Context: an optimization exercise on an open-source flow, tuned for a short achievable clock period and few clock cycles. The choices shown serve that exercise and are no tape-out recipe.
At most, simulation tests tie the RTL to the original design; equivalence was not proved.
The series may have gaps, and a smaller design here may also do less where the tests do not look.
Function not checked in run 2: the RTL went through the layout flow alone.
Power figures rest on the tool's default switching activity, not on a simulated workload.

**Run 1: metal 3**

Drawn at 1.5 px/um.
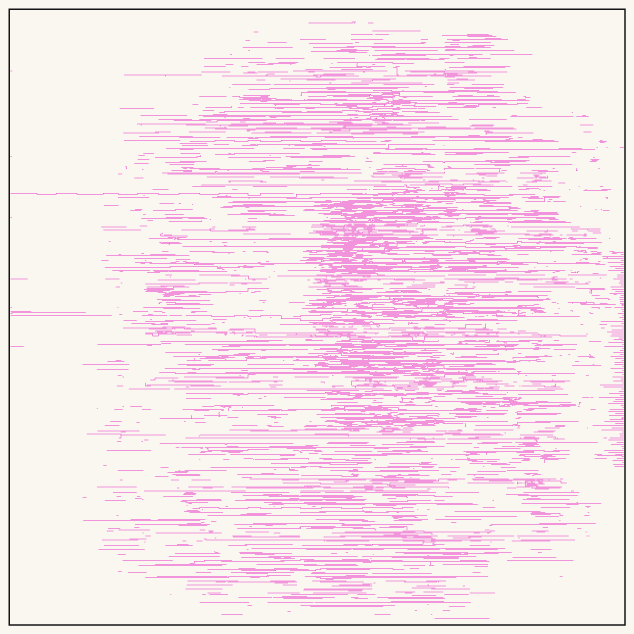
**Run 1: sequential cells grouped by signal name**

Drawn at 1 px/um. Other cells in gray.
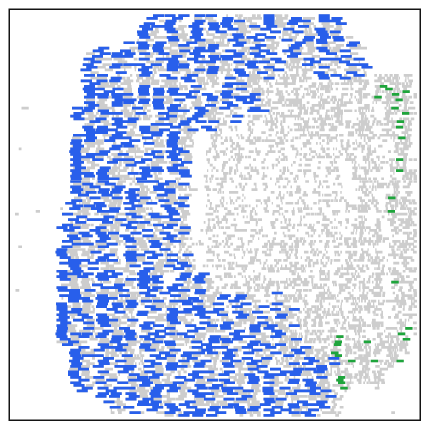
**Run 1: signal metal coverage by tile**

Drawn at 1 px/um. 20 x 20 tiles, from dark purple (low) to yellow (high), scaled to the fullest tile. Values are wire area over tile area, all layers added.
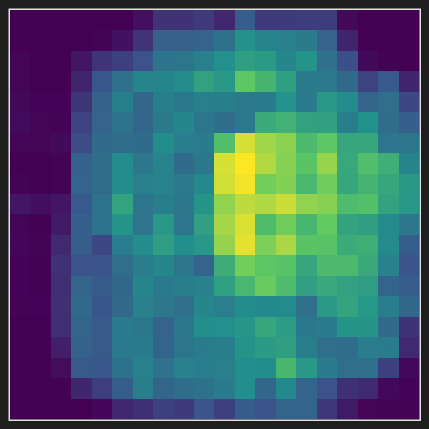
File: flow/design.v
module processor( input         clk, reset,
                  output [31:0] PC,
                  input  [31:0] instruction,
                  output        WE,
                  output [31:0] address_to_mem,
                  output [31:0] data_to_mem,
                  input  [31:0] data_from_mem
                );
    wire 		PC_Jal_J;
    wire 		PC_Jr;
    wire 		Branch;
    wire 		RegWrite;
    wire 		MemToReg;
    wire 		RegDst;
    wire 		ALUSrc;
    wire [3:0]  ALUControl;
    control_unit control_inst(instruction[31:26], 
    						  instruction[5:0], 
    						  instruction[10:6], 
    						  PC_Jal_J, 
    						  PC_Jr, 
    						  Branch, 
    						  RegWrite, 
    						  MemToReg, 
    						  WE, 
    						  RegDst, 
    						  ALUSrc, 
    						  ALUControl);
    data_path  execution_inst(clk, 
    					      reset, 
    					      instruction, 
    					      data_from_mem, 
    					      ALUControl, 
    					      PC_Jal_J, 
    					      PC_Jr, 
    					      Branch, 
    					      RegWrite, 
    					      MemToReg, 
    					      RegDst, 
    					      ALUSrc, 
    					      PC, 
    					      address_to_mem, 
    					      data_to_mem);
endmodule
module control_unit (input [5:0] OpCode,
					 input [5:0] Funct,
					 input [4:0] Shamt,
					 output reg PC_Jal_J, PC_Jr, Branch, RegWrite, MemToReg, WE, RegDst, ALUSrc,
					 output reg [3:0] ALUControl);
always @(OpCode or Funct or Shamt) begin
	case(OpCode)
		6'b000010 :	begin		 
			{PC_Jal_J, PC_Jr, Branch, RegWrite, WE, MemToReg, ALUSrc, ALUControl, RegDst} = 12'b100000000000;
		end
		6'b000011 :	begin		 
			{PC_Jal_J, PC_Jr, Branch, RegWrite, WE, MemToReg, ALUSrc, ALUControl, RegDst} = 12'b100100000000;
		end
		6'b000111 :	begin		 
			{PC_Jal_J, PC_Jr, Branch, RegWrite, WE, MemToReg, ALUSrc, ALUControl, RegDst} = 12'b010000000000;
		end
		6'b000100 :	begin		 
			{PC_Jal_J, PC_Jr, Branch, RegWrite, WE, MemToReg, ALUSrc, ALUControl, RegDst} = 12'b001000001100;
		end
		6'b100011 :	begin		 
			{PC_Jal_J, PC_Jr, Branch, RegWrite, WE, MemToReg, ALUSrc, ALUControl, RegDst} = 12'b000101100100;
		end
		6'b101011 :	begin		 
			{PC_Jal_J, PC_Jr, Branch, RegWrite, WE, MemToReg, ALUSrc, ALUControl, RegDst} = 12'b000010100100;
		end
		6'b001000 :	begin		 
			{PC_Jal_J, PC_Jr, Branch, RegWrite, WE, MemToReg, ALUSrc, ALUControl, RegDst} = 12'b000100100100;
		end
		6'b011111 :	begin		 
			if (Funct == 6'b010000) begin
				case (Shamt) 
					5'b00000 : begin 		 
						{PC_Jal_J, PC_Jr, Branch, RegWrite, WE, MemToReg, ALUSrc, ALUControl, RegDst} = 12'b000100010001;
					end
					5'b00100 : begin 		 
						{PC_Jal_J, PC_Jr, Branch, RegWrite, WE, MemToReg, ALUSrc, ALUControl, RegDst} = 12'b000100010011;
					end
					default : begin 	     
						{PC_Jal_J, PC_Jr, Branch, RegWrite, WE, MemToReg, ALUSrc, ALUControl, RegDst} = 12'b000000000000;
					end
				endcase					
			end else begin 		 
				{PC_Jal_J, PC_Jr, Branch, RegWrite, WE, MemToReg, ALUSrc, ALUControl, RegDst} = 12'b000000000000;
			end
		end
		6'b000000 :	begin		 
			case (Funct) 
				6'b100000 : begin 		 
					{PC_Jal_J, PC_Jr, Branch, RegWrite, WE, MemToReg, ALUSrc, ALUControl, RegDst} = 12'b000100000101;
				end
				6'b100010 : begin 		 
					{PC_Jal_J, PC_Jr, Branch, RegWrite, WE, MemToReg, ALUSrc, ALUControl, RegDst} = 12'b000100001101;
				end 
				6'b100100 : begin 		 
					{PC_Jal_J, PC_Jr, Branch, RegWrite, WE, MemToReg, ALUSrc, ALUControl, RegDst} = 12'b000100000001;
				end
				6'b100101 : begin 		 
					{PC_Jal_J, PC_Jr, Branch, RegWrite, WE, MemToReg, ALUSrc, ALUControl, RegDst} = 12'b000100000011;
				end
				6'b101010 : begin 		 
					{PC_Jal_J, PC_Jr, Branch, RegWrite, WE, MemToReg, ALUSrc, ALUControl, RegDst} = 12'b000100001111;
				end
				6'b000100 : begin 		 
					{PC_Jal_J, PC_Jr, Branch, RegWrite, WE, MemToReg, ALUSrc, ALUControl, RegDst} = 12'b000100010101;
				end
				6'b000110 : begin 		 
					{PC_Jal_J, PC_Jr, Branch, RegWrite, WE, MemToReg, ALUSrc, ALUControl, RegDst} = 12'b000100010111;
				end	
				6'b000111 : begin 		 
					{PC_Jal_J, PC_Jr, Branch, RegWrite, WE, MemToReg, ALUSrc, ALUControl, RegDst} = 12'b000100011001;
				end
				default : begin 		 
					{PC_Jal_J, PC_Jr, Branch, RegWrite, WE, MemToReg, ALUSrc, ALUControl, RegDst} = 12'b000000000000;
				end	
			endcase
		end
		default : begin 	     
			{PC_Jal_J, PC_Jr, Branch, RegWrite, WE, MemToReg, ALUSrc, ALUControl, RegDst} = 12'b000000000000;
		end
	endcase	
end
endmodule
module data_path (input  		clk, reset,
				  input  [31:0] instruction,
				  input  [31:0] data_from_mem,
				  input  [3:0]  ALUControl,
				  input         PC_Jal_J, PC_Jr, Branch, RegWrite, MemToReg, RegDst, ALUSrc,
				  output [31:0] PC,
				  output [31:0] address_to_mem,
				  output [31:0] data_to_mem);
wire 		PC_Beq;
wire 		Zero;
wire [31:0] SrcA;
wire [31:0] SrcB;
wire [31:0] PC_Jal_J_v;
wire [31:0] PC_Beq_v;
wire [31:0] PCPlus4;
wire [31:0] PCNext;
wire [31:0] ExtData;
wire [31:0] ExtData4;
wire [31:0] Resault;
wire [31:0] WD3;
wire [4:0]  A3;
wire [4:0]  A3Dst;
alu 			alu32bit   (ALUControl, 			 
							SrcA, 					 
							SrcB, 					 
							address_to_mem, 		 
							Zero);					 
file_register 	registers  (WD3, 					 
							instruction[25:21], 	 
							instruction[20:16], 	 
							A3, 					 
							RegWrite, 				 
							clk, 					 
							SrcA, 					 
							data_to_mem);			 
summator_32    PCsummator  (PC,									  	 
							32'b00000000000000000000000000000100, 	 
							PCPlus4);								 
summator_32   BEQsummator  (ExtData4,								 
							PCPlus4, 								 
							PC_Beq_v);								 
and_1x1        andBeqZero  (Zero, 			 
							Branch, 		 
							PC_Beq);    	 
pc_jal_j  PC_Jal_J_vector  (PCPlus4[31:28],  		 
							instruction[25:0],		 
							PC_Jal_J_v);			 
sign_ext       signed_ext  (instruction[15:0], 		 
							ExtData);				 
left_shift_2  	     ls_2  (ExtData, 				 
							ExtData4);				 
mux_5_5      mux_WriteDst  (RegDst,					 
							instruction[20:16],		 
							instruction[15:11],		 
							A3Dst);					 
mux_5_5 mux_WriteJalOrDst  (PC_Jal_J,				 
							A3Dst,					 
							5'b11111,				 
							A3);					 
mux_32_32 mux_WriteDataReg (PC_Jal_J,				 
							Resault,				 
							PCPlus4,				 
							WD3);					 
mux_32_32      mux_ALUSrc  (ALUSrc,					 
							data_to_mem,			 
							ExtData,				 
							SrcB);					 
mux_32_32    mux_MemToReg  (MemToReg,				 
							address_to_mem,			 
							data_from_mem,			 
							Resault);				 
mux_PC		mux_PCounter   (PC_Jr,					 
							PC_Jal_J,				 
							PC_Beq,					 
							SrcA,					 
							PC_Jal_J_v,				 
							PC_Beq_v,				 
							PCPlus4,				 
							PCNext);				 
PCounter   CounterControl  (PCNext,					 
							clk,					 
							reset,					 
							PC);					 
endmodule
module alu (input 	   [3:0]  ALUControl,
            input 	   [31:0] SrcA, SrcB,
            output reg [31:0] ALUResult,
            output reg 		  Zero );
    always @(ALUControl or SrcA or SrcB) begin
    	case(ALUControl) 
    		4'b0010 : begin 					 
    			ALUResult = SrcA + SrcB;
    		end
    		4'b0110 : begin 					 
    			ALUResult = SrcA - SrcB;
    		end
    		4'b0000 : begin 					 
    			ALUResult = SrcA & SrcB;
    		end
			4'b0001 : begin 					 
    			ALUResult = SrcA | SrcB;
    		end
    		4'b0111 : begin 					 
    			if (SrcA < SrcB) begin
    				ALUResult = 32'b00000000000000000000000000000001;
    			end else begin
    				ALUResult = 32'b00000000000000000000000000000000;
    			end
    		end
    		4'b1000 : begin 					 
    			ALUResult[7:0]   = SrcA[7:0]   + SrcB[7:0];
    			ALUResult[15:8]  = SrcA[15:8]  + SrcB[15:8];
    			ALUResult[23:16] = SrcA[23:16] + SrcB[23:16];
    			ALUResult[31:24] = SrcA[31:24] + SrcB[31:24];
    		end
    		4'b1001 : begin 					 
				ALUResult[7:0] = SrcA[6:0] + SrcB[6:0];
				if ((ALUResult[7] && (SrcA[7] || SrcB[7])) || (!ALUResult[7] && SrcA[7] && SrcB[7])) begin
					ALUResult[7:0] = 8'b11111111;
				end else begin
					ALUResult[7] = ALUResult[7] + SrcA[7] + SrcB[7];
				end
				ALUResult[15:8] = SrcA[14:8] + SrcB[14:8];
				if ((ALUResult[15] && (SrcA[15] || SrcB[15])) || (!ALUResult[15] && SrcA[15] && SrcB[15])) begin
					ALUResult[15:8] = 8'b11111111;
				end else begin
					ALUResult[15] = ALUResult[15] + SrcA[15] + SrcB[15];
				end
				ALUResult[23:16] = SrcA[22:16] + SrcB[22:16];
				if ((ALUResult[23] && (SrcA[23] || SrcB[23])) || (!ALUResult[23] && SrcA[23] && SrcB[23])) begin
					ALUResult[23:16] = 8'b11111111;
				end else begin
					ALUResult[23] = ALUResult[23] + SrcA[23] + SrcB[23];
				end
				ALUResult[31:24] = SrcA[30:24] + SrcB[30:24];
				if ((ALUResult[31] && (SrcA[31] || SrcB[31])) || (!ALUResult[31] && SrcA[31] && SrcB[31])) begin
					ALUResult[31:24] = 8'b11111111;
				end else begin
					ALUResult[31] = ALUResult[31] + SrcA[31] + SrcB[31];
				end
    		end
    		4'b1010 : begin 					 
    			ALUResult = SrcB << (SrcA[4:0]);	
    		end
    		4'b1011 : begin 					 
				ALUResult = SrcB >> (SrcA[4:0]);
    		end
    		4'b1100 : begin 					 
    			case(SrcA[4:0]) 
    			5'b00000 : ALUResult = SrcB;
    			5'b00001 : ALUResult = {{1{SrcB[31]}},  SrcB[31:1]};
    			5'b00010 : ALUResult = {{2{SrcB[31]}},  SrcB[31:2]};
    			5'b00011 : ALUResult = {{3{SrcB[31]}},  SrcB[31:3]};
    			5'b00100 : ALUResult = {{4{SrcB[31]}},  SrcB[31:4]};
    			5'b00101 : ALUResult = {{5{SrcB[31]}},  SrcB[31:5]};
    			5'b00110 : ALUResult = {{6{SrcB[31]}},  SrcB[31:6]};
    			5'b00111 : ALUResult = {{7{SrcB[31]}},  SrcB[31:7]};
    			5'b01000 : ALUResult = {{8{SrcB[31]}},  SrcB[31:8]};
    			5'b01001 : ALUResult = {{9{SrcB[31]}},  SrcB[31:9]};
    			5'b01010 : ALUResult = {{10{SrcB[31]}}, SrcB[31:10]};
    			5'b01011 : ALUResult = {{11{SrcB[31]}}, SrcB[31:11]};
    			5'b01100 : ALUResult = {{12{SrcB[31]}}, SrcB[31:12]};
    			5'b01101 : ALUResult = {{13{SrcB[31]}}, SrcB[31:13]};
    			5'b01110 : ALUResult = {{14{SrcB[31]}}, SrcB[31:14]};
    			5'b01111 : ALUResult = {{15{SrcB[31]}}, SrcB[31:15]};
    			5'b10000 : ALUResult = {{16{SrcB[31]}}, SrcB[31:16]};
    			5'b10001 : ALUResult = {{17{SrcB[31]}}, SrcB[31:17]};
    			5'b10010 : ALUResult = {{18{SrcB[31]}}, SrcB[31:18]};
    			5'b10011 : ALUResult = {{19{SrcB[31]}}, SrcB[31:19]};
    			5'b10100 : ALUResult = {{20{SrcB[31]}}, SrcB[31:20]};
    			5'b10101 : ALUResult = {{21{SrcB[31]}}, SrcB[31:21]};
    			5'b10110 : ALUResult = {{22{SrcB[31]}}, SrcB[31:22]};
    			5'b10111 : ALUResult = {{23{SrcB[31]}}, SrcB[31:23]};
    			5'b11000 : ALUResult = {{24{SrcB[31]}}, SrcB[31:24]};
    			5'b11001 : ALUResult = {{25{SrcB[31]}}, SrcB[31:25]};
    			5'b11010 : ALUResult = {{26{SrcB[31]}}, SrcB[31:26]};
    			5'b11011 : ALUResult = {{27{SrcB[31]}}, SrcB[31:27]};
    			5'b11100 : ALUResult = {{28{SrcB[31]}}, SrcB[31:28]};
    			5'b11101 : ALUResult = {{29{SrcB[31]}}, SrcB[31:29]};
    			5'b11110 : ALUResult = {{30{SrcB[31]}}, SrcB[31:30]};
    			5'b11111 : ALUResult = {{31{SrcB[31]}}, SrcB[31]};
    			default  : ALUResult = {{31{SrcB[31]}}, SrcB[31]};
    			endcase
    		end
    		default : begin
    			ALUResult[31:0] = 32'b00000000000000000000000000000000;
    		end
    	endcase
    end
    always @(ALUResult) begin
    	if (ALUResult == 0) begin
    		Zero = 1'b1;
    	end else begin
    		Zero = 1'b0;
    	end
    end
endmodule
module file_register (input 	 [31:0] WriteData_3,
					  input 	 [4:0]  A1, A2, A3,
					  input 			WriteEnable_3, clk,		
					  output reg [31:0] RegistrData_1, RegistrData_2);
	reg [31:0] register[31:0];
	always @(*) begin
		RegistrData_1 = (A1 == 5'd0) ? 32'h00000000 : register[A1];
		RegistrData_2 = (A2 == 5'd0) ? 32'h00000000 : register[A2];
	end
	always @(posedge clk) begin
		if (WriteEnable_3 && A3 != 0) begin
			register[A3] <= WriteData_3;
		end
	end
endmodule
module summator_32 (input 	[31:0] Data_0, Data_1,
					output  [31:0] ReturnData);
	assign ReturnData = Data_1 + Data_0;
endmodule
module and_1x1 (input 	   Data_0, Data_1, 
				output reg ReturnData);
	always @(Data_0 or Data_1) begin
		ReturnData = Data_1 & Data_0;
	end
endmodule
module pc_jal_j (input 		[3:0]  PcLeft_4,
				 input 		[25:0] Imm_26,
				 output reg [31:0] Pc_Jal_J);
	always @(*) begin
		Pc_Jal_J = {PcLeft_4[3:0], Imm_26[25:0], {2{1'b0}}};
	end
endmodule
module sign_ext (input 		[15:0] imm_16,
				 output reg [31:0] imm_32);
always @(imm_16) begin
	if (imm_16[15] == 1) begin
		imm_32 = 32'b11111111111111110000000000000000 + imm_16;
	end else begin
		imm_32 = 32'b00000000000000000000000000000000 + imm_16;
	end
end
endmodule
module left_shift_2 (input 		[31:0] InputNum,
					 output reg [31:0] OutputNum);
	always @(InputNum) begin
		OutputNum = {InputNum[29:0], {2'b00}};
	end
endmodule
module mux_5_5 (input 			  Control,
				input 		[4:0] Data_0, Data_1,
				output reg  [4:0] ReturnData);
	always @(Data_0 or Data_1 or Control) begin
		if (Control == 0) begin
			ReturnData = Data_0;
		end else begin
			ReturnData = Data_1;
		end
	end
endmodule
module mux_32_32 (input 			Control,
				  input 	 [31:0] Data_0, Data_1,
				  output reg [31:0] ReturnData);
	always @(Control or Data_0 or Data_1) begin
		if (Control == 0) begin
			ReturnData = Data_0;	
		end else begin
			ReturnData = Data_1;
		end
	end
endmodule
module mux_PC (input 	   		 jr, jal_j, beq,
			   input 	  [31:0] jr_pc, jal_j_pc, beq_pc, pointer_pc, 
			   output reg [31:0] ret_pc);
	always @(*) begin
		if (jr == 1) begin
			ret_pc = jr_pc;
		end else if (jal_j == 1) begin
			ret_pc = jal_j_pc;
		end else if (beq == 1) begin
			ret_pc = beq_pc;
		end else begin
			ret_pc = pointer_pc;
		end
	end
endmodule
module PCounter (input 		[31:0] newPC,
				 input 			   clk, reset,
				 output reg [31:0] PC);
always @(posedge clk) begin
	if (reset) begin
		PC <= 32'b00000000000000000000000000000000;
	end
	else begin
		PC <= newPC;
	end
end
endmodule
File: flow/run.sh
#!/bin/bash
# synth_recipe.tcl (not shown) runs the flow's synth.tcl, then flattens the netlist and writes it again
# the make line also repeats each setting of config.mk as NAME=value (left out here)
make -C /OpenROAD-flow-scripts/flow DESIGN_CONFIG=/design/flow/config.mk WORK_HOME=/design/flow/orfs CLKGATE_MAP_FILE= SYNTH_SCRIPT=/design/flow/synth_recipe.tcl finish
File: flow/config.mk
export PLATFORM = sky130hd
export DESIGN_NAME = processor
export DESIGN_NICKNAME = processor
export VERILOG_FILES = /design/flow/design.v
export SDC_FILE = /design/flow/constraint.sdc
export NUM_CORES = 4
export LEC_CHECK = 0
export CAP_MARGIN = 20
export CORE_MARGIN = 2
export CORE_UTILIZATION = 40
export SLEW_MARGIN = 20
File: flow/constraint.sdc
create_clock -name core_clock -period 12.5 [get_ports {clk}]
set_input_delay 2.5000 -clock core_clock [delete_from_list [all_inputs] [get_ports {clk}]]
set_output_delay 2.5000 -clock core_clock [all_outputs]
set_load 0.01 [all_outputs]
==> run_results.csv, run 1 <==
group,metric,value,unit
grt,overflow,0,
clocking,clk_latency,0.77,ns
setup_path,reg2reg_slack,4.30,ns
sta,fmax,81.7,MHz
setup_path,cp_slowest_cell,"nor4b_1",
synthesis,synth.distinct_cells,118,
pwr,power.total,10.5,mW
synthesis,synth_edf_count,1024,
worst_hold_path,hold_class,"flip-flop to flip-flop",
sta,drv_slew,0,
cells_and_area,final_cell_mix,"1,024 x edfxtp_1, 495 x mux4_2, 348 x nand2_1",
synthesis,synth_area,0.0658,mm^2
setup_path,end_kind,"primary output",
synthesis,ys_async_sr_fraction,0,
pwr,p_leak,25.9,nW
setup_path,slowest_delay,0.58,ns
synthesis,avgSynthCellArea,12.9,um^2
sta,timing.final.crit_share,0.979,
sta,relSlewSlack,0.136,
clocking,cts_tree,"yes",
sta,final.setup_skew,0.0407,ns
floorplan,num_rows,148,
sta,period_needed,12.24,ns
synthesis,ys.flop_type,"edfxtp_1",
cells_and_area,final_common_cell,"edfxtp_1",
grt,grt_max_degree,66,
setup_path,cp_cell_sequence,"clkdlybuf4s50_1, nor4b_1, o21a_1, buf_4, nand2_1, o21ai_1, ha_1, or3_1, o211ai_1, o21bai_1, or3_1, mux2i_1, o211ai_1, buf_4, a21oi_1, o2111ai_1, a21bo_2, o21bai_1, a211o_1, nand2_1, o311ai_0, buf_4, clkdlybuf4s50_1",
grt,grt_first_pass_wirelength,424000,um
clocking,cts_made_buffers,108,
place,gp_congestion,1.18,
synthesis,synth_top_cell_by_area,"edfxtp_1",
floorplan,start_util,0.404,
synthesis,synth_seq_cells,1056,
clocking,hold_buffers,0,
sta,rsz0062_at_grt,"false",
sta,setup_viol,0,
clocking,clkTransAtPathRegs,0.06,ns
synthesis,ys_top_cells_by_area,"edfxtp_1 47%, mux4_2 17%, mux2i_1 3.7%, ha_1 2.4%, nand2_1 2.0%",
pwr,ir_worst_vdd,119,uV
cells_and_area,areaGrowthSynthToFinish,15.2,%
route,wl_met2,132000,um
cells_and_area,nNetsFinal,5546,
setup_path,cp-start-kind,"input port",
setup_path,critPathArrivalTime,9.74,ns
run,cap_violations,0,
synthesis,yosysTopAreaCellShare,0.468,
cells_and_area,multi_input_area,0.0326,mm^2
route,vias_per_cell,7.20,
run_status,status,"complete, no violations",
grt,grt_pass1_vias,52600,
route,top_layer,"met5",
clocking,clockBufferDepth,3,
setup_path,critPathKind,"input port to primary output",
setup_path,crit_top_cell,"buf_4",
place,place_area,0.0720,mm^2
cells_and_area,nFillCells,14500,
pwr,power.density,138,mW/mm^2
clocking,cts_sinks,1056,
setup_path,path_max_fanout,24,
floorplan,die_y,409,um
route,drt_iter0_markers,9066,
cells_and_area,drive_above_1_share,0.235,
floorplan,design.core.area,0.163,mm^2
synthesis,synth_warnings,11,
sta,fin_setup_tns,0,ns
sta,hold_violations,0,
place,portBuffers,162,
floorplan,fp.dieArea,0.168,mm^2
floorplan,die_w,409,um
synthesis,netlist_instances,5079,
sta,tightest_slew,1.29,ns
place,place_hpwl,211000,um
route,first_pass_iters,8,
grt,grt_antenna_before_repair,10,
synthesis,synth-seq-area-share,0.477,
clocking,root_buffer,"clkbuf_16",
clocking,cts-htree-levels,3,
route,drc_errors,0,
floorplan,pin_count,163,
cells_and_area,design_area,0.0758,mm^2
setup_path,cp_data_required_time,10.00,ns
route,drtAntennaViolNets,0,
route,dr_wl_met3,44600,um
route,wl_met1,108000,um
Testbench counts for the RTL of run 1, summed over its fixed seeds: cycles 250,272.
-- 'metal 3' (at the start) --
nets with wire on the layer: 1,047
wire length on this layer: 44.6 mm
main direction: horizontal
longest straight run: 219 um
routing usage on met3: 0.130
via count: 54,800

-- 'sequential cells grouped by signal name' (at the start) --
[blue] execution_inst.registers.register | sequential cells: 1,024
[green] execution_inst.CounterControl.PC | sequential cells: 32 | where: a column on the right
seq pwr: 4.08 mW
register area: 0.0314 mm^2
sequential share of cell area: 0.414
Final Core Density: 0.465

-- 'signal metal coverage by tile' (at the start) --
mean over tiles: 0.33
fullest tile: 0.92
nearly empty tiles: 16%
tiles over half the peak: 26%
emptiest ninth of the die: top left
routed len/inst: 40.5 um
Post-Route WL: 309,000 um
gr usage total: 0.360

run 1: flip-flops by register name, indices dropped and copies added (netlist names):
register and count:
execution_inst.CounterControl.PC 32, execution_inst.registers.register 1024
run 1: report_power, final:
part           internal (mW)  total, mW  switching (mW)  leakage [nW]
sequential              4.07       4.08          0.0135          9.64
combinational          0.927       2.93            2.00          14.5
clock                   1.98       3.46            1.48          1.82
run 1: area by class of cell:
| type | instances | area share |
|---|---|---|
| Clock buffer | 124 | 0.0365 |
| Inverter | 133 | 0.00675 |
| Sequential cell | 1056 | 0.414 |
| Clock inverter | 78 | 0.0132 |
| Multi-Input combinational cell | 3516 | 0.431 |
| Timing Repair Buffer | 529 | 0.0627 |
| Antenna cell | 4 | 0.000132 |
| Tap cell | 2175 | 0.0359 |
run 1: layer usage:
metal | up-vias | global-route usage
met4 | 14 | 0.220
met3 | 1208 | 0.130
li1 | 21300 | -
met5 | - | 0
met1 | 27600 | 0.454
met2 | 4683 | 0.529
run 1: final timing paths:
| kind | end | depth (start not counted) | from |
|---|---|---|---|
| max reg2reg | execution_inst.CounterControl.PC[18] | 26 | execution_inst.registers.register[29][14] |
| min reg2reg | execution_inst.CounterControl.PC[0] | 2 | execution_inst.CounterControl.PC[0] |
| max | address_to_mem[31] | 23 | instruction[27] |
| min | execution_inst.CounterControl.PC[0] | 2 | execution_inst.CounterControl.PC[0] |
run 1: cell usage after synthesis, drive strengths merged (93+ instances only):
cell / n
nand3: 105
nand2: 352
clkbuf: 224
a21oi: 210
edfxtp: 1024
inv: 128
mux4: 500
nor2: 345
nor3: 117
mux2i: 246
ha: 126
buf: 181
o22ai: 93
o21ai: 167
run 1: cell families (layout without fill, tap and decap cells):
logic type | after synthesis | in the layout | share of synthesized area
compound gates | 1282 | 1282 | 0.145
mux | 778 | 778 | 0.215
simple gates | 1199 | 1199 | 0.0862
fa+ha+maj | 136 | 136 | 0.0270
buf+inv | 538 | 864 | 0.0380
other cells | 1 | 36 | 0.0000570
flops | 1056 | 1056 | 0.477
xor+xnor | 89 | 89 | 0.0119
run 1: critical path, delay by kind of cell:
| family | cells | cell delay [ns] |
|---|---|---|
| muxes | 1 | 0.26 |
| AOI/OAI and AO/OA | 11 | 3.20 |
| buffers and inverters | 5 | 1.96 |
| and+or+nand+nor | 5 | 1.45 |
| adders and majority gates | 1 | 0.34 |
run 1: through the flow:
| step | util | instances | setup slack (ns) | hold WS [ns] |
|---|---|---|---|---|
| after CTS | 0.465 | 7610 | 0.0686 | 0.543 |
| after detailed placement | 0.442 | 7405 | 0.00260 | 0.527 |
| after global routing | 0.465 | 7611 | 0.0408 | 0.585 |
| final | 0.465 | 7615 | 0.262 | 0.550 |
| after global placement | 0.442 | 7405 | 0.0471 | 0.515 |
| after floorplan | - | 5110 | 1.15 | 0.557 |
run 1: timing repair:
action                                  CTS  global route
buffers inserted                          3             0
endpoints found under the setup margin    1             2
gates resized for setup                   0             3
## Run 2: files that changed since run 1, shown whole
removed: flow/run.sh
==> flow/design.v <==
module processor( input         clk, reset,
                  output [31:0] PC,
                  input  [31:0] instruction,
                  output        WE,
                  output [31:0] address_to_mem,
                  output [31:0] data_to_mem,
                  input  [31:0] data_from_mem
                );
    reg  [31:0] pc_f;
    reg  [31:0] ras;
    reg         ras_v;
    reg         d_v;
    reg  [31:0] d_ins;
    reg  [31:0] d_pc4;
    reg  [31:0] d_pnpc;         
    reg         e_v;
    reg         e_add, e_sub, e_and, e_or, e_slt, e_sll, e_srl, e_sra, e_qb, e_qbs, e_link;
    reg         e_lw, e_sw, e_beq, e_jr, e_wen;
    reg  [4:0]  e_rd;
    reg  [31:0] e_a, e_b, e_bi;
    reg         e_fa_m, e_fa_w, e_fb_m, e_fb_w, e_fbi_m, e_fbi_w;
    reg  [31:0] e_alt;          
    reg  [31:0] e_pnpc;         
    reg  [31:0] e_pc4;
    reg         m_we, m_lw, m_wen;
    reg  [4:0]  m_rd;
    reg  [31:0] m_res, m_sd;
    reg         w_wen;
    reg  [4:0]  w_rd;
    reg  [31:0] w_val;
    reg  [31:0] rf [31:0];
    wire [31:0] pc4_f = pc_f + 32'd4;
    wire [5:0]  f_op  = instruction[31:26];
    wire        f_j   = (f_op[5:1] == 5'b00001);      
    wire        f_jal = (f_op == 6'b000011);
    wire        f_jr  = (f_op == 6'b000111) && ras_v;
    wire [5:0]  d_op = d_ins[31:26];
    wire [4:0]  d_rs = d_ins[25:21];
    wire [4:0]  d_rt = d_ins[20:16];
    wire [4:0]  d_rdf = d_ins[15:11];
    wire [4:0]  d_sh = d_ins[10:6];
    wire [5:0]  d_fn = d_ins[5:0];
    wire [31:0] d_imm = {{16{d_ins[15]}}, d_ins[15:0]};
    wire d_rtype = (d_op == 6'b000000);
    wire d_add  = d_rtype && d_fn == 6'h20;
    wire d_sub  = d_rtype && d_fn == 6'h22;
    wire d_and  = d_rtype && d_fn == 6'h24;
    wire d_or   = d_rtype && d_fn == 6'h25;
    wire d_slt  = d_rtype && d_fn == 6'h2a;
    wire d_sll  = d_rtype && d_fn == 6'h04;
    wire d_srl  = d_rtype && d_fn == 6'h06;
    wire d_sra  = d_rtype && d_fn == 6'h07;
    wire d_qbx  = (d_op == 6'h1f) && (d_fn == 6'h10);
    wire d_qb   = d_qbx && d_sh == 5'd0;
    wire d_qbs  = d_qbx && d_sh == 5'd4;
    wire d_addi = (d_op == 6'h08);
    wire d_lw   = (d_op == 6'h23);
    wire d_sw   = (d_op == 6'h2b);
    wire d_beqx = (d_op == 6'h04);
    wire d_beqs = d_beqx && (d_rs == d_rt);           
    wire d_beq  = d_beqx && (d_rs != d_rt);
    wire d_jal  = (d_op == 6'h03);
    wire d_jr   = (d_op == 6'h07);
    wire d_r3   = d_add | d_sub | d_and | d_or | d_slt | d_sll | d_srl | d_sra | d_qb | d_qbs;
    wire d_use_imm = d_addi | d_lw | d_sw;
    wire d_use_rs = d_r3 | d_use_imm | d_beq | d_jr;
    wire d_use_rt = d_r3 | d_sw | d_beq;
    wire [4:0] d_dst = d_jal ? 5'd31 : d_r3 ? d_rdf : (d_addi | d_lw) ? d_rt : 5'd0;
    wire d_wen = (d_r3 | d_addi | d_lw | d_jal) && (d_dst != 5'd0);
    wire [31:0] d_tgt = d_pc4 + {d_imm[29:0], 2'b00};
    wire e_w = e_v && e_wen;
    wire m_w = m_wen;
    wire haz_rs = d_use_rs && (d_rs != 5'd0);
    wire haz_rt = d_use_rt && (d_rt != 5'd0);
    wire d_stall = d_v && e_w && e_lw &&
                   ((haz_rs && e_rd == d_rs) || (haz_rt && e_rd == d_rt));
    wire fa_m = haz_rs && e_w && e_rd == d_rs;
    wire fa_w = haz_rs && !fa_m && m_w && m_rd == d_rs;
    wire fb_m = haz_rt && e_w && e_rd == d_rt;
    wire fb_w = haz_rt && !fb_m && m_w && m_rd == d_rt;
    wire [31:0] rf_a = (d_rs == 5'd0) ? 32'd0 :
                       (w_wen && w_rd == d_rs) ? w_val : rf[d_rs];
    wire [31:0] rf_b = (d_rt == 5'd0) ? 32'd0 :
                       (w_wen && w_rd == d_rt) ? w_val : rf[d_rt];
    wire [31:0] opa = e_fa_m ? m_res : e_fa_w ? w_val : e_a;
    wire [31:0] rtv = e_fb_m ? m_res : e_fb_w ? w_val : e_b;
    wire [31:0] opb = e_fbi_m ? m_res : e_fbi_w ? w_val : e_bi;
    wire [31:0] sum, diff;
    wire        c_add, c_sub;
    ksadd #(32) u_add (.a(opa), .b(opb),  .cin(1'b0), .s(sum),  .cout(c_add));
    ksadd #(32) u_sub (.a(opa), .b(~opb), .cin(1'b1), .s(diff), .cout(c_sub));
    wire        lt   = ~c_sub;                  
    wire [31:0] shl  = opb << opa[4:0];
    wire [31:0] shr  = opb >> opa[4:0];
    wire [63:0] sha64 = {{32{opb[31]}}, opb} >> opa[4:0];
    wire [31:0] sha  = sha64[31:0];
    wire [31:0] qb, qbs;
    genvar gi;
    generate
        for (gi = 0; gi < 4; gi = gi + 1) begin : g_lane
            wire [7:0] ls;
            wire       lc;
            ksadd #(8) u_lane (.a(opa[8*gi +: 8]), .b(opb[8*gi +: 8]), .cin(1'b0), .s(ls), .cout(lc));
            assign qb[8*gi +: 8]  = ls;
            assign qbs[8*gi +: 8] = ls | {8{lc}};
        end
    endgenerate
    wire [31:0] e_res = ({32{e_add}} & sum)  | ({32{e_sub}} & diff) |
                        ({32{e_and}} & (opa & opb)) | ({32{e_or}} & (opa | opb)) |
                        {31'd0, e_slt & lt} |
                        ({32{e_sll}} & shl) | ({32{e_srl}} & shr) | ({32{e_sra}} & sha) |
                        ({32{e_qb}} & qb) | ({32{e_qbs}} & qbs) |
                        ({32{e_link}} & e_pc4);
    wire e_eq = (opa == rtv);
    wire e_mis_beq = e_v && e_beq && e_eq;
    wire e_mis_jr  = e_v && e_jr && (opa != e_pnpc);
    wire e_redir   = e_mis_beq | e_mis_jr;
    wire [31:0] e_rpc = e_jr ? opa : e_alt;
    wire d_redir = d_v && d_beqs;                
    wire hold    = d_stall;
    wire f_take  = !e_redir && !d_redir && !hold;
    wire [31:0] jtgt = {pc4_f[31:28], instruction[25:0], 2'b00};
    wire [31:0] npc_d = d_redir ? d_tgt : pc_f;
    wire [31:0] npc_f = f_j ? jtgt : f_jr ? ras : pc4_f;
    wire [31:0] npc_n = (d_redir | hold) ? npc_d : npc_f;
    wire [31:0] npc   = e_redir ? e_rpc : npc_n;
    always @(posedge clk) begin
        if (reset) begin
            pc_f  <= 32'd0;
            ras_v <= 1'b0;
        end else begin
            pc_f <= npc;
            if (f_take && f_jal) begin
                ras   <= pc4_f;
                ras_v <= 1'b1;
            end
        end
    end
    always @(posedge clk) begin
        if (reset)
            d_v <= 1'b0;
        else if (e_redir)
            d_v <= 1'b0;
        else if (!hold)
            d_v <= !d_redir;
        if (!hold) begin
            d_ins  <= instruction;
            d_pc4  <= pc4_f;
            d_pnpc <= (f_jr) ? ras : pc4_f;
        end
    end
    always @(posedge clk) begin
        if (reset)
            e_v <= 1'b0;
        else
            e_v <= d_v && !d_stall && !e_redir;
        e_add  <= d_add | d_addi | d_lw | d_sw;
        e_sub  <= d_sub;
        e_and  <= d_and;
        e_or   <= d_or;
        e_slt  <= d_slt;
        e_sll  <= d_sll;
        e_srl  <= d_srl;
        e_sra  <= d_sra;
        e_qb   <= d_qb;
        e_qbs  <= d_qbs;
        e_link <= d_jal;
        e_lw   <= d_lw;
        e_sw   <= d_sw;
        e_beq  <= d_beq;
        e_jr   <= d_jr;
        e_wen  <= d_wen;
        e_rd   <= d_dst;
        e_a    <= rf_a;
        e_b    <= rf_b;
        e_bi   <= d_use_imm ? d_imm : rf_b;
        e_fa_m <= fa_m;
        e_fa_w <= fa_w;
        e_fb_m <= fb_m;
        e_fb_w <= fb_w;
        e_fbi_m <= fb_m && !d_use_imm;
        e_fbi_w <= fb_w && !d_use_imm;
        e_alt  <= d_tgt;
        e_pnpc <= d_pnpc;
        e_pc4  <= d_pc4;
    end
    always @(posedge clk) begin
        if (reset) begin
            m_we  <= 1'b0;
            m_wen <= 1'b0;
        end else begin
            m_we  <= e_v && e_sw;
            m_wen <= e_v && e_wen;
        end
        m_lw  <= e_lw;
        m_rd  <= e_rd;
        m_res <= e_res;
        m_sd  <= rtv;
    end
    always @(posedge clk) begin
        if (reset)
            w_wen <= 1'b0;
        else
            w_wen <= m_wen;
        w_rd  <= m_rd;
        w_val <= m_lw ? data_from_mem : m_res;
    end
    always @(posedge clk) begin
        if (w_wen)
            rf[w_rd] <= w_val;
    end
    assign PC             = pc_f;
    assign WE             = m_we;
    assign address_to_mem = m_res;
    assign data_to_mem    = m_sd;
endmodule
module ksadd #(parameter W = 32)
             (input  [W-1:0] a, b,
              input          cin,
              output [W-1:0] s,
              output         cout);
    wire [W-1:0] p0 = a ^ b;
    localparam L = $clog2(W + 1);
    wire [W:0]   g [0:L];
    wire [W:0]   p [0:L];
    assign g[0] = {a & b, cin};
    assign p[0] = {p0, 1'b0};
    genvar l, i;
    generate
        for (l = 0; l < L; l = l + 1) begin : g_lvl
            for (i = 0; i <= W; i = i + 1) begin : g_bit
                if (i >= (1 << l)) begin : g_op
                    assign g[l+1][i] = g[l][i] | (p[l][i] & g[l][i - (1 << l)]);
                    assign p[l+1][i] = p[l][i] & p[l][i - (1 << l)];
                end else begin : g_pass
                    assign g[l+1][i] = g[l][i];
                    assign p[l+1][i] = p[l][i];
                end
            end
        end
    endgenerate
    assign s    = p0 ^ g[L][W-1:0];
    assign cout = g[L][W];
endmodule
==> flow/flow/run.sh <==
#!/bin/bash
# Standard ORFS layout; timing repair aims for the given setup slack at the design's clock.
set -euo pipefail
bash standard.sh SETUP_SLACK_MARGIN=8.5 finish > flow_make.log 2>&1
==> flow/standard.sh <==
#!/bin/bash
# synth_recipe.tcl (not shown) runs the flow's synth.tcl, then flattens the netlist and writes it again
# the make line also repeats each setting of config.mk as NAME=value (left out here)
make -C /OpenROAD-flow-scripts/flow DESIGN_CONFIG=/design/flow/config.mk WORK_HOME=/design/flow/orfs CLKGATE_MAP_FILE= SYNTH_SCRIPT=/design/flow/synth_recipe.tcl "${@:-finish}"
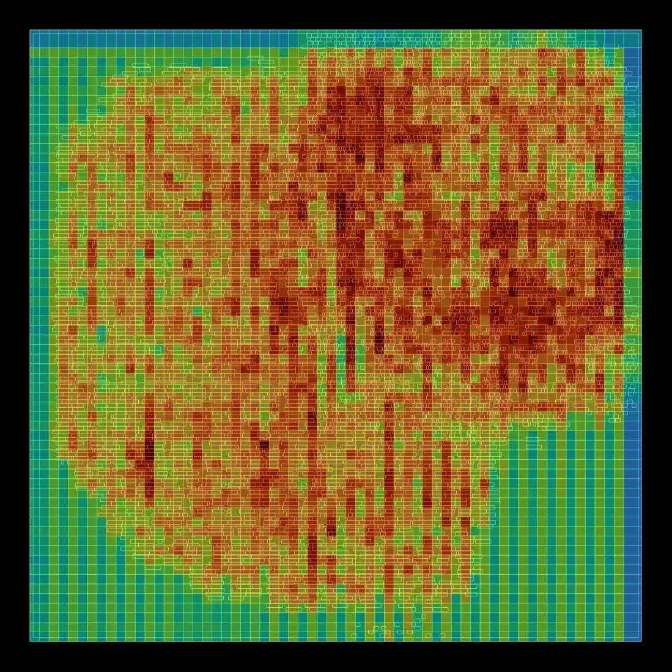
**Above:** run 2 (congestion heat map).
routing usage on met3: 0.0587
Final Core Density: 0.482
gr usage total: 0.294

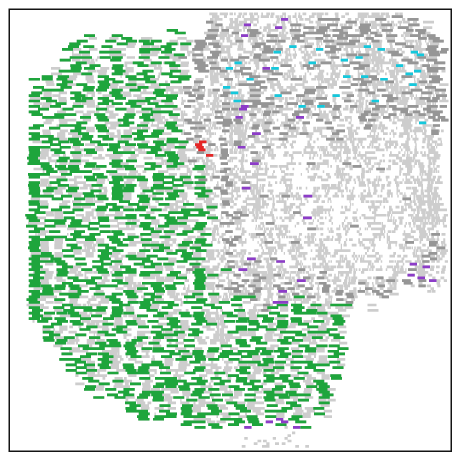
**Above:** run 2 (sequential cells grouped by signal name).
Drawn at 1 px/um. Other sequential cells in the stronger gray, the rest of the logic in the fainter gray.
[cyan] e_alt | sequential cells: 30
[red] w_rd | sequential cells: 5
[green] rf | sequential cells: 1,024
[purple] m_sd | sequential cells: 32
not colored: 428
seq pwr: 5.90 mW
sequential share of cell area: 0.462
register area: 0.0423 mm^2

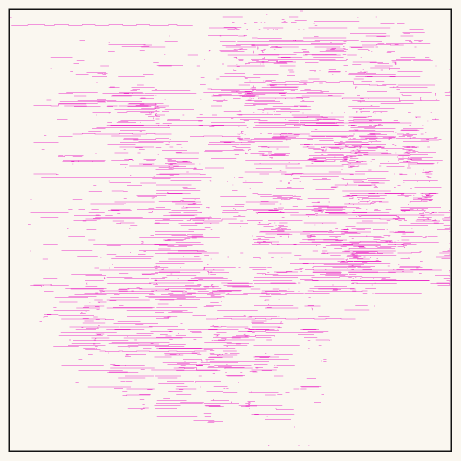
**Above:** run 2 (metal 3).
Drawn at 1 px/um.
nets with wire on the layer: 868
main direction: horizontal
longest straight run: 170 um
share of all routed wire: 9.6%
wire length on this layer: 28.0 mm
via count: 53,200
Post-Route WL: 293,000 um

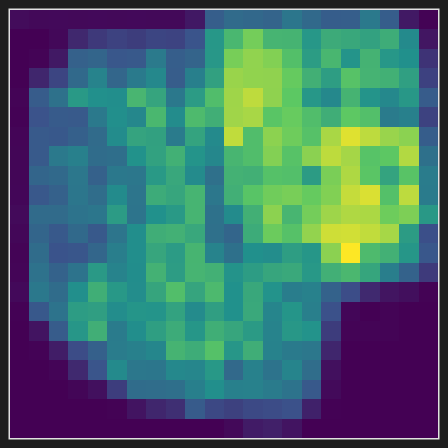
**Above:** run 2 (signal metal coverage by tile).
22 x 22 tiles, from dark purple (low) to yellow (high), scaled to the fullest tile. Values are wire area over tile area, all layers added.
fullest tile: 0.65
mean over tiles: 0.26
tiles over half the peak: 39%
emptiest ninth of the die: bottom right
routed len/inst: 35.5 um

==> run 2 against run 1 <==
Sequential share of layout area up 4.7 points. Flip-flop and latch count up 463. Critical path depth down 6. Clock skew up 0.025 ns. Count of clock-buffer cells in the layout up 89. Sequential power up 45%. First-iteration DRC count down 20%. Largest cell class is now flip-flops and latches. Largest power group unchanged.
==> run_results.csv, run 2 <==
group,metric,value,unit
run_status,status,"complete, no violations",
pwr,power.density,149,mW/mm^2
synthesis,avgSynthCellArea,14.5,um^2
worst_hold_path,hold_class,"flip-flop to flip-flop",
synthesis,synth.distinct_cells,87,
setup_path,reg2reg_to,"m_res[31]",
synthesis,netlist_instances,5266,
worst_hold_path,hold_path_depth,0,
place,place_hpwl,179000,um
place,dpl.cell_count,7715,
synthesis,synth_most_common_cell,"edfxtp_1",
setup_path,reg2reg_slack,8.37,ns
setup_path,cp-start-kind,"flip-flop",
synthesis,synth_seq_cells,1519,
setup_path,rr_worst_depth,17,
pwr,p_switching,3.95,mW
synthesis,yosys.area_share.simple,0.0548,
clocking,cts_made_buffers,167,
sta,rsz0062_at_grt,"true",
route,drc_errors,0,
cells_and_area,nNetsFinal,5799,
sta,drv_slew,0,
worst_hold_path,holdPathEnd,"e_pnpc[27]",
route,wl_met1,112000,um
place,gp_congestion,0.991,
clocking,root_buffer,"clkbuf_16",
synthesis,synth_top_family_by_area,"multiplexers",
pwr,ir_worst_vdd,159,uV
sta,hold_violations,0,
synthesis,ys.flop_type,"edfxtp_1",
synthesis,synth_compound_area_frac,0.0851,
route,drt_iter0_markers,7272,
clocking,cts-htree-levels,4,
sta,fin_setup_tns,0,ns
clocking,clkTransAtPathRegs,0.06,ns
pwr,p_seq_frac,0.433,
floorplan,num_rows,160,
cells_and_area,areaGrowthSynthToFinish,20.1,%
synthesis,ys_async_sr_fraction,0,
synthesis,synth_edf_count,1152,
pwr,p_leak,31.9,nW
setup_path,critPathKind,"flip-flop to flip-flop",
sta,tightest_slew,1.15,ns
synthesis,synth_area,0.0762,mm^2
route,vias_per_cell,6.44,
clocking,hold_buffers,0,
clocking,cts_sinks,1519,
worst_hold_path,min_from,"d_pnpc[27]",
cells_and_area,drive_above_1_share,0.319,
floorplan,die_w,441,um
grt,grt_first_pass_wirelength,400000,um
setup_path,reg2reg_from,"e_fa_w",
place,place_area,0.0812,mm^2
setup_path,end_kind,"flip-flop",
cells_and_area,stdcell_count,8262,
grt,grt_pass1_vias,51100,
synthesis,synth-seq-area-share,0.550,
run,cap_violations,0,
clocking,clk_latency,0.83,ns
clocking,cts_tree,"yes",
setup_path,critPathArrivalTime,4.81,ns
route,drtAntennaViolNets,0,
pwr,clock_power_share,0.375,
floorplan,pin_count,163,
route,first_pass_iters,6,
route,dr_wl_met3,28000,um
floorplan,start_util,0.402,
sta,final.setup_skew,0.0652,ns
grt,grt_antenna_before_repair,15,
cells_and_area,largest_register_ffs,1024,
synthesis,synth_top_cell_by_area,"edfxtp_1",
synthesis,synth_warnings,3,
sta,fmax,242,MHz
route,wl_met2,133000,um
sta,period_needed,4.13,ns
synthesis,synthAdderAreaFrac,0.0223,
pwr,p_sw_frac,0.290,
synthesis,synthTopCellsByCount,"1,152 x edfxtp_1, 621 x mux4_2, 367 x dfxtp_1",
synthesis,ys_top_cells_by_area,"edfxtp_1 45%, mux4_2 18%, dfxtp_1 9.6%, mux2i_1 4.0%, ha_1 2.1%",
place,portBuffers,162,
pwr,internal_power,9.68,mW
sta,setup_viol,0,
setup_path,path_max_fanout,6,
cells_and_area,final_cell_mix,"1,152 x edfxtp_1, 621 x mux4_2, 323 x nand2_1",
synthesis,synth-xor-area-share,0.0211,
cells_and_area,final_common_cell,"edfxtp_1",
setup_path,cp_data_required_time,13.18,ns
cells_and_area,design_area,0.0915,mm^2
synthesis,muxShareOfSynthArea,0.238,
sta,relSlewSlack,0.236,
synthesis,yosysTopAreaCellShare,0.454,
clocking,clockBufferDepth,3,
floorplan,fp.dieArea,0.194,mm^2
cells_and_area,max_flop_register,"rf",
floorplan,design.core.area,0.190,mm^2
floorplan,die_y,441,um
grt,overflow,0,
pwr,pwr-share-comb,0.192,
route,top_layer,"met5",
grt,grt_max_degree,96,
sta,timing.final.crit_share,0.331,
run 2: changes by cell type in the layout (fill, tap and decap cells not counted), moves of 56 or more:
cell,before,now
a22o_1,68,8
o22ai_1,92,9
clkdlybuf4s50_1,153,59
dfxtp_4,0,75
a22oi_1,64,8
nor3_1,108,25
edfxtp_1,1024,1152
buf_4,341,258
dfxtp_1,32,260
mux4_2,495,621
a211oi_1,45,142
mux2_2,31,93
clkbuf_16,108,179
run 2: worst max-delay path: stages, from the launching register on:
cell and delay, ns:
dfxtp_4 0.42, buf_12 0.12, buf_16 0.14, mux2i_1 0.22, o21a_2 0.32, buf_4 0.16
inv_1 0.07, ha_1 0.27, a21oi_2 0.24, o21ai_1 0.15, a32oi_2 0.30, a21oi_1 0.14
a21oi_4 0.29, o211ai_1 0.22, a31o_2 0.31, a21boi_1 0.21, xnor2_1 0.10, a211o_1 0.30
run 2: metrics by stage:
stage	worst slack [ns]	util	hold WS [ns]	power, mW
global placement	6.53	0.428	0.325	8.19
detailed placement	6.52	0.428	0.328	8.19
floorplan	7.96	-	0.323	7.26
finish	8.37	0.482	0.340	13.6
CTS	8.40	0.475	0.342	13.5
global route	8.34	0.482	0.348	14.0
run 2: layout make-up:
class | count | area (um^2)
Multi-Input combinational cell | 3209 | 33700
Tap cell | 2511 | 3140
Antenna cell | 12 | 30.0
Fill cell | 16200 | 98200
Inverter | 158 | 638
Clock inverter | 94 | 1070
Clock buffer | 213 | 4620
Timing Repair Buffer | 546 | 6040
Sequential cell | 1519 | 42300
run 2: worst max path at each step:
stage / startpoint / end / slack (ns) / depth (start not counted)
6_report: e_fa_w / m_res[31] / 8.37 / 17
3_3_place_gp: d_ins[22] / ras[4] / 6.53 / 15
3_5_place_dp: d_ins[22] / ras[4] / 6.52 / 15
4_1_cts: e_fa_w / m_res[31] / 8.40 / 17
5_1_grt: e_fa_w / m_res[31] / 8.34 / 17
2_1_floorplan: instruction[30] / ras[0] / 7.96 / 6
run 2: kinds of logic (layout without fill, tap and decap cells):
family / Yosys count / count (layout)
mux: 1023 / 1023
simple gates: 921 / 921
buf+inv: 538 / 1011
other cells: 0 / 12
compound gates: 948 / 948
fa+ha+maj: 133 / 133
xor+xnor: 184 / 184
flops: 1519 / 1519
run 2: layer usage:
layer | vias to the layer above | GRT usage
li1 | 21600 | -
met1 | 27400 | 0.391
met2 | 3388 | 0.448
met3 | 773 | 0.0587
met4 | 10 | 0.171
met5 | - | 0
run 2: timing repair:
item	in CTS	in global routing
endpoints found under the setup margin	316	106
gates resized for setup	669	153
buffers inserted	132	60
pin swaps	39	65
gates cloned	28	8
run 2: power by group through the flow:
stage,registers [mW],logic (mW),clock network [mW]
global route,5.90,2.73,5.36
floorplan,5.99,1.27,0
CTS,5.90,2.43,5.17
global placement,6.04,2.15,0
finish,5.90,2.62,5.11
detailed placement,6.04,2.15,0
==> run 3: changes to the inputs <==
--- a/flow/design.v
+++ b/flow/design.v
@@ -87,7 +87,5 @@
     wire [31:0] opb = e_fbi_m ? m_res : e_fbi_w ? w_val : e_bi;
-    wire [31:0] sum, diff;
-    wire        c_add, c_sub;
-    ksadd #(32) u_add (.a(opa), .b(opb),  .cin(1'b0), .s(sum),  .cout(c_add));
-    ksadd #(32) u_sub (.a(opa), .b(~opb), .cin(1'b1), .s(diff), .cout(c_sub));
-    wire        lt   = ~c_sub;                  
+    wire [31:0] sum  = opa + opb;
+    wire [31:0] diff = opa - opb;
+    wire        lt   = opa < opb;
     wire [31:0] shl  = opb << opa[4:0];
@@ -96,13 +94,15 @@
     wire [31:0] sha  = sha64[31:0];
-    wire [31:0] qb, qbs;
-    genvar gi;
-    generate
-        for (gi = 0; gi < 4; gi = gi + 1) begin : g_lane
-            wire [7:0] ls;
-            wire       lc;
-            ksadd #(8) u_lane (.a(opa[8*gi +: 8]), .b(opb[8*gi +: 8]), .cin(1'b0), .s(ls), .cout(lc));
-            assign qb[8*gi +: 8]  = ls;
-            assign qbs[8*gi +: 8] = ls | {8{lc}};
-        end
-    endgenerate
+    reg  [31:0] qb, qbs;
+    reg  [7:0]  lane;
+    integer i;
+    always @(*) begin
+        for (i = 0; i < 4; i = i + 1) begin
+            qb[8*i +: 8] = opa[8*i +: 8] + opb[8*i +: 8];
+            lane = opa[8*i +: 7] + opb[8*i +: 7];
+            if ((lane[7] && (opa[8*i+7] || opb[8*i+7])) || (!lane[7] && opa[8*i+7] && opb[8*i+7]))
+                qbs[8*i +: 8] = 8'hff;
+            else
+                qbs[8*i +: 8] = {lane[7] ^ opa[8*i+7] ^ opb[8*i+7], lane[6:0]};
+        end
+    end
     wire [31:0] e_res = ({32{e_add}} & sum)  | ({32{e_sub}} & diff) |
@@ -118,10 +118,9 @@
     wire [31:0] e_rpc = e_jr ? opa : e_alt;
-    wire d_redir = d_v && d_beqs;                
-    wire hold    = d_stall;
+    wire d_redir = d_v && d_beqs && !e_redir;
+    wire hold    = d_stall && !e_redir;
     wire f_take  = !e_redir && !d_redir && !hold;
+    wire [31:0] npc_early = e_redir ? e_rpc : d_redir ? d_tgt : hold ? pc_f : pc4_f;
     wire [31:0] jtgt = {pc4_f[31:28], instruction[25:0], 2'b00};
-    wire [31:0] npc_d = d_redir ? d_tgt : pc_f;
-    wire [31:0] npc_f = f_j ? jtgt : f_jr ? ras : pc4_f;
-    wire [31:0] npc_n = (d_redir | hold) ? npc_d : npc_f;
-    wire [31:0] npc   = e_redir ? e_rpc : npc_n;
+    wire [31:0] npc = (f_take && f_j)  ? jtgt :
+                      (f_take && f_jr) ? ras  : npc_early;
     always @(posedge clk) begin
@@ -141,6 +140,4 @@
             d_v <= 1'b0;
-        else if (e_redir)
-            d_v <= 1'b0;
         else if (!hold)
-            d_v <= !d_redir;
+            d_v <= !e_redir && !d_redir;
         if (!hold) begin
@@ -216,29 +213 @@
 endmodule
-module ksadd #(parameter W = 32)
-             (input  [W-1:0] a, b,
-              input          cin,
-              output [W-1:0] s,
-              output         cout);
-    wire [W-1:0] p0 = a ^ b;
-    localparam L = $clog2(W + 1);
-    wire [W:0]   g [0:L];
-    wire [W:0]   p [0:L];
-    assign g[0] = {a & b, cin};
-    assign p[0] = {p0, 1'b0};
-    genvar l, i;
-    generate
-        for (l = 0; l < L; l = l + 1) begin : g_lvl
-            for (i = 0; i <= W; i = i + 1) begin : g_bit
-                if (i >= (1 << l)) begin : g_op
-                    assign g[l+1][i] = g[l][i] | (p[l][i] & g[l][i - (1 << l)]);
-                    assign p[l+1][i] = p[l][i] & p[l][i - (1 << l)];
-                end else begin : g_pass
-                    assign g[l+1][i] = g[l][i];
-                    assign p[l+1][i] = p[l][i];
-                end
-            end
-        end
-    endgenerate
-    assign s    = p0 ^ g[L][W-1:0];
-    assign cout = g[L][W];
-endmodule
==> flow/run.sh (new file) <==
#!/bin/bash
# synth_recipe.tcl (not shown) runs the flow's synth.tcl, then flattens the netlist and writes it again
# the make line also repeats each setting of config.mk as NAME=value (left out here)
make -C /OpenROAD-flow-scripts/flow DESIGN_CONFIG=/design/flow/config.mk WORK_HOME=/design/flow/orfs CLKGATE_MAP_FILE= SYNTH_SCRIPT=/design/flow/synth_recipe.tcl finish
removed: flow/flow/run.sh
removed: flow/standard.sh
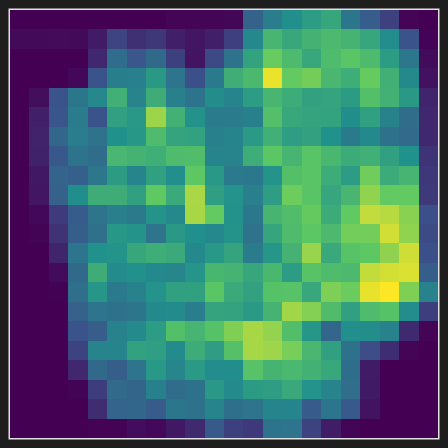
**Above:** run 3 (signal metal coverage by tile).
22 x 22 tiles, from dark purple (low) to yellow (high), scaled to the fullest tile. Values are wire area over tile area, all layers added.
densest ninth of the die: right middle
fullest tile: 0.57
nearly empty tiles: 17%
emptiest ninth of the die: bottom left
tiles over half the peak: 43%
Post-Route WL: 273,000 um
routed len/inst: 33.9 um
via count: 50,800

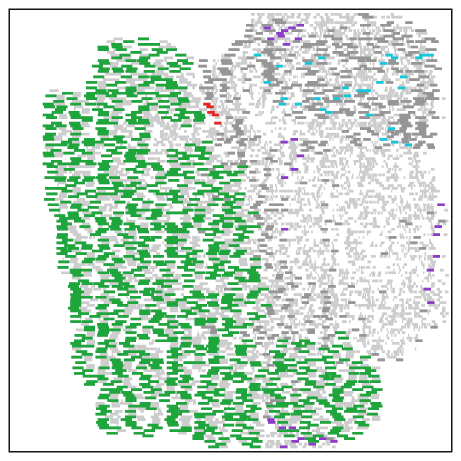
**Above:** run 3 (sequential cells grouped by signal name).
Drawn at 1 px/um. Other sequential cells in the stronger gray, the rest of the logic in the fainter gray.
[red] w_rd | sequential cells: 5 | where: top middle
[green] rf | sequential cells: 1,024
[purple] m_sd | sequential cells: 32
[cyan] e_alt | sequential cells: 30 | where: top right
seq pwr: 5.79 mW
sequential share of cell area: 0.484
Final Core Density: 0.456
register area: 0.0420 mm^2

==> run 3 against run 2 <==
Largest power group unchanged. Non-clock buffer count fell by 226. Global-route usage decreased by 1.5 points. Critical endpoint is now m_res[30]. Sequential share of layout area up 2.2 points. Clock skew fell by 0.028 ns. Register-to-register slack lost 2.2 ns. Combinational power down 23%. Cell count shrank 2.4%. Still clean on timing, DRC and antenna. Routed wire length is 6.8% lower. Setup slack got worse by 2.2 ns. Maximum frequency down 35%.
==> run_results.csv, run 3 <==
group,metric,value,unit
run_status,status,"complete, no violations",
clocking,cts_resized,0,
synthesis,yosysTopAreaCellShare,0.453,
synthesis,ys_async_sr_fraction,0,
synthesis,synth_edf_count,1152,
route,vias_per_cell,6.31,
floorplan,pin_count,163,
grt,grt_first_pass_wirelength,384000,um
sta,fmax,158,MHz
place,gp_congestion,1.01,
clocking,clk_latency,0.84,ns
clocking,cts_made_buffers,163,
grt,grt_pass1_vias,49900,
grt,grt_antenna_before_repair,13,
sta,period_needed,6.33,ns
route,first_pass_iters,6,
sta,fin_setup_tns,0,ns
clocking,hold_buffers,0,
sta,drv_slew,0,
synthesis,yosys.area_share.simple,0.0564,
floorplan,design.core.area,0.190,mm^2
setup_path,critPathArrivalTime,7.07,ns
clocking,cts-htree-levels,4,
synthesis,ys.flop_type,"edfxtp_1",
clocking,post_cts_buffers,0,
sta,relSlewSlack,0.206,
worst_hold_path,hold_class,"flip-flop to flip-flop",
place,place_hpwl,178000,um
synthesis,synth_top_cell_by_area,"edfxtp_1",
setup_path,cp_data_required_time,13.24,ns
setup_path,slowest_delay,0.88,ns
synthesis,synth_compound_area_frac,0.0860,
clocking,clkTransAtPathRegs,0.08,ns
route,drtAntennaViolNets,0,
cells_and_area,areaGrowthSynthToFinish,13.5,%
synthesis,muxShareOfSynthArea,0.235,
setup_path,end_kind,"flip-flop",
cells_and_area,nFillCells,16600,
sta,tightest_slew,1.16,ns
synthesis,synth.distinct_cells,101,
sta,setup_viol,0,
setup_path,cp_slowest_cell,"o31ai_1",
synthesis,ys_top_cells_by_area,"edfxtp_1 45%, mux4_2 18%, dfxtp_1 9.6%, mux2i_1 4.1%, ha_1 2.1%",
synthesis,synthTopCellsByCount,"1,152 x edfxtp_1, 620 x mux4_2, 367 x dfxtp_1",
run,cap_violations,0,
synthesis,synth-seq-area-share,0.549,
clocking,root_buffer,"clkbuf_16",
setup_path,path_max_fanout,19,
cells_and_area,final_cell_mix,"1,152 x edfxtp_1, 620 x mux4_2, 348 x dfxtp_1",
sta,hold_violations,0,
synthesis,synth_most_common_cell,"edfxtp_1",
sta,final.setup_skew,0.0370,ns
setup_path,cp-start-kind,"flip-flop",
synthesis,netlist_instances,5302,
synthesis,avgSynthCellArea,14.4,um^2
grt,overflow,0,
route,drt_iter0_markers,6275,
floorplan,fp.dieArea,0.194,mm^2
pwr,ir_worst_vdd,172,uV
synthesis,synth_warnings,1,
sta,rsz0062_at_grt,"false",
floorplan,die_y,441,um
synthesis,synth_seq_cells,1519,
cells_and_area,max_flop_register,"rf",
synthesis,synth_top_family_by_area,"multiplexers",
synthesis,synthAdderAreaFrac,0.0233,
synthesis,synth-xor-area-share,0.0219,
floorplan,die_w,441,um
grt,grt_max_degree,132,
clocking,clockBufferDepth,3,
floorplan,num_rows,160,
cells_and_area,drive_above_1_share,0.220,
sta,fin_hold_ws,0.331,ns
clocking,cts_tree,"yes",
synthesis,synth_area,0.0764,mm^2
sta,timing.final.crit_share,0.507,
route,drc_errors,0,
cells_and_area,nNetsFinal,5610,
cells_and_area,final_common_cell,"edfxtp_1",
pwr,power.density,148,mW/mm^2
clocking,cts_sinks,1519,
cells_and_area,largest_register_ffs,1024,
place,portBuffers,162,
Testbench counts for the RTL of run 3, summed over its fixed seeds: cycles 269,091.
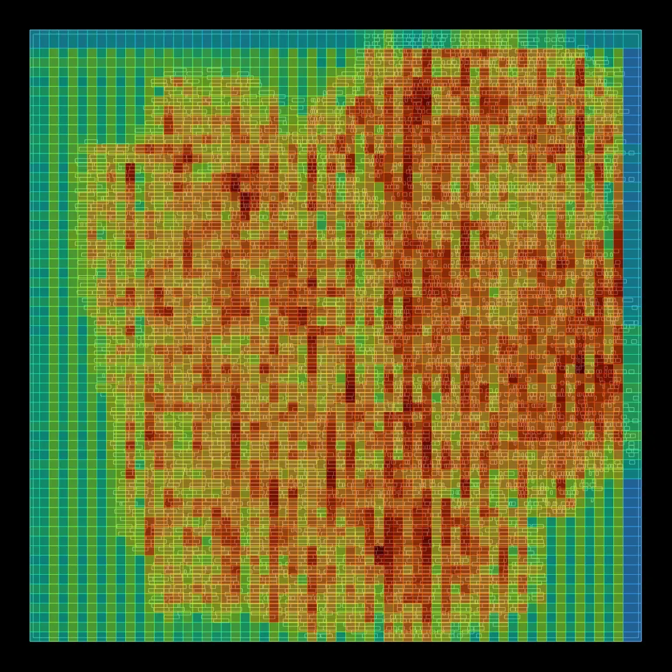
**Above:** run 3 (congestion heat map).
routing usage on met3: 0.0470
gr usage total: 0.279
grt met2 use: 0.446
GR peak layer: met2
met1 Use GR: 0.370

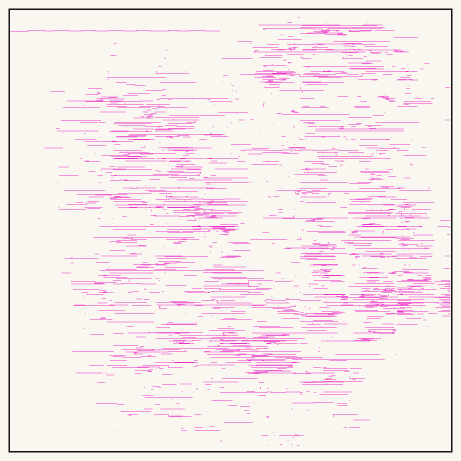
**Above:** run 3 (metal 3).
Drawn at 1 px/um.
main direction: horizontal
nets with wire on the layer: 711
wire length on this layer: 22.3 mm
share of all routed wire: 8.2%

run 3: layout make-up:
class                   instances  area, um^2  share of cell area
diodes                          6        15.0            0.000173
multi-input cells            3258       32600               0.376
repair buffers                320        2900              0.0334
clock inverters                88         916              0.0106
well taps                    2511        3140              0.0362
inverters                     146         551             0.00635
flip-flops and latches       1519       42000               0.484
clock buffers                 214        4600              0.0530
run 3: critical path, delay by kind of cell, from the launching register on:
family                     cells  cell delay [ns]
AOI/OAI and AO/OA             10             3.89
adders and majority gates      2             0.75
DFF                            1             0.60
muxes                          2             0.51
buffers and inverters          1             0.47
run 3: power by group:
part	switching (mW)	internal, mW	leakage (nW)
Combinational	1.28	0.756	13.3
Sequential	0.167	5.63	13.9
Clock	2.11	2.91	2.70
Total	3.56	9.30	29.9
run 3: logic make-up (layout without fill, tap and decap cells):
family / Yosys count / after routing
simple gates: 943 / 943
mux: 1010 / 1010
fa+ha+maj: 136 / 136
compound gates: 978 / 978
flops: 1519 / 1519
buf+inv: 525 / 768
xor+xnor: 191 / 191
other cells: 0 / 6
run 3: routing by layer:
layer  up-vias  part of all wire
met4         4             0.053
met3       525             0.082
li1      21200                 -
met5         -          0.000073
met2      2656              0.47
met1     26400              0.39
run 3: worst paths after layout:
kind                            depth (start not counted)      start   endpoint  slack [ns]
worst max register to register                         15    e_fbi_w  m_res[30]        6.17
worst min-delay path                                    0  d_pnpc[5]  e_pnpc[5]        0.33
worst min register to register                          0  d_pnpc[5]  e_pnpc[5]        0.33
worst max-delay path                                   15    e_fbi_w  m_res[30]        6.17
run 3: through the flow:
step                worst slack [ns]  total power [mW]  cells  cell area (um^2)
floorplan                       7.61              7.07   5302             76400
global placement                6.37              7.89   7754             81200
detailed placement              6.30              7.89   7754             81200
CTS                             6.29              12.9   8056             86700
global route                    5.88              13.2   8056             86700
finish                          6.17              12.9   8062             86700
==> run 4: a larger rewrite; changed files in full <==
removed: flow/run.sh
==> flow/design.v <==
module processor( input         clk, reset,
                  output [31:0] PC,
                  input  [31:0] instruction,
                  output        WE,
                  output [31:0] address_to_mem,
                  output [31:0] data_to_mem,
                  input  [31:0] data_from_mem
                );
    reg  [31:0] pc_f;
    reg  [31:0] ras;
    reg         ras_v;
    localparam BI = 4;
    localparam BN = 1 << BI;
    localparam TW = 6;
    reg  [BN-1:0] btb_v;
    reg  [TW-1:0] btb_tag [0:BN-1];
    reg  [31:0]   btb_tgt [0:BN-1];
    reg         d_v;
    reg  [31:0] d_ins;
    reg  [31:0] d_pc;
    reg  [31:0] d_pc4;
    reg  [31:0] d_pnpc;         
    reg         d_bp;           
    reg         e_v;
    reg         e_add, e_sub, e_and, e_or, e_slt, e_sll, e_sr, e_q;
    reg         e_qsat, e_sfill;
    reg         e_lw, e_sw, e_beq, e_jr, e_wen, e_bpw;
    reg  [4:0]  e_rd;
    reg  [31:0] e_a, e_b, e_bi;
    reg         e_fa, e_fb, e_fbi;
    reg  [31:0] e_alt;          
    reg  [31:0] e_pnpc;         
    reg  [31:0] e_pc;
    reg         m_we, m_lw, m_wen;
    reg  [4:0]  m_rd;
    reg  [31:0] m_res, m_sd;
    reg         w_wen;
    reg  [4:0]  w_rd;
    reg  [31:0] w_val;
    reg  [31:0] rf [31:0];
    wire [31:0]   pc4_f = pc_f + 32'd4;
    wire [5:0]    f_op  = instruction[31:26];
    wire          f_j   = (f_op[5:1] == 5'b00001);      
    wire          f_jr  = (f_op == 6'b000111);
    wire [BI-1:0] f_bi  = pc_f[BI+1:2];
    wire          f_bh  = btb_v[f_bi] && (btb_tag[f_bi] == pc_f[BI+TW+1:BI+2]);
    wire [31:0]   f_bt  = btb_tgt[f_bi];
    wire [5:0]  d_op  = d_ins[31:26];
    wire [4:0]  d_rs  = d_ins[25:21];
    wire [4:0]  d_rt  = d_ins[20:16];
    wire [4:0]  d_rdf = d_ins[15:11];
    wire [4:0]  d_sh  = d_ins[10:6];
    wire [5:0]  d_fn  = d_ins[5:0];
    wire [31:0] d_imm = {{16{d_ins[15]}}, d_ins[15:0]};
    wire d_rtype = (d_op == 6'b000000);
    wire d_add  = d_rtype && d_fn == 6'h20;
    wire d_sub  = d_rtype && d_fn == 6'h22;
    wire d_and  = d_rtype && d_fn == 6'h24;
    wire d_or   = d_rtype && d_fn == 6'h25;
    wire d_slt  = d_rtype && d_fn == 6'h2a;
    wire d_sll  = d_rtype && d_fn == 6'h04;
    wire d_srl  = d_rtype && d_fn == 6'h06;
    wire d_sra  = d_rtype && d_fn == 6'h07;
    wire d_qbx  = (d_op == 6'h1f) && (d_fn == 6'h10);
    wire d_qb   = d_qbx && d_sh == 5'd0;
    wire d_qbs  = d_qbx && d_sh == 5'd4;
    wire d_addi = (d_op == 6'h08);
    wire d_lw   = (d_op == 6'h23);
    wire d_sw   = (d_op == 6'h2b);
    wire d_beqx = (d_op == 6'h04);
    wire d_beqs = d_beqx && (d_rs == d_rt);           
    wire d_beq  = d_beqx && (d_rs != d_rt);
    wire d_jal  = (d_op == 6'h03);
    wire d_jr   = (d_op == 6'h07);
    wire d_r3   = d_add | d_sub | d_and | d_or | d_slt | d_sll | d_srl | d_sra | d_qb | d_qbs;
    wire d_use_imm = d_addi | d_lw | d_sw;
    wire d_use_rs = d_r3 | d_use_imm | d_beq | d_jr;
    wire d_use_rt = d_r3 | d_sw | d_beq;
    wire [4:0] d_dst = d_jal ? 5'd31 : d_r3 ? d_rdf : (d_addi | d_lw) ? d_rt : 5'd0;
    wire d_wen = (d_r3 | d_addi | d_lw | d_jal) && (d_dst != 5'd0);
    wire [31:0] d_tgt = d_pc4 + {d_imm[29:0], 2'b00};
    wire e_w = e_v && e_wen;
    wire haz_rs = d_use_rs && (d_rs != 5'd0);
    wire haz_rt = d_use_rt && (d_rt != 5'd0);
    wire d_stall = d_v && e_w && e_lw &&
                   ((haz_rs && e_rd == d_rs) || (haz_rt && e_rd == d_rt));
    wire fa_e = haz_rs && e_w && e_rd == d_rs;        
    wire fb_e = haz_rt && e_w && e_rd == d_rt;
    wire fa_m = m_wen && m_rd == d_rs;                
    wire fb_m = m_wen && m_rd == d_rt;
    wire [31:0] m_val = m_lw ? data_from_mem : m_res;    
    wire [31:0] rf_a = (d_rs == 5'd0) ? 32'd0 :
                       fa_m ? m_val :
                       (w_wen && w_rd == d_rs) ? w_val : rf[d_rs];
    wire [31:0] rf_b = (d_rt == 5'd0) ? 32'd0 :
                       fb_m ? m_val :
                       (w_wen && w_rd == d_rt) ? w_val : rf[d_rt];
    wire [31:0] opa = e_fa  ? m_res : e_a;
    wire [31:0] rtv = e_fb  ? m_res : e_b;
    wire [31:0] opb = e_fbi ? m_res : e_bi;
    wire [31:0] sum, diff;
    wire        c_add, c_sub;
    ksadd #(32, 6) u_add (.a(opa), .b(opb),  .cin(1'b0), .s(sum),  .cout(c_add));
    ksadd #(32, 6) u_sub (.a(opa), .b(~opb), .cin(1'b1), .s(diff), .cout(c_sub));
    wire        lt   = ~c_sub;                  
    wire [31:0] shl  = opb << opa[4:0];
    wire [63:0] sr64 = {{32{e_sfill & opb[31]}}, opb} >> opa[4:0];
    wire [31:0] shr  = sr64[31:0];
    wire [31:0] q;
    genvar gi;
    generate
        for (gi = 0; gi < 4; gi = gi + 1) begin : g_lane
            wire [7:0] ls;
            wire       lc;
            ksadd #(8, 4) u_lane (.a(opa[8*gi +: 8]), .b(opb[8*gi +: 8]), .cin(1'b0), .s(ls), .cout(lc));
            assign q[8*gi +: 8] = ls | {8{lc & e_qsat}};
        end
    endgenerate
    wire [31:0] e_res = ({32{e_add}} & sum)  | ({32{e_sub}} & diff) |
                        ({32{e_and}} & (opa & opb)) | ({32{e_or}} & (opa | opb)) |
                        {31'd0, e_slt & lt} |
                        ({32{e_sll}} & shl) | ({32{e_sr}} & shr) |
                        ({32{e_q}} & q);
    wire e_eq = (opa == rtv);
    wire e_mis_beq = e_v && e_beq && e_eq;
    wire e_mis_jr  = e_v && e_jr && (opa != e_pnpc);
    wire e_mis_bt  = e_v && e_bpw;
    wire e_redir   = e_mis_beq | e_mis_jr | e_mis_bt;
    wire [31:0] e_rpc = e_jr ? opa : e_alt;
    wire d_bad   = d_v && d_bp && !d_beqs;
    wire d_ins_b = d_v && !d_bp && d_beqs;        
    wire d_redir = d_bad || d_ins_b;
    wire hold    = d_stall;
    wire [31:0] d_rpc = d_bad ? d_pc : d_tgt;
    wire        ras_vn = ras_v || (d_v && d_jal);
    wire [31:0] ras_n  = (d_v && d_jal) ? d_pc4 : ras;
    wire        early  = e_redir || d_redir || hold || f_bh;
    wire [31:0] npc_e  = e_redir ? e_rpc : d_redir ? d_rpc : hold ? pc_f : f_bh ? f_bt : pc4_f;
    wire        take_j  = f_j && !early;
    wire        take_jr = f_jr && ras_vn && !early;
    wire [31:0] jtgt   = {pc4_f[31:28], instruction[25:0], 2'b00};
    wire [31:0] npc    = take_j ? jtgt : take_jr ? ras_n : npc_e;
    always @(posedge clk) begin
        if (reset) begin
            pc_f  <= 32'd0;
            ras_v <= 1'b0;
        end else begin
            pc_f  <= npc;
            ras_v <= ras_vn;
        end
        ras <= ras_n;
    end
    always @(posedge clk) begin
        if (reset)
            d_v <= 1'b0;
        else if (e_redir)
            d_v <= 1'b0;
        else if (!hold)
            d_v <= !d_redir;
        if (!hold) begin
            d_ins  <= instruction;
            d_pc   <= pc_f;
            d_pc4  <= pc4_f;
            d_pnpc <= f_bh ? f_bt : (f_jr && ras_vn) ? ras_n : pc4_f;
            d_bp   <= f_bh;
        end
    end
    always @(posedge clk) begin
        if (reset)
            e_v <= 1'b0;
        else
            e_v <= d_v && !d_stall && !e_redir && !d_bad;
        e_add  <= d_add | d_addi | d_lw | d_sw | d_jal;
        e_sub  <= d_sub;
        e_and  <= d_and;
        e_or   <= d_or;
        e_slt  <= d_slt;
        e_sll  <= d_sll;
        e_sr   <= d_srl | d_sra;
        e_sfill <= d_sra;
        e_q    <= d_qb | d_qbs;
        e_qsat <= d_qbs;
        e_lw   <= d_lw;
        e_sw   <= d_sw;
        e_beq  <= d_beq;
        e_jr   <= d_jr;
        e_wen  <= d_wen;
        e_rd   <= d_dst;
        e_bpw  <= d_bp && (d_pnpc != d_tgt);
        e_a    <= d_jal ? d_pc4 : rf_a;
        e_b    <= rf_b;
        e_bi   <= d_jal ? 32'd0 : d_use_imm ? d_imm : rf_b;
        e_fa   <= fa_e;
        e_fb   <= fb_e;
        e_fbi  <= fb_e && !d_use_imm;
        e_alt  <= d_tgt;
        e_pnpc <= d_pnpc;
        e_pc   <= d_pc;
    end
    always @(posedge clk) begin
        if (reset) begin
            m_we  <= 1'b0;
            m_wen <= 1'b0;
        end else begin
            m_we  <= e_v && e_sw;
            m_wen <= e_v && e_wen;
        end
        m_lw  <= e_lw;
        m_rd  <= e_rd;
        m_res <= e_res;
        m_sd  <= rtv;
    end
    always @(posedge clk) begin
        if (reset)
            w_wen <= 1'b0;
        else
            w_wen <= m_wen;
        w_rd  <= m_rd;
        w_val <= m_val;
    end
    always @(posedge clk) begin
        if (w_wen)
            rf[w_rd] <= w_val;
    end
    wire          bw_e  = e_mis_bt;
    wire          bw_d  = !e_redir && d_ins_b;
    wire [31:0]   bw_pc = bw_e ? e_pc : d_pc;
    wire [BI-1:0] bw_i  = bw_pc[BI+1:2];
    always @(posedge clk) begin
        if (reset)
            btb_v <= {BN{1'b0}};
        else if (bw_e || bw_d)
            btb_v[bw_i] <= 1'b1;
        else if (!e_redir && d_bad)
            btb_v[d_pc[BI+1:2]] <= 1'b0;
        if (bw_e || bw_d) begin
            btb_tag[bw_i] <= bw_pc[BI+TW+1:BI+2];
            btb_tgt[bw_i] <= bw_e ? e_alt : d_tgt;
        end
    end
    assign PC             = pc_f;
    assign WE             = m_we;
    assign address_to_mem = m_res;
    assign data_to_mem    = m_sd;
endmodule
module ksadd #(parameter W = 32, parameter L = 6)    
             (input  [W-1:0] a, b,
              input          cin,
              output [W-1:0] s,
              output         cout);
    wire [W-1:0] p0 = a ^ b;
    wire [W:0]   g [0:L];
    wire [W:0]   p [0:L];
    assign g[0] = {a & b, cin};
    assign p[0] = {p0, 1'b0};
    genvar l, i;
    generate
        for (l = 0; l < L; l = l + 1) begin : g_lvl
            for (i = 0; i <= W; i = i + 1) begin : g_bit
                if (i >= (1 << l)) begin : g_op
                    assign g[l+1][i] = g[l][i] | (p[l][i] & g[l][i - (1 << l)]);
                    assign p[l+1][i] = p[l][i] & p[l][i - (1 << l)];
                end else begin : g_pass
                    assign g[l+1][i] = g[l][i];
                    assign p[l+1][i] = p[l][i];
                end
            end
        end
    endgenerate
    assign s    = p0 ^ g[L][W-1:0];
    assign cout = g[L][W];
endmodule
==> flow/flow/run.sh <==
#!/bin/bash
# Standard ORFS layout with two changes: timing repair aims for extra setup
# slack at the design's own clock and constraints, and the port buffers are
# buf_4 cells rather than the default delay-cell buffers.
set -euo pipefail
bash standard.sh SETUP_SLACK_MARGIN=8.7 "BUFFER_PORTS_ARGS=-buffer_cell sky130_fd_sc_hd__buf_4" finish > flow_make.log 2>&1
==> flow/standard.sh <==
#!/bin/bash
# synth_recipe.tcl (not shown) runs the flow's synth.tcl, then flattens the netlist and writes it again
# the make line also repeats each setting of config.mk as NAME=value (left out here)
make -C /OpenROAD-flow-scripts/flow DESIGN_CONFIG=/design/flow/config.mk WORK_HOME=/design/flow/orfs CLKGATE_MAP_FILE= SYNTH_SCRIPT=/design/flow/synth_recipe.tcl "${@:-finish}"
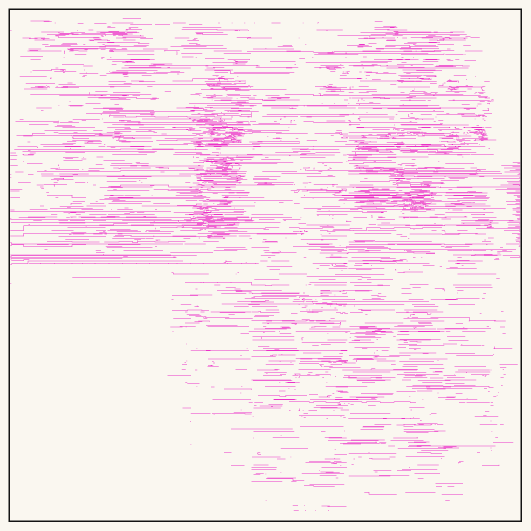
**Above:** run 4 (metal 3).
Drawn at 1 px/um.
share of all routed wire: 11%
longest straight run: 185 um
main direction: horizontal
routing usage on met3: 0.0725
Post-Route WL: 396,000 um
via count: 70,600

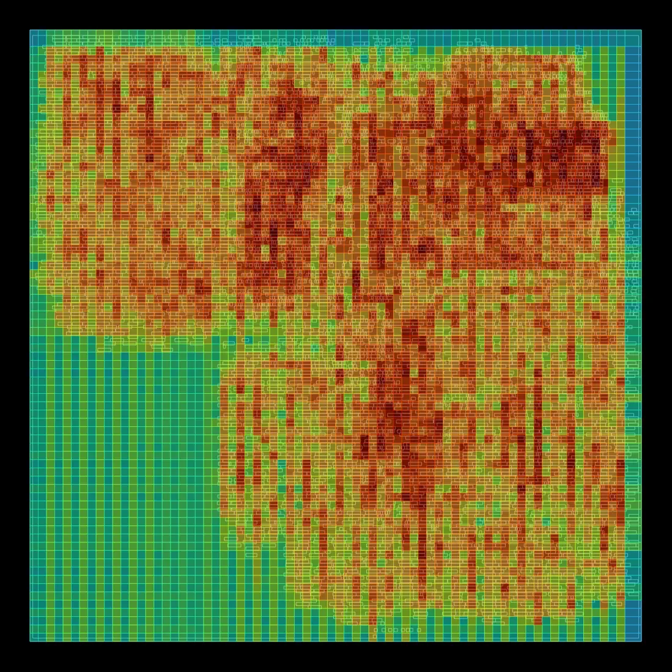
**Above:** run 4 (congestion heat map).
met1 Use GR: 0.398
gr usage total: 0.295
Final Core Density: 0.505
routed len/inst: 35.9 um
grt met2 use: 0.443

==> run 4 against run 3 <==
The layout now fails its checks (max-capacitance violations, max-slew violations). Cell count increased by 37%. Total power increased by 45%. Synthesized area increased by 34%. Global-route usage increased by 1.6 points. Hold slack improved by 0.063 ns. Critical endpoint is now btb_tgt[10][24]. Largest cell class unchanged. Largest power group unchanged. Highest routed layer unchanged.
==> run_results.csv, run 4 <==
group,metric,value,unit
place,dp_slack,6.40,ns
cells_and_area,areaGrowthSynthToFinish,25.2,%
synthesis,synthTopCellsByCount,"1,759 x edfxtp_1, 829 x mux4_2, 512 x nor2_1",
run_status,status,"complete, but fails checks",
pwr,internal_power,13.4,mW
pwr,power.total,18.6,mW
synthesis,synth_most_common_cell,"edfxtp_1",
setup_path,critPathArrivalTime,4.88,ns
clocking,cts_sinks,2160,
grt,grt_antenna_before_repair,23,
clocking,root_buffer,"clkbuf_16",
clocking,cts-htree-levels,4,
worst_hold_path,hold_class,"flip-flop to flip-flop",
synthesis,ys.flop_type,"edfxtp_1",
floorplan,design.core.area,0.255,mm^2
setup_path,end_kind,"flip-flop",
synthesis,netlist_instances,6773,
sta,tightest_slew,1.58,ns
cells_and_area,drive_above_1_share,0.362,
synthesis,synth_top_cell_by_area,"edfxtp_1",
clocking,clkTransAtPathRegs,0.06,ns
synthesis,synth_seq_cells,2160,
route,vias_per_cell,6.40,
place,gp_congestion,0.976,
pwr,ir_worst_vdd,149,uV
synthesis,synth_top_family_by_area,"multiplexers",
synthesis,ys_async_sr_fraction,0,
synthesis,avgSynthCellArea,15.2,um^2
floorplan,fp.dieArea,0.261,mm^2
route,drc_errors,0,
grt,overflow,0,
setup_path,rr_worst_depth,17,
sta,period_needed,4.27,ns
grt,grt_pass1_vias,68500,
floorplan,die_y,511,um
clocking,cts_tree,"yes",
sta,fmax,234,MHz
pwr,power.density,145,mW/mm^2
setup_path,cp_slowest_cell,"or4b_1",
synthesis,synth-seq-area-share,0.593,
sta,setup_viol,0,
worst_hold_path,hold_path_depth,0,
pwr,p_switching,5.22,mW
clocking,cts_made_buffers,222,
synthesis,synth_area,0.103,mm^2
floorplan,pin_count,163,
pwr,pwr-share-comb,0.171,
setup_path,cp_data_required_time,13.11,ns
cells_and_area,final_common_cell,"edfxtp_1",
run_status,so.violations,"max-capacitance violations, max-slew violations",
cells_and_area,nNetsFinal,7654,
pwr,p_seq_frac,0.450,
sta,final.setup_skew,0.124,ns
synthesis,muxShareOfSynthArea,0.217,
pwr,clock_power_share,0.379,
cells_and_area,final_cell_mix,"1,759 x edfxtp_1, 829 x mux4_2, 447 x nor2_1",
place,place_hpwl,231000,um
setup_path,slowest_delay,0.49,ns
route,drtAntennaViolNets,0,
sta,fin_setup_tns,0,ns
sta,hold_violations,0,
synthesis,yosys.area_share.simple,0.0542,
clocking,clockBufferDepth,3,
cells_and_area,max_flop_register,"rf",
synthesis,synthAdderAreaFrac,0.0174,
cells_and_area,largest_register_ffs,1024,
synthesis,synth.distinct_cells,95,
synthesis,ys_top_cells_by_area,"edfxtp_1 51%, mux4_2 18%, dfxtp_1 7.8%, mux2i_1 2.6%, nor2_1 1.9%",
sta,drv_slew,24,
synthesis,synth_edf_count,1759,
grt,grt_first_pass_wirelength,539000,um
setup_path,path_delay_family,"simple AND/OR/NAND/NOR gates",
route,first_pass_iters,8,
cells_and_area,nFillCells,20800,
sta,timing.final.crit_share,0.342,
floorplan,die_w,511,um
pwr,p_sw_frac,0.281,
synthesis,synth-xor-area-share,0.0212,
run,cap_violations,1,
Testbench counts for the RTL of run 4, summed over its fixed seeds: cycles 260,732.
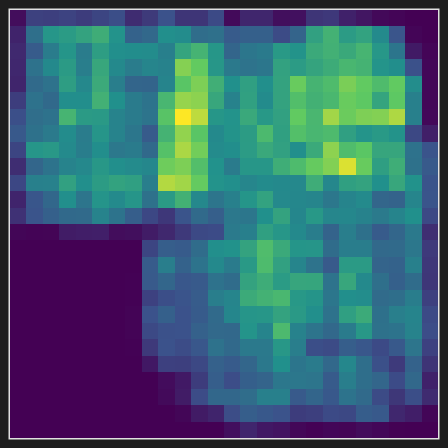
**Above:** run 4 (signal metal coverage by tile).
26 x 26 tiles, from dark purple (low) to yellow (high), scaled to the fullest tile. Values are wire area over tile area, all layers added.
emptiest ninth of the die: bottom left
fullest tile: 0.77
tiles over half the peak: 26%
nearly empty tiles: 19%

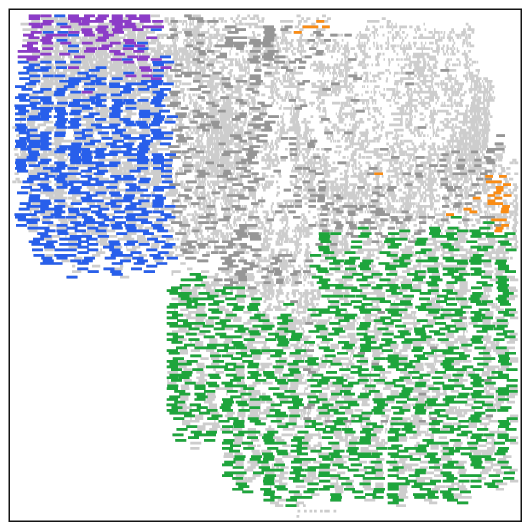
**Above:** run 4 (sequential cells grouped by signal name).
Drawn at 1 px/um. Other sequential cells in the stronger gray, the rest of the logic in the fainter gray.
[orange] m_sd | sequential cells: 32
[purple] btb_tag | sequential cells: 96 | where: top left
[green] rf | sequential cells: 1,024
[blue] btb_tgt | sequential cells: 512
not colored: 496
seq pwr: 8.37 mW
sequential share of cell area: 0.476
register area: 0.0612 mm^2

run 4: worst register-to-register path, stage by stage, from the launching register on:
cell       delay [ns]
dfxtp_4          0.44
buf_16           0.16
mux2i_4          0.27
bufinv_16        0.21
nor2_4           0.10
o221ai_2         0.10
or4b_1           0.49
or4_4            0.45
a211oi_4         0.38
a21oi_4          0.08
buf_12           0.17
a21oi_4          0.32
nand2b_4         0.26
buf_12           0.12
nor2_4           0.03
buf_12           0.17
buf_12           0.14
buf_16           0.13
run 4: cells by family (layout without fill, tap and decap cells):
logic type / count (synthesis) / in the layout
adders and majority gates: 140 / 140
xor gates and xnor gates: 247 / 247
AOI/OAI and AO/OA: 1124 / 1124
other: 0 / 6
DFF: 2160 / 2160
muxes: 1181 / 1181
buffers and inverters: 679 / 1547
and+or+nand+nor: 1242 / 1246
run 4: area by class of cell:
| cell class | instances | area (um^2) | share of cell area |
|---|---|---|---|
| Antenna cell | 6 | 15.0 | 0.000117 |
| Clock buffer | 283 | 6020 | 0.0469 |
| Clock inverter | 138 | 1720 | 0.0134 |
| Inverter | 213 | 882 | 0.00687 |
| Multi-Input combinational cell | 3938 | 42200 | 0.328 |
| Sequential cell | 2160 | 61200 | 0.476 |
| Tap cell | 3366 | 4210 | 0.0328 |
| Timing Repair Buffer | 908 | 12200 | 0.0948 |
| Timing Repair inverter | 5 | 43.8 | 0.000341 |
run 4: power by group through the flow:
| stage | Sequential, mW | Clock (mW) | Combinational (mW) |
|---|---|---|---|
| after CTS | 8.37 | 7.07 | 2.94 |
| after global placement | 8.58 | 0 | 2.44 |
| after global routing | 8.39 | 7.39 | 3.30 |
| after detailed placement | 8.59 | 0 | 2.45 |
| after floorplan | 8.38 | 0 | 1.62 |
| final | 8.37 | 7.04 | 3.18 |
run 4: worst paths after layout:
kind,from,slack (ns),endpoint
hold / removal,m_rd[0],0.39,w_rd[0]
hold reg to reg,m_rd[0],0.39,w_rd[0]
setup / recovery,e_fa,8.23,btb_tgt[10][24]
setup reg to reg,e_fa,8.23,btb_tgt[10][24]
run 4: routing by layer:
layer  vias to the layer above  share of wire
met2                      4635           0.44
met1                     36600           0.38
met4                        18          0.064
li1                      28300              -
met3                      1004           0.11
met5                         -        0.00032
run 4: through the flow:
step           cells  utilization  hold WS, ns  cell area [um^2]
2_1_floorplan   6773            -        0.331            103000
3_3_place_gp    9999        0.425        0.382            108000
3_5_place_dp    9999        0.425        0.387            108000
4_1_cts        10900        0.494        0.393            126000
5_1_grt        11000        0.505        0.398            128000
6_report       11000        0.505        0.394            128000
run 4: repair_timing:
action	CTS	global route
pin swaps	81	119
setup endpoints to repair	1383	1062
hold buffers	0	0
resized for setup	858	285
cloned	136	19
buffers inserted	310	125
==> run 5: a larger rewrite; changed files in full <==
==> flow/design.v <==
module processor( input         clk, reset,
                  output [31:0] PC,
                  input  [31:0] instruction,
                  output        WE,
                  output [31:0] address_to_mem,
                  output [31:0] data_to_mem,
                  input  [31:0] data_from_mem
                );
    reg  [31:0] pc_f;
    reg  [31:0] ras;
    reg         ras_v;
    localparam BI = 4;
    localparam BN = 1 << BI;
    localparam TW = 6;
    reg  [BN-1:0] btb_v;
    reg  [TW-1:0] btb_tag [0:BN-1];
    reg  [31:0]   btb_tgt [0:BN-1];
    reg  [BN-1:0] btb_c;                  
    reg  [1:0]    btb_ctr [0:BN-1];
    reg         d_v;
    reg  [31:0] d_ins;
    reg  [31:0] d_pc;
    reg  [31:0] d_pc4;
    reg  [31:0] d_bnpc;         
    reg  [31:0] d_ras;          
    reg         d_jrp;          
    reg         d_bp;           
    reg         d_hc;           
    reg  [1:0]  d_ctr;
    reg         d_urs, d_urt, d_pbeqs, d_pbeqx, d_puimm;    
    reg         e_v;
    reg         e_and, e_or, e_sll, e_sr, e_q;
    reg  [3:0]  e_add, e_sub, e_slt;    
    reg         e_qsat, e_sfill;
    reg         e_lw, e_sw, e_beq, e_jr, e_wen;
    reg         nopred;         
    reg         e_ww, e_lww;    
    reg         e_sdl;          
    reg         d_urtx;         
    reg  [4:0]  e_rd;
    reg  [31:0] e_a, e_b, e_bi;
    reg         e_fa, e_fb, e_fbi;
    reg  [31:0] e_alt;          
    reg  [31:0] e_pnpc;         
    reg  [31:0] e_pc;
    reg  [31:0] e_tgt;
    reg         e_bp, e_hc, e_beqs;
    reg  [1:0]  e_ctr;
    reg         m_bw, m_bc;     
    reg  [31:0] m_bpc, m_btgt;
    reg  [1:0]  m_bctr;
    reg         m_we, m_lw, m_wen;
    reg  [4:0]  m_rd;
    reg  [31:0] m_res, m_sd;
    reg         w_wen;
    reg  [4:0]  w_rd;
    reg  [31:0] w_val;
    reg  [31:0] rf [31:0];
    wire [31:0]   pc4_f = pc_f + 32'd4;
    wire [5:0]    f_op  = instruction[31:26];
    wire          f_j   = (f_op[5:1] == 5'b00001);      
    wire          f_jr  = (f_op == 6'b000111);
    wire [BI-1:0] f_bi  = pc_f[BI+1:2];
    reg  [BN-1:0] f_hv, f_pv;
    integer k;
    always @(*) begin
        for (k = 0; k < BN; k = k + 1) begin
            f_hv[k] = btb_v[k] && (btb_tag[k] == pc_f[BI+TW+1:BI+2]);
            f_pv[k] = f_hv[k] && (!btb_c[k] || btb_ctr[k][1]);
        end
    end
    wire          f_hit = f_hv[f_bi];
    wire          f_bh  = f_pv[f_bi] && !nopred;
    wire [31:0]   f_bt  = btb_tgt[f_bi];
    wire [4:0]    f_rs  = instruction[25:21];
    wire [4:0]    f_rt  = instruction[20:16];
    wire [5:0]    f_fn  = instruction[5:0];
    wire [4:0]    f_sh  = instruction[10:6];
    wire          f_r3  = ((f_op == 6'h00) && (f_fn == 6'h20 || f_fn == 6'h22 || f_fn == 6'h24 ||
                                               f_fn == 6'h25 || f_fn == 6'h2a || f_fn == 6'h04 ||
                                               f_fn == 6'h06 || f_fn == 6'h07)) ||
                          ((f_op == 6'h1f) && (f_fn == 6'h10) && (f_sh == 5'd0 || f_sh == 5'd4));
    wire          f_uimm = (f_op == 6'h08) || (f_op == 6'h23) || (f_op == 6'h2b);
    wire          f_beqx = (f_op == 6'h04);
    wire          f_beqs = f_beqx && (f_rs == f_rt);
    wire          f_urs  = f_r3 || f_uimm || f_beqx || f_jr;
    wire          f_urt  = f_r3 || (f_op == 6'h2b) || f_beqx;
    wire [5:0]  d_op  = d_ins[31:26];
    wire [4:0]  d_rs  = d_ins[25:21];
    wire [4:0]  d_rt  = d_ins[20:16];
    wire [4:0]  d_rdf = d_ins[15:11];
    wire [4:0]  d_sh  = d_ins[10:6];
    wire [5:0]  d_fn  = d_ins[5:0];
    wire [31:0] d_imm = {{16{d_ins[15]}}, d_ins[15:0]};
    wire d_rtype = (d_op == 6'b000000);
    wire d_add  = d_rtype && d_fn == 6'h20;
    wire d_sub  = d_rtype && d_fn == 6'h22;
    wire d_and  = d_rtype && d_fn == 6'h24;
    wire d_or   = d_rtype && d_fn == 6'h25;
    wire d_slt  = d_rtype && d_fn == 6'h2a;
    wire d_sll  = d_rtype && d_fn == 6'h04;
    wire d_srl  = d_rtype && d_fn == 6'h06;
    wire d_sra  = d_rtype && d_fn == 6'h07;
    wire d_qbx  = (d_op == 6'h1f) && (d_fn == 6'h10);
    wire d_qb   = d_qbx && d_sh == 5'd0;
    wire d_qbs  = d_qbx && d_sh == 5'd4;
    wire d_addi = (d_op == 6'h08);
    wire d_lw   = (d_op == 6'h23);
    wire d_sw   = (d_op == 6'h2b);
    wire d_beqx = (d_op == 6'h04);
    wire d_beqs = d_beqx && (d_rs == d_rt);           
    wire d_beq  = d_beqx && (d_rs != d_rt);
    wire d_jal  = (d_op == 6'h03);
    wire d_jr   = (d_op == 6'h07);
    wire d_r3   = d_add | d_sub | d_and | d_or | d_slt | d_sll | d_srl | d_sra | d_qb | d_qbs;
    wire d_use_imm = d_addi | d_lw | d_sw;
    wire d_use_rs = d_r3 | d_use_imm | d_beq | d_jr;
    wire d_use_rt = d_r3 | d_sw | d_beq;
    wire [4:0] d_dst = d_jal ? 5'd31 : d_r3 ? d_rdf : (d_addi | d_lw) ? d_rt : 5'd0;
    wire d_wen = (d_r3 | d_addi | d_lw | d_jal) && (d_dst != 5'd0);
    wire [31:0] d_tgt = d_pc4 + {d_imm[29:0], 2'b00};
    wire e_w = e_v && e_wen;
    wire d_stall = d_v && e_lww && ((d_urs && e_rd == d_rs) || (d_urtx && e_rd == d_rt));
    wire fa_e = d_urs && e_ww && e_rd == d_rs;        
    wire fb_e = d_urt && e_ww && e_rd == d_rt;
    wire fa_m = d_urs && m_wen && m_rd == d_rs;       
    wire fb_m = d_urt && m_wen && m_rd == d_rt;
    wire [31:0] m_val = m_lw ? data_from_mem : m_res;    
    wire       fbi_e = fb_e && !d_puimm;
    wire [3:0] e_fsel = {fa_e && fbi_e, !fa_e && fbi_e, fa_e && !fbi_e, !fa_e && !fbi_e};
    wire [31:0] rf_a = (d_rs == 5'd0) ? 32'd0 :
                       (w_wen && w_rd == d_rs) ? w_val : rf[d_rs];
    wire [31:0] rf_b = (d_rt == 5'd0) ? 32'd0 :
                       (w_wen && w_rd == d_rt) ? w_val : rf[d_rt];
    wire [31:0] opa = e_fa  ? m_res : e_a;
    wire [31:0] rtv = e_fb  ? m_res : e_b;
    wire [31:0] opb = e_fbi ? m_res : e_bi;
    wire [31:0] s00, s10, s01, s11, d00, d10, d01, d11;
    wire        c00, c10, c01, c11, b00, b10, b01, b11;
    ksadd #(32, 6) u_s00 (.a(e_a),   .b(e_bi),   .cin(1'b0), .s(s00), .cout(c00));
    ksadd #(32, 6) u_s10 (.a(m_res), .b(e_bi),   .cin(1'b0), .s(s10), .cout(c10));
    ksadd #(32, 6) u_s01 (.a(e_a),   .b(m_res),  .cin(1'b0), .s(s01), .cout(c01));
    ksadd #(32, 6) u_s11 (.a(m_res), .b(m_res),  .cin(1'b0), .s(s11), .cout(c11));
    ksadd #(32, 6) u_d00 (.a(e_a),   .b(~e_bi),  .cin(1'b1), .s(d00), .cout(b00));
    ksadd #(32, 6) u_d10 (.a(m_res), .b(~e_bi),  .cin(1'b1), .s(d10), .cout(b10));
    ksadd #(32, 6) u_d01 (.a(e_a),   .b(~m_res), .cin(1'b1), .s(d01), .cout(b01));
    ksadd #(32, 6) u_d11 (.a(m_res), .b(~m_res), .cin(1'b1), .s(d11), .cout(b11));
    wire [31:0] sum  = ({32{e_add[0]}} & s00) | ({32{e_add[1]}} & s10) |
                       ({32{e_add[2]}} & s01) | ({32{e_add[3]}} & s11);
    wire [31:0] diff = ({32{e_sub[0]}} & d00) | ({32{e_sub[1]}} & d10) |
                       ({32{e_sub[2]}} & d01) | ({32{e_sub[3]}} & d11);
    wire        lt   = (e_slt[0] & ~b00) | (e_slt[1] & ~b10) | (e_slt[2] & ~b01) | (e_slt[3] & ~b11);
    wire [31:0] shl, shr;
    shifter u_sh (.d(opb), .amt(opa[4:0]), .fill(e_sfill & opb[31]), .l(shl), .r(shr));
    wire [31:0] q;
    genvar gi;
    generate
        for (gi = 0; gi < 4; gi = gi + 1) begin : g_lane
            wire [7:0] ls;
            wire       lc;
            ksadd #(8, 4) u_lane (.a(opa[8*gi +: 8]), .b(opb[8*gi +: 8]), .cin(1'b0), .s(ls), .cout(lc));
            assign q[8*gi +: 8] = ls | {8{lc & e_qsat}};
        end
    endgenerate
    wire [31:0] e_res = sum | diff |
                        ({32{e_and}} & (opa & opb)) | ({32{e_or}} & (opa | opb)) |
                        {31'd0, lt} |
                        ({32{e_sll}} & shl) | ({32{e_sr}} & shr) |
                        ({32{e_q}} & q);
    wire q_ab, q_mb, q_am, q_aj, q_mj;
    eq32 u_qab (.a(e_a),   .b(e_b),    .eq(q_ab));
    eq32 u_qmb (.a(m_res), .b(e_b),    .eq(q_mb));
    eq32 u_qam (.a(e_a),   .b(m_res),  .eq(q_am));
    eq32 u_qaj (.a(e_a),   .b(e_pnpc), .eq(q_aj));
    eq32 u_qmj (.a(m_res), .b(e_pnpc), .eq(q_mj));
    wire e_eq  = e_fa ? (e_fb || q_mb) : (e_fb ? q_am : q_ab);    
    wire e_jeq = e_fa ? q_mj : q_aj;                               
    wire e_teq;
    eq32 u_teq (.a(e_pnpc), .b(e_tgt), .eq(e_teq));
    wire e_bpw     = e_bp && !e_teq;
    wire e_mis_beq = e_v && e_beq && (e_bpw || (e_eq != e_bp));
    wire e_mis_jr  = e_v && e_jr && !e_jeq;
    wire e_mis_bt  = e_v && e_beqs && e_bpw;
    wire e_redir   = e_mis_beq | e_mis_jr | e_mis_bt;
    wire [31:0] e_rpc = e_jr ? opa : e_bpw ? e_pc : e_alt;
    wire d_bad   = d_v && d_bp && !d_pbeqx;
    wire d_ins_b = d_v && !d_bp && d_pbeqs;       
    wire d_redir = d_bad || d_ins_b;
    wire hold    = d_stall && !d_redir;
    wire [31:0] d_rpc = d_bad ? d_pc : d_tgt;
    wire        ras_vn = ras_v || (d_v && d_jal);
    wire [31:0] ras_n  = (d_v && d_jal) ? d_pc4 : ras;
    wire        f_jt   = f_j || (f_jr && ras_vn);
    wire        early  = d_redir || hold;
    wire [31:0] npc_e  = d_redir ? d_rpc : hold ? pc_f : f_bh ? f_bt : pc4_f;
    wire [31:0] npc;
    fetch_sel u_fsel (.op(f_op), .tgt(instruction[25:0]), .early(early), .ras_ok(ras_vn),
                      .pc4_hi(pc4_f[31:28]), .ras(ras_n), .npc_e(npc_e),
                      .e_redir(e_redir), .e_rpc(e_rpc), .npc(npc));
    always @(posedge clk) begin
        if (reset) begin
            pc_f  <= 32'd0;
            ras_v <= 1'b0;
        end else begin
            pc_f  <= npc;
            ras_v <= ras_vn;
        end
        ras <= ras_n;
    end
    always @(posedge clk) begin
        if (reset)
            d_v <= 1'b0;
        else if (e_redir)
            d_v <= 1'b0;
        else if (!hold)
            d_v <= !d_redir;
        if (!hold) begin
            d_ins  <= instruction;
            d_pc   <= pc_f;
            d_pc4  <= pc4_f;
            d_bnpc <= f_bh ? f_bt : pc4_f;
            d_ras  <= ras_n;
            d_jrp  <= f_jr && ras_vn;
            d_bp   <= f_bh && !f_jt;
            d_urs  <= f_urs;
            d_urt  <= f_urt;
            d_urtx <= f_urt && (f_op != 6'h2b);
            d_pbeqs <= f_beqs;
            d_pbeqx <= f_beqx;
            d_puimm <= f_uimm;
            d_hc   <= f_hit && btb_c[f_bi];
            d_ctr  <= btb_ctr[f_bi];
        end
    end
    always @(posedge clk) begin
        if (reset) begin
            e_v   <= 1'b0;
            e_ww  <= 1'b0;
            e_lww <= 1'b0;
        end else begin
            e_v   <= d_v && !d_stall && !e_redir && !d_bad;
            e_ww  <= d_v && !d_stall && !e_redir && !d_bad && d_wen;
            e_lww <= d_v && !d_stall && !e_redir && !d_bad && d_wen && d_lw;
        end
        e_add  <= {4{d_add | d_addi | d_lw | d_sw | d_jal}} & e_fsel;
        e_sub  <= {4{d_sub}} & e_fsel;
        e_and  <= d_and;
        e_or   <= d_or;
        e_slt  <= {4{d_slt}} & e_fsel;
        e_sll  <= d_sll;
        e_sr   <= d_srl | d_sra;
        e_sfill <= d_sra;
        e_q    <= d_qb | d_qbs;
        e_qsat <= d_qbs;
        e_lw   <= d_lw;
        e_sw   <= d_sw;
        e_beq  <= d_beq;
        e_jr   <= d_jr;
        e_wen  <= d_wen;
        e_rd   <= d_dst;
        e_bp   <= d_bp;
        e_hc   <= d_hc;
        e_ctr  <= d_ctr;
        e_beqs <= d_beqs;
        e_tgt  <= d_tgt;
        e_a    <= fa_m ? m_val : d_jal ? d_pc4 : rf_a;
        e_b    <= fb_m ? m_val : rf_b;
        e_bi   <= (fb_m && !d_puimm) ? m_val : d_jal ? 32'd0 : d_puimm ? d_imm : rf_b;
        e_fa   <= fa_e;
        e_fb   <= fb_e;
        e_sdl  <= fb_e && e_lww && d_sw;
        e_fbi  <= fbi_e;
        e_alt  <= (d_beq && d_bp) ? d_pc4 : d_tgt;
        e_pnpc <= d_jrp ? d_ras : d_bnpc;
        e_pc   <= d_pc;
    end
    always @(posedge clk) begin
        if (reset) begin
            m_we  <= 1'b0;
            m_wen <= 1'b0;
        end else begin
            m_we  <= e_v && e_sw;
            m_wen <= e_v && e_wen;
        end
        m_lw  <= e_lw;
        m_rd  <= e_rd;
        m_res <= e_res;
        m_sd  <= e_sdl ? data_from_mem : rtv;
    end
    always @(posedge clk) begin
        if (reset)
            w_wen <= 1'b0;
        else
            w_wen <= m_wen;
        w_rd  <= m_rd;
        w_val <= m_val;
    end
    always @(posedge clk) begin
        if (w_wen && w_rd != 5'd0)
            rf[w_rd] <= w_val;
    end
    wire          e_cu  = e_v && e_beq && (e_eq || e_hc);
    wire [1:0]    e_cn  = e_eq ? (!e_hc ? 2'd2 : (e_ctr == 2'd3) ? 2'd3 : e_ctr + 2'd1)
                               : ((e_ctr == 2'd0) ? 2'd0 : e_ctr - 2'd1);
    always @(posedge clk) begin
        if (reset)
            m_bw <= 1'b0;
        else
            m_bw <= e_mis_bt || e_cu;
        m_bc   <= e_beq;
        m_bctr <= e_bpw ? 2'd1 : e_cn;
        m_bpc  <= e_pc;
        m_btgt <= e_tgt;
    end
    wire          bw_d  = d_ins_b;
    wire [31:0]   bw_pc = d_bad ? d_pc : m_bw ? m_bpc : d_pc;
    wire [BI-1:0] bw_i  = bw_pc[BI+1:2];
    wire          bw_en = !d_bad && (m_bw || bw_d);
    always @(posedge clk) begin
        if (reset)
            btb_v <= {BN{1'b0}};
        else if (d_bad || m_bw || bw_d)
            btb_v[bw_i] <= !d_bad;
        if (bw_en) begin
            btb_tag[bw_i] <= bw_pc[BI+TW+1:BI+2];
            btb_tgt[bw_i] <= m_bw ? m_btgt : d_tgt;
            btb_c[bw_i]   <= m_bw && m_bc;
            btb_ctr[bw_i] <= m_bctr;
        end
    end
    always @(posedge clk) begin
        if (reset)
            nopred <= 1'b0;
        else if (e_redir)
            nopred <= e_v && e_bpw;
        else if (!hold)
            nopred <= d_bad;
    end
    assign PC             = pc_f;
    assign WE             = m_we;
    assign address_to_mem = m_res;
    assign data_to_mem    = m_sd;
endmodule
module ksadd #(parameter W = 32, parameter L = 6)    
             (input  [W-1:0] a, b,
              input          cin,
              output [W-1:0] s,
              output         cout);
    wire [W-1:0] p0 = a ^ b;
    wire [W:0]   g [0:L];
    wire [W:0]   p [0:L];
    assign g[0] = {a & b, cin};
    assign p[0] = {p0, 1'b0};
    genvar l, i;
    generate
        for (l = 0; l < L; l = l + 1) begin : g_lvl
            for (i = 0; i <= W; i = i + 1) begin : g_bit
                if (i >= (1 << l)) begin : g_op
                    assign g[l+1][i] = g[l][i] | (p[l][i] & g[l][i - (1 << l)]);
                    assign p[l+1][i] = p[l][i] & p[l][i - (1 << l)];
                end else begin : g_pass
                    assign g[l+1][i] = g[l][i];
                    assign p[l+1][i] = p[l][i];
                end
            end
        end
    endgenerate
    assign s    = p0 ^ g[L][W-1:0];
    assign cout = g[L][W];
endmodule
module fetch_sel (input  [5:0]  op,
                  input  [25:0] tgt,
                  input         early, ras_ok,
                  input  [3:0]  pc4_hi,
                  input  [31:0] ras, npc_e,
                  input         e_redir,
                  input  [31:0] e_rpc,
                  output [31:0] npc);
    wire take_j  = (op[5:1] == 5'b00001) && !early;
    wire take_jr = (op == 6'b000111) && ras_ok && !early;
    wire [31:0] n = take_j ? {pc4_hi, tgt, 2'b00} : take_jr ? ras : npc_e;
    assign npc = e_redir ? e_rpc : n;
endmodule
module eq32 (input [31:0] a, b, output eq);
    assign eq = (a == b);
endmodule
module shifter (input  [31:0] d,
                input  [4:0]  amt,
                input         fill,
                output [31:0] l, r);
    wire [63:0] r64 = {{32{fill}}, d} >> amt;
    assign l = d << amt;
    assign r = r64[31:0];
endmodule
==> flow/flow/run.sh <==
#!/bin/bash
# Standard ORFS layout with two changes: timing repair aims for extra setup
# slack at the design's own clock and constraints, and the port buffers are
# buf_4 cells rather than the default delay-cell buffers. Timing repair does
# not remove buffers (removing them left max-slew violations).
set -euo pipefail
bash standard.sh SETUP_SLACK_MARGIN=8.7 SKIP_BUFFER_REMOVAL=1 "BUFFER_PORTS_ARGS=-buffer_cell sky130_fd_sc_hd__buf_4" finish > flow_make.log 2>&1
==> flow/config.mk <==
export PLATFORM = sky130hd
export DESIGN_NAME = processor
export DESIGN_NICKNAME = processor
export VERILOG_FILES = /design/flow/design.v
export SDC_FILE = /design/flow/constraint.sdc
export NUM_CORES = 4
export LEC_CHECK = 0
export CAP_MARGIN = 20
export CORE_MARGIN = 2
export CORE_UTILIZATION = 40
export SLEW_MARGIN = 20
export SYNTH_HIERARCHICAL = 1
export SYNTH_MINIMUM_KEEP_SIZE = 0
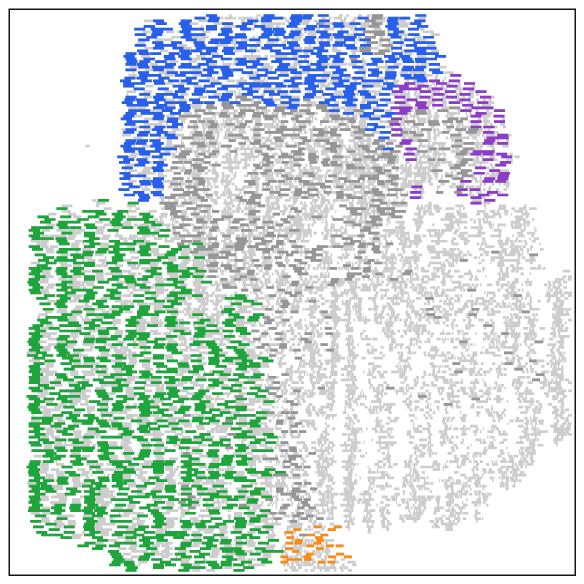
**Above:** run 5 (sequential cells grouped by signal name).
Drawn at 1 px/um. Other sequential cells in the stronger gray, the rest of the logic in the fainter gray.
[blue] btb_tgt | sequential cells: 512
[orange] m_sd | sequential cells: 32 | where: bottom middle
[purple] btb_tag | sequential cells: 96 | where: top right
[green] rf | sequential cells: 1,024
not colored: 695
sequential share of cell area: 0.452
Final Core Density: 0.469

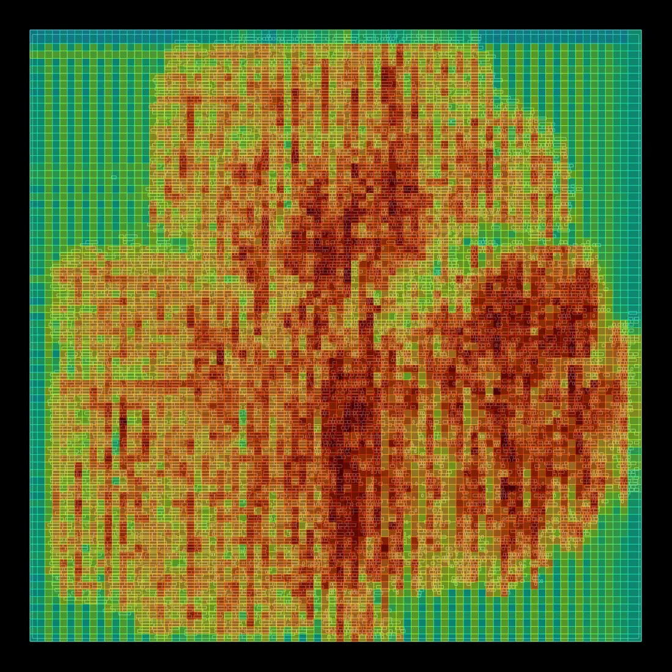
**Above:** run 5 (congestion heat map).
gr usage total: 0.309
routing usage on met3: 0.0722

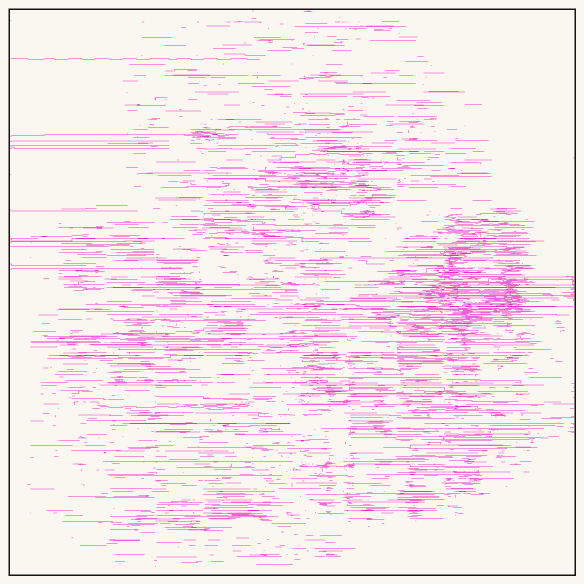
**Above:** run 5 (metal 3).
Drawn at 1 px/um.
nets with wire on the layer: 1,504
longest straight run: 243 um
Post-Route WL: 506,000 um
via count: 91,000

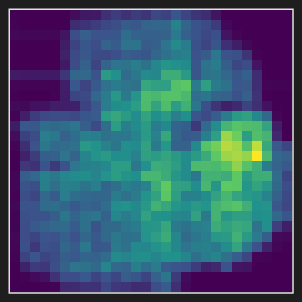
**Above:** run 5 (signal metal coverage by tile).
Drawn at 0.5 px/um. 28 x 28 tiles, from dark purple (low) to yellow (high), scaled to the fullest tile. Values are wire area over tile area, all layers added.
nearly empty tiles: 18%
emptiest ninth of the die: top left
tiles over half the peak: 20%
mean over tiles: 0.28
fullest tile: 0.89
routed len/inst: 36.2 um

==> run 5 against run 4 <==
Now clean on timing, DRC and antenna. Sequential power is 24% higher. First-iteration DRC count increased by 26%. Synthesized cell count is 36% higher. Sequential share of layout area decreased by 2.5 points. Core utilization down 3.6 points. Count of clock-buffer cells in the layout rose by 26. Register-to-register slack improved by 0.21 ns. Total power rose by 43%. Setup slack improved by 0.056 ns. Clock skew fell by 0.00076 ns. Synthesized area rose by 22%. Critical path type is now flip-flop to primary output. Largest cell class unchanged.
==> run_results.csv, run 5 <==
group,metric,value,unit
pwr,ir_worst_vdd,137,uV
clocking,root_buffer,"clkbuf_16",
floorplan,fp.dieArea,0.319,mm^2
route,vias_per_cell,6.50,
route,drtAntennaViolNets,0,
run_status,status,"complete, no violations",
cells_and_area,design_area,0.146,mm^2
place,dpl.cell_count,13200,
clocking,cts_tree,"yes",
floorplan,start_util,0.403,
clocking,clkTransAtPathRegs,0.08,ns
grt,grt_antenna_before_repair,53,
clocking,clockBufferDepth,4,
grt,grt_pass1_vias,87500,
clocking,cts_sinks,2359,
sta,period_needed,4.22,ns
sta,fin_hold_ws,0.289,ns
clocking,cts-htree-levels,4,
cells_and_area,final_common_cell,"edfxtp_1",
grt,grt_first_pass_wirelength,691000,um
cells_and_area,final_cell_mix,"1,849 x edfxtp_1, 823 x mux4_2, 584 x nand2_1",
sta,setup_viol,0,
sta,hold_violations,0,
sta,fmax,237,MHz
pwr,power.density,182,mW/mm^2
floorplan,die_y,564,um
place,gp_congestion,1.06,
floorplan,design.core.area,0.312,mm^2
cells_and_area,max_flop_register,"rf",
place,dp_slack,7.32,ns
synthesis,synth_area,0.126,mm^2
pwr,power.total,26.6,mW
floorplan,die_w,564,um
sta,tightest_slew,1.17,ns
setup_path,cp_data_required_time,10.00,ns
run,cap_violations,0,
sta,timing.final.crit_share,0.337,
cells_and_area,drive_above_1_share,0.283,
route,drt_iter0_markers,13200,
grt,overflow,0,
clocking,hold_buffers,0,
route,first_pass_iters,8,
cells_and_area,nFillCells,27000,
setup_path,end_kind,"primary output",
sta,final.setup_skew,0.123,ns
cells_and_area,nNetsFinal,10000,
sta,drv_slew,0,
worst_hold_path,hold_class,"flip-flop to flip-flop",
synthesis,avgSynthCellArea,13.6,um^2
place,place_area,0.132,mm^2
synthesis,netlist_instances,9242,
setup_path,critPathKind,"flip-flop to primary output",
sta,fin_setup_tns,0,ns
cells_and_area,largest_register_ffs,1024,
setup_path,critPathArrivalTime,1.72,ns
floorplan,pin_count,163,
cells_and_area,stdcell_count,14000,
route,drc_errors,0,
cells_and_area,areaGrowthSynthToFinish,16.5,%
place,place_hpwl,327000,um
clocking,cts_made_buffers,248,
Testbench counts for the RTL of run 5, summed over its fixed seeds: cycles 259,320.
-- run 5: final timing paths --
check                               start           endpoint  slack (ns)  cells past startpoint
worst max register to register  m_res[16]          m_res[30]        8.44                     15
worst min register to register  e_tgt[15]         m_btgt[15]        0.29                      0
worst min-delay path            e_tgt[15]         m_btgt[15]        0.29                      0
worst max-delay path             m_res[9]  address_to_mem[9]        8.28                      2
-- run 5: critical path: stages, from the launching register on --
cell and delay (ns):
dfxtp_4 0.47, buf_12 0.17, buf_6 0.11
-- run 5: metal layers --
| metal | global-route usage | wire length [um] | part of all wire |
|---|---|---|---|
| met4 | 0.200 | 39200 | 0.077 |
| met5 | 0 | 217 | 0.00043 |
| met3 | 0.0722 | 52400 | 0.10 |
| met1 | 0.394 | 189000 | 0.37 |
| met2 | 0.473 | 226000 | 0.45 |
-- run 5: repair_timing --
action,4_1_cts,5_1_grt
pin swaps,16,58
gates resized for setup,539,303
buffers inserted,156,96
gates cloned,9,12
setup endpoints to repair,1135,453
-- run 5: where the power goes --
group          switching (mW)  internal (mW)
logic                    5.21           3.27
registers               0.819           9.58
clock network            3.22           4.50
-- run 5: area by class of cell --
type,instances,area (um^2),share of cell area
repair buffers,662,7090,0.0484
multi-input cells,6136,58600,0.401
diodes,27,67.6,0.000461
inverters,222,851,0.00581
clock inverters,148,1690,0.0115
well taps,4140,5180,0.0354
clock buffers,309,6770,0.0463
flip-flops and latches,2359,66100,0.452
==> run 6: changes to the inputs <==
--- a/flow/design.v
+++ b/flow/design.v
@@ -19,2 +19,5 @@
     reg  [1:0]    btb_ctr [0:BN-1];
+    reg  [3:0]    btb_lc [0:BN-1];
+    reg  [3:0]    btb_tr [0:BN-1];
+    reg  [BN-1:0] btb_lf, btb_pt;
     reg         d_v;
@@ -29,2 +32,4 @@
     reg  [1:0]  d_ctr;
+    reg  [3:0]  d_lc, d_tr;
+    reg         d_lf;
     reg         d_urs, d_urt, d_pbeqs, d_pbeqx, d_puimm;    
@@ -48,2 +53,6 @@
     reg  [1:0]  e_ctr;
+    reg  [3:0]  e_lc, e_tr;
+    reg         e_lf;
+    reg  [3:0]  m_blc, m_btr;
+    reg         m_blf, m_bpt;
     reg         m_bw, m_bc;     
@@ -68,3 +77,3 @@
             f_hv[k] = btb_v[k] && (btb_tag[k] == pc_f[BI+TW+1:BI+2]);
-            f_pv[k] = f_hv[k] && (!btb_c[k] || btb_ctr[k][1]);
+            f_pv[k] = f_hv[k] && (!btb_c[k] || btb_pt[k]);
         end
@@ -232,2 +241,5 @@
             d_ctr  <= btb_ctr[f_bi];
+            d_lc   <= btb_lc[f_bi];
+            d_tr   <= btb_tr[f_bi];
+            d_lf   <= btb_lf[f_bi];
         end
@@ -263,2 +275,5 @@
         e_ctr  <= d_ctr;
+        e_lc   <= d_lc;
+        e_tr   <= d_tr;
+        e_lf   <= d_lf;
         e_beqs <= d_beqs;
@@ -302,4 +317,16 @@
     wire          e_cu  = e_v && e_beq && (e_eq || e_hc);
-    wire [1:0]    e_cn  = e_eq ? (!e_hc ? 2'd2 : (e_ctr == 2'd3) ? 2'd3 : e_ctr + 2'd1)
-                               : ((e_ctr == 2'd0) ? 2'd0 : e_ctr - 2'd1);
+    wire          e_lend = (e_lc == e_tr);
+    wire [1:0]    cn_t  = !e_hc ? 2'd2 : (e_ctr == 2'd3) ? 2'd3 : e_ctr + 2'd1;
+    wire [1:0]    cn_n  = (e_ctr == 2'd0) ? 2'd0 : e_ctr - 2'd1;
+    wire [3:0]    tn_t  = !e_hc ? 4'd15 : e_lc;
+    wire [3:0]    ln_n  = (e_lc == 4'd15) ? 4'd15 : e_lc + 4'd1;
+    wire          fn_t  = e_hc && e_lend;
+    wire          fn_n  = e_hc && e_lf && !e_lend;
+    wire          pt_t  = (fn_t && tn_t == 4'd0) || cn_t[1];
+    wire          pt_n  = (fn_n && ln_n == e_tr) || cn_n[1];
+    wire [1:0]    e_cn  = e_eq ? cn_t : cn_n;
+    wire [3:0]    e_ln  = e_eq ? 4'd0 : ln_n;
+    wire [3:0]    e_tn  = e_eq ? tn_t : e_tr;
+    wire          e_fn  = e_eq ? fn_t : fn_n;
+    wire          e_pn  = e_eq ? pt_t : pt_n;
     always @(posedge clk) begin
@@ -311,2 +338,6 @@
         m_bctr <= e_bpw ? 2'd1 : e_cn;
+        m_blc  <= e_ln;
+        m_btr  <= e_tn;
+        m_blf  <= e_fn && !e_bpw;
+        m_bpt  <= !e_bpw && e_pn;
         m_bpc  <= e_pc;
@@ -328,2 +359,6 @@
             btb_ctr[bw_i] <= m_bctr;
+            btb_lc[bw_i]  <= m_blc;
+            btb_tr[bw_i]  <= m_btr;
+            btb_lf[bw_i]  <= m_blf;
+            btb_pt[bw_i]  <= m_bpt;
         end
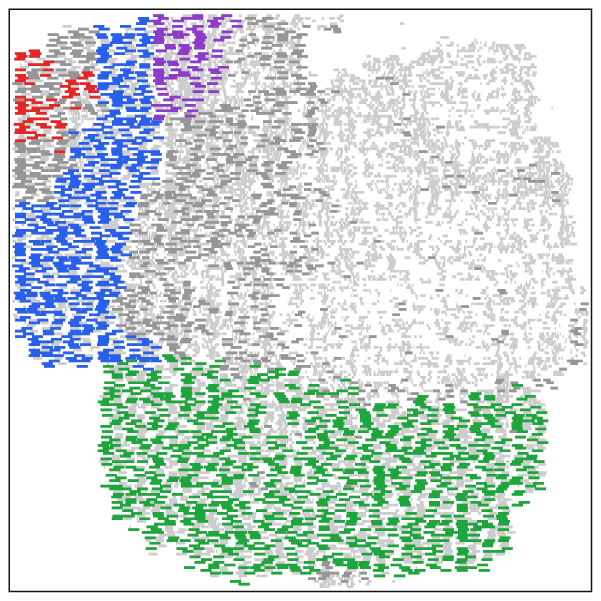
**Above:** run 6 (sequential cells grouped by signal name).
Drawn at 1 px/um. Other sequential cells in the stronger gray, the rest of the logic in the fainter gray.
[purple] btb_tag | sequential cells: 96
[green] rf | sequential cells: 1,024
[red] btb_lc | sequential cells: 64 | where: top left
[blue] btb_tgt | sequential cells: 512
not colored: 851
sequential share of cell area: 0.458
seq pwr: 11.4 mW
Final Core Density: 0.472
register area: 0.0716 mm^2

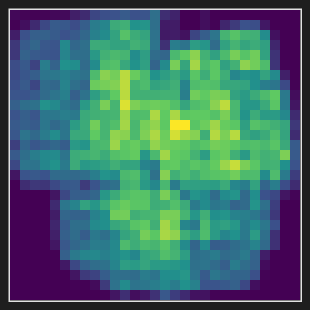
**Above:** run 6 (signal metal coverage by tile).
Drawn at 0.5 px/um. 29 x 29 tiles, from dark purple (low) to yellow (high), scaled to the fullest tile. Values are wire area over tile area, all layers added.
fullest tile: 0.67
mean over tiles: 0.28
tiles over half the peak: 42%
emptiest ninth of the die: bottom left
densest ninth of the die: middle
nearly empty tiles: 15%
gr usage total: 0.314
Post-Route WL: 548,000 um
via count: 96,000

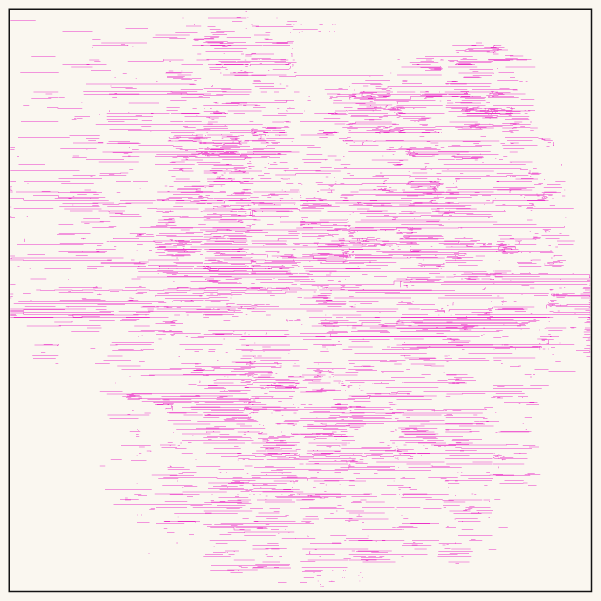
**Above:** run 6 (metal 3).
Drawn at 1 px/um.
wire length on this layer: 56.7 mm
share of all routed wire: 10%
longest straight run: 238 um
nets with wire on the layer: 1,677
routing usage on met3: 0.0719

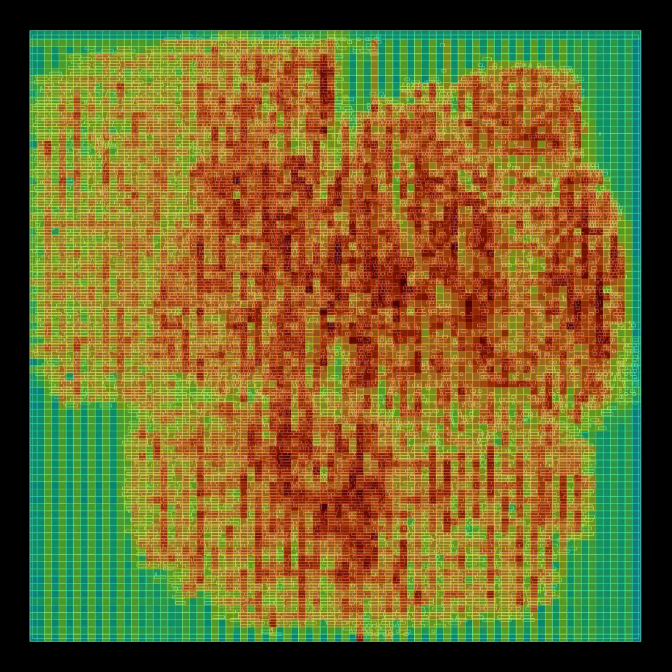
**Above:** run 6 (congestion heat map).
grt met2 use: 0.467
met1 Use GR: 0.423
routed len/inst: 37.3 um

==> run 6 against run 5 <==
Combinational power increased by 13%. Count of clock-buffer cells in the layout increased by 83. Synthesized cell count increased by 3.5%. Hold slack improved by 0.039 ns. Die area increased by 5.9%. Routed wire length increased by 8.2%. Sequential power increased by 9.6%. Critical path depth unchanged. Maximum frequency increased by 1.9%. Sequential share of layout area increased by 0.67 points. Largest cell class unchanged. Largest power group unchanged. Highest routed layer unchanged.
==> run_results.csv, run 6 <==
group,metric,value,unit
run_status,status,"complete, no violations",
worst_hold_path,hold_class,"flip-flop to flip-flop",
floorplan,die_y,581,um
clocking,cts_made_buffers,285,
cells_and_area,largest_register_ffs,1024,
pwr,internal_power,19.1,mW
route,drc_errors,0,
route,wl_met1,214000,um
pwr,p_seq_frac,0.388,
pwr,ir_worst_vdd,137,uV
worst_hold_path,holdPathEnd,"m_lw",
sta,period_needed,4.14,ns
synthesis,netlist_instances,9570,
pwr,p_sw_frac,0.350,
clocking,hold_buffers,0,
setup_path,reg2reg_slack,8.39,ns
clocking,cts_sinks,2547,
setup_path,cp_cell_sequence,"buf_12, buf_8",
cells_and_area,drive_above_1_share,0.291,
clocking,root_buffer,"clkbuf_16",
clocking,cts_tree,"yes",
route,drtAntennaViolNets,0,
route,vias_per_cell,6.55,
setup_path,reg2reg_to,"m_res[0]",
worst_hold_path,min_from,"e_lw",
clocking,clockBufferDepth,4,
cells_and_area,nFillCells,28600,
route,wl_met2,239000,um
route,drt_iter0_markers,13500,
place,place_hpwl,362000,um
synthesis,avgSynthCellArea,13.9,um^2
route,dr_wl_met3,56700,um
setup_path,critPathArrivalTime,1.64,ns
pwr,clock_power_share,0.285,
sta,fmax,242,MHz
place,gp_congestion,1.04,
setup_path,critPathBufInv,2,
Testbench counts for the RTL of run 6, summed over its fixed seeds: cycles 257,794.
[run 6: worst max path at each step]
stage               depth (start not counted)                 end  slack [ns]      start
finish                                      2  address_to_mem[10]        8.36  m_res[10]
global route                                2  address_to_mem[10]        8.34  m_res[10]
CTS                                         2   address_to_mem[9]        8.33   m_res[9]
detailed placement                         13            pc_f[13]        7.38   pc_f[10]
global placement                           13            pc_f[13]        7.42   pc_f[10]
floorplan                                   7      btb_ctr[10][0]        8.37        d_v
[run 6: worst register-to-register path: cells and delay by family (launching register included)]
kind / cells / cell delay (ns)
flip-flops: 1 / 0.46
AO/OA/AOI/OAI: 8 / 1.56
AND/OR/NAND/NOR: 3 / 0.74
buffers and inverters: 3 / 0.76
adder cells (fa/ha/maj): 1 / 0.56
[run 6: power groups by stage]
stage	clock network (mW)	logic [mW]	registers, mW
global route	8.81	9.99	11.4
detailed placement	0	7.97	11.6
CTS	8.49	9.07	11.4
finish	8.39	9.61	11.4
floorplan	0	5.25	11.0
global placement	0	7.95	11.6
[run 6: what timing repair did]
action                      CTS  global route
hold endpoints to repair      0             0
pin swaps                    31            74
buffers inserted            250            68
gates cloned                 20             8
setup endpoints to repair  1310           546
resized for setup           621           270
[run 6: area by class of cell]
cell class | instances | area [um^2] | area share
Clock buffer | 392 | 7860 | 0.0503
Multi-Input combinational cell | 6266 | 61000 | 0.391
Clock inverter | 123 | 1300 | 0.00833
Inverter | 219 | 875 | 0.00560
Tap cell | 4366 | 5460 | 0.0350
Antenna cell | 24 | 60.1 | 0.000385
Sequential cell | 2547 | 71600 | 0.458
Timing Repair Buffer | 734 | 8010 | 0.0513
[run 6: through the flow]
step / std cells / instance area (um^2) / setup WS [ns] / util / total power [mW]
final: 14700 / 156000 / 8.36 / 0.472 / 29.4
after global routing: 14700 / 156000 / 8.34 / 0.472 / 30.2
after CTS: 14600 / 154000 / 8.33 / 0.465 / 28.9
after detailed placement: 13800 / 140000 / 7.38 / 0.422 / 19.6
after global placement: 13800 / 140000 / 7.42 / 0.422 / 19.5
after floorplan: 9624 / 133000 / 8.37 / - / 16.3

-- port drivers added, routing unchanged --
How much do the figures lean on ideal ports? The routed layouts below were timed once more, with nothing changed but the port constraints.
Step 1 (the two cells are an assumption about what drives the block):
set clk [get_ports {clk}]
set_driving_cell -lib_cell sky130_fd_sc_hd__clkbuf_16 $clk
set_driving_cell -lib_cell sky130_fd_sc_hd__buf_2 [delete_from_list [all_inputs] $clk]
Step 2, shift: input delay + t, output delay - t, t = (earliest + latest rising clock arrival at the registers) / 2. This alone moves slack from input paths to output paths.
Three values: ideal ports, drivers, drivers and shift; two values: the first two.
run	t, ns	slack for setup (ns)	worst setup path after step 2	worst slew at a driven data input, ns
run 1	0.833	0.262 / 0.195 / 0.195	input to output	0.08
run 2	0.890	8.366 / 8.366 / 7.748	input to register	0.09
run 3	0.899	6.165 / 6.165 / 6.165	register to register	0.07
run 4	0.956	8.228 / 8.228 / 7.647	input to register	0.16
run 5	1.018	8.284 / 8.176 / 8.103	input to register	0.24
run 6	1.044	8.364 / 8.268 / 7.970	input to register	0.21
For run 2, which loses most, drivers alone change the setup slack by 0.000 ns; drivers and shift together by -0.618 ns.
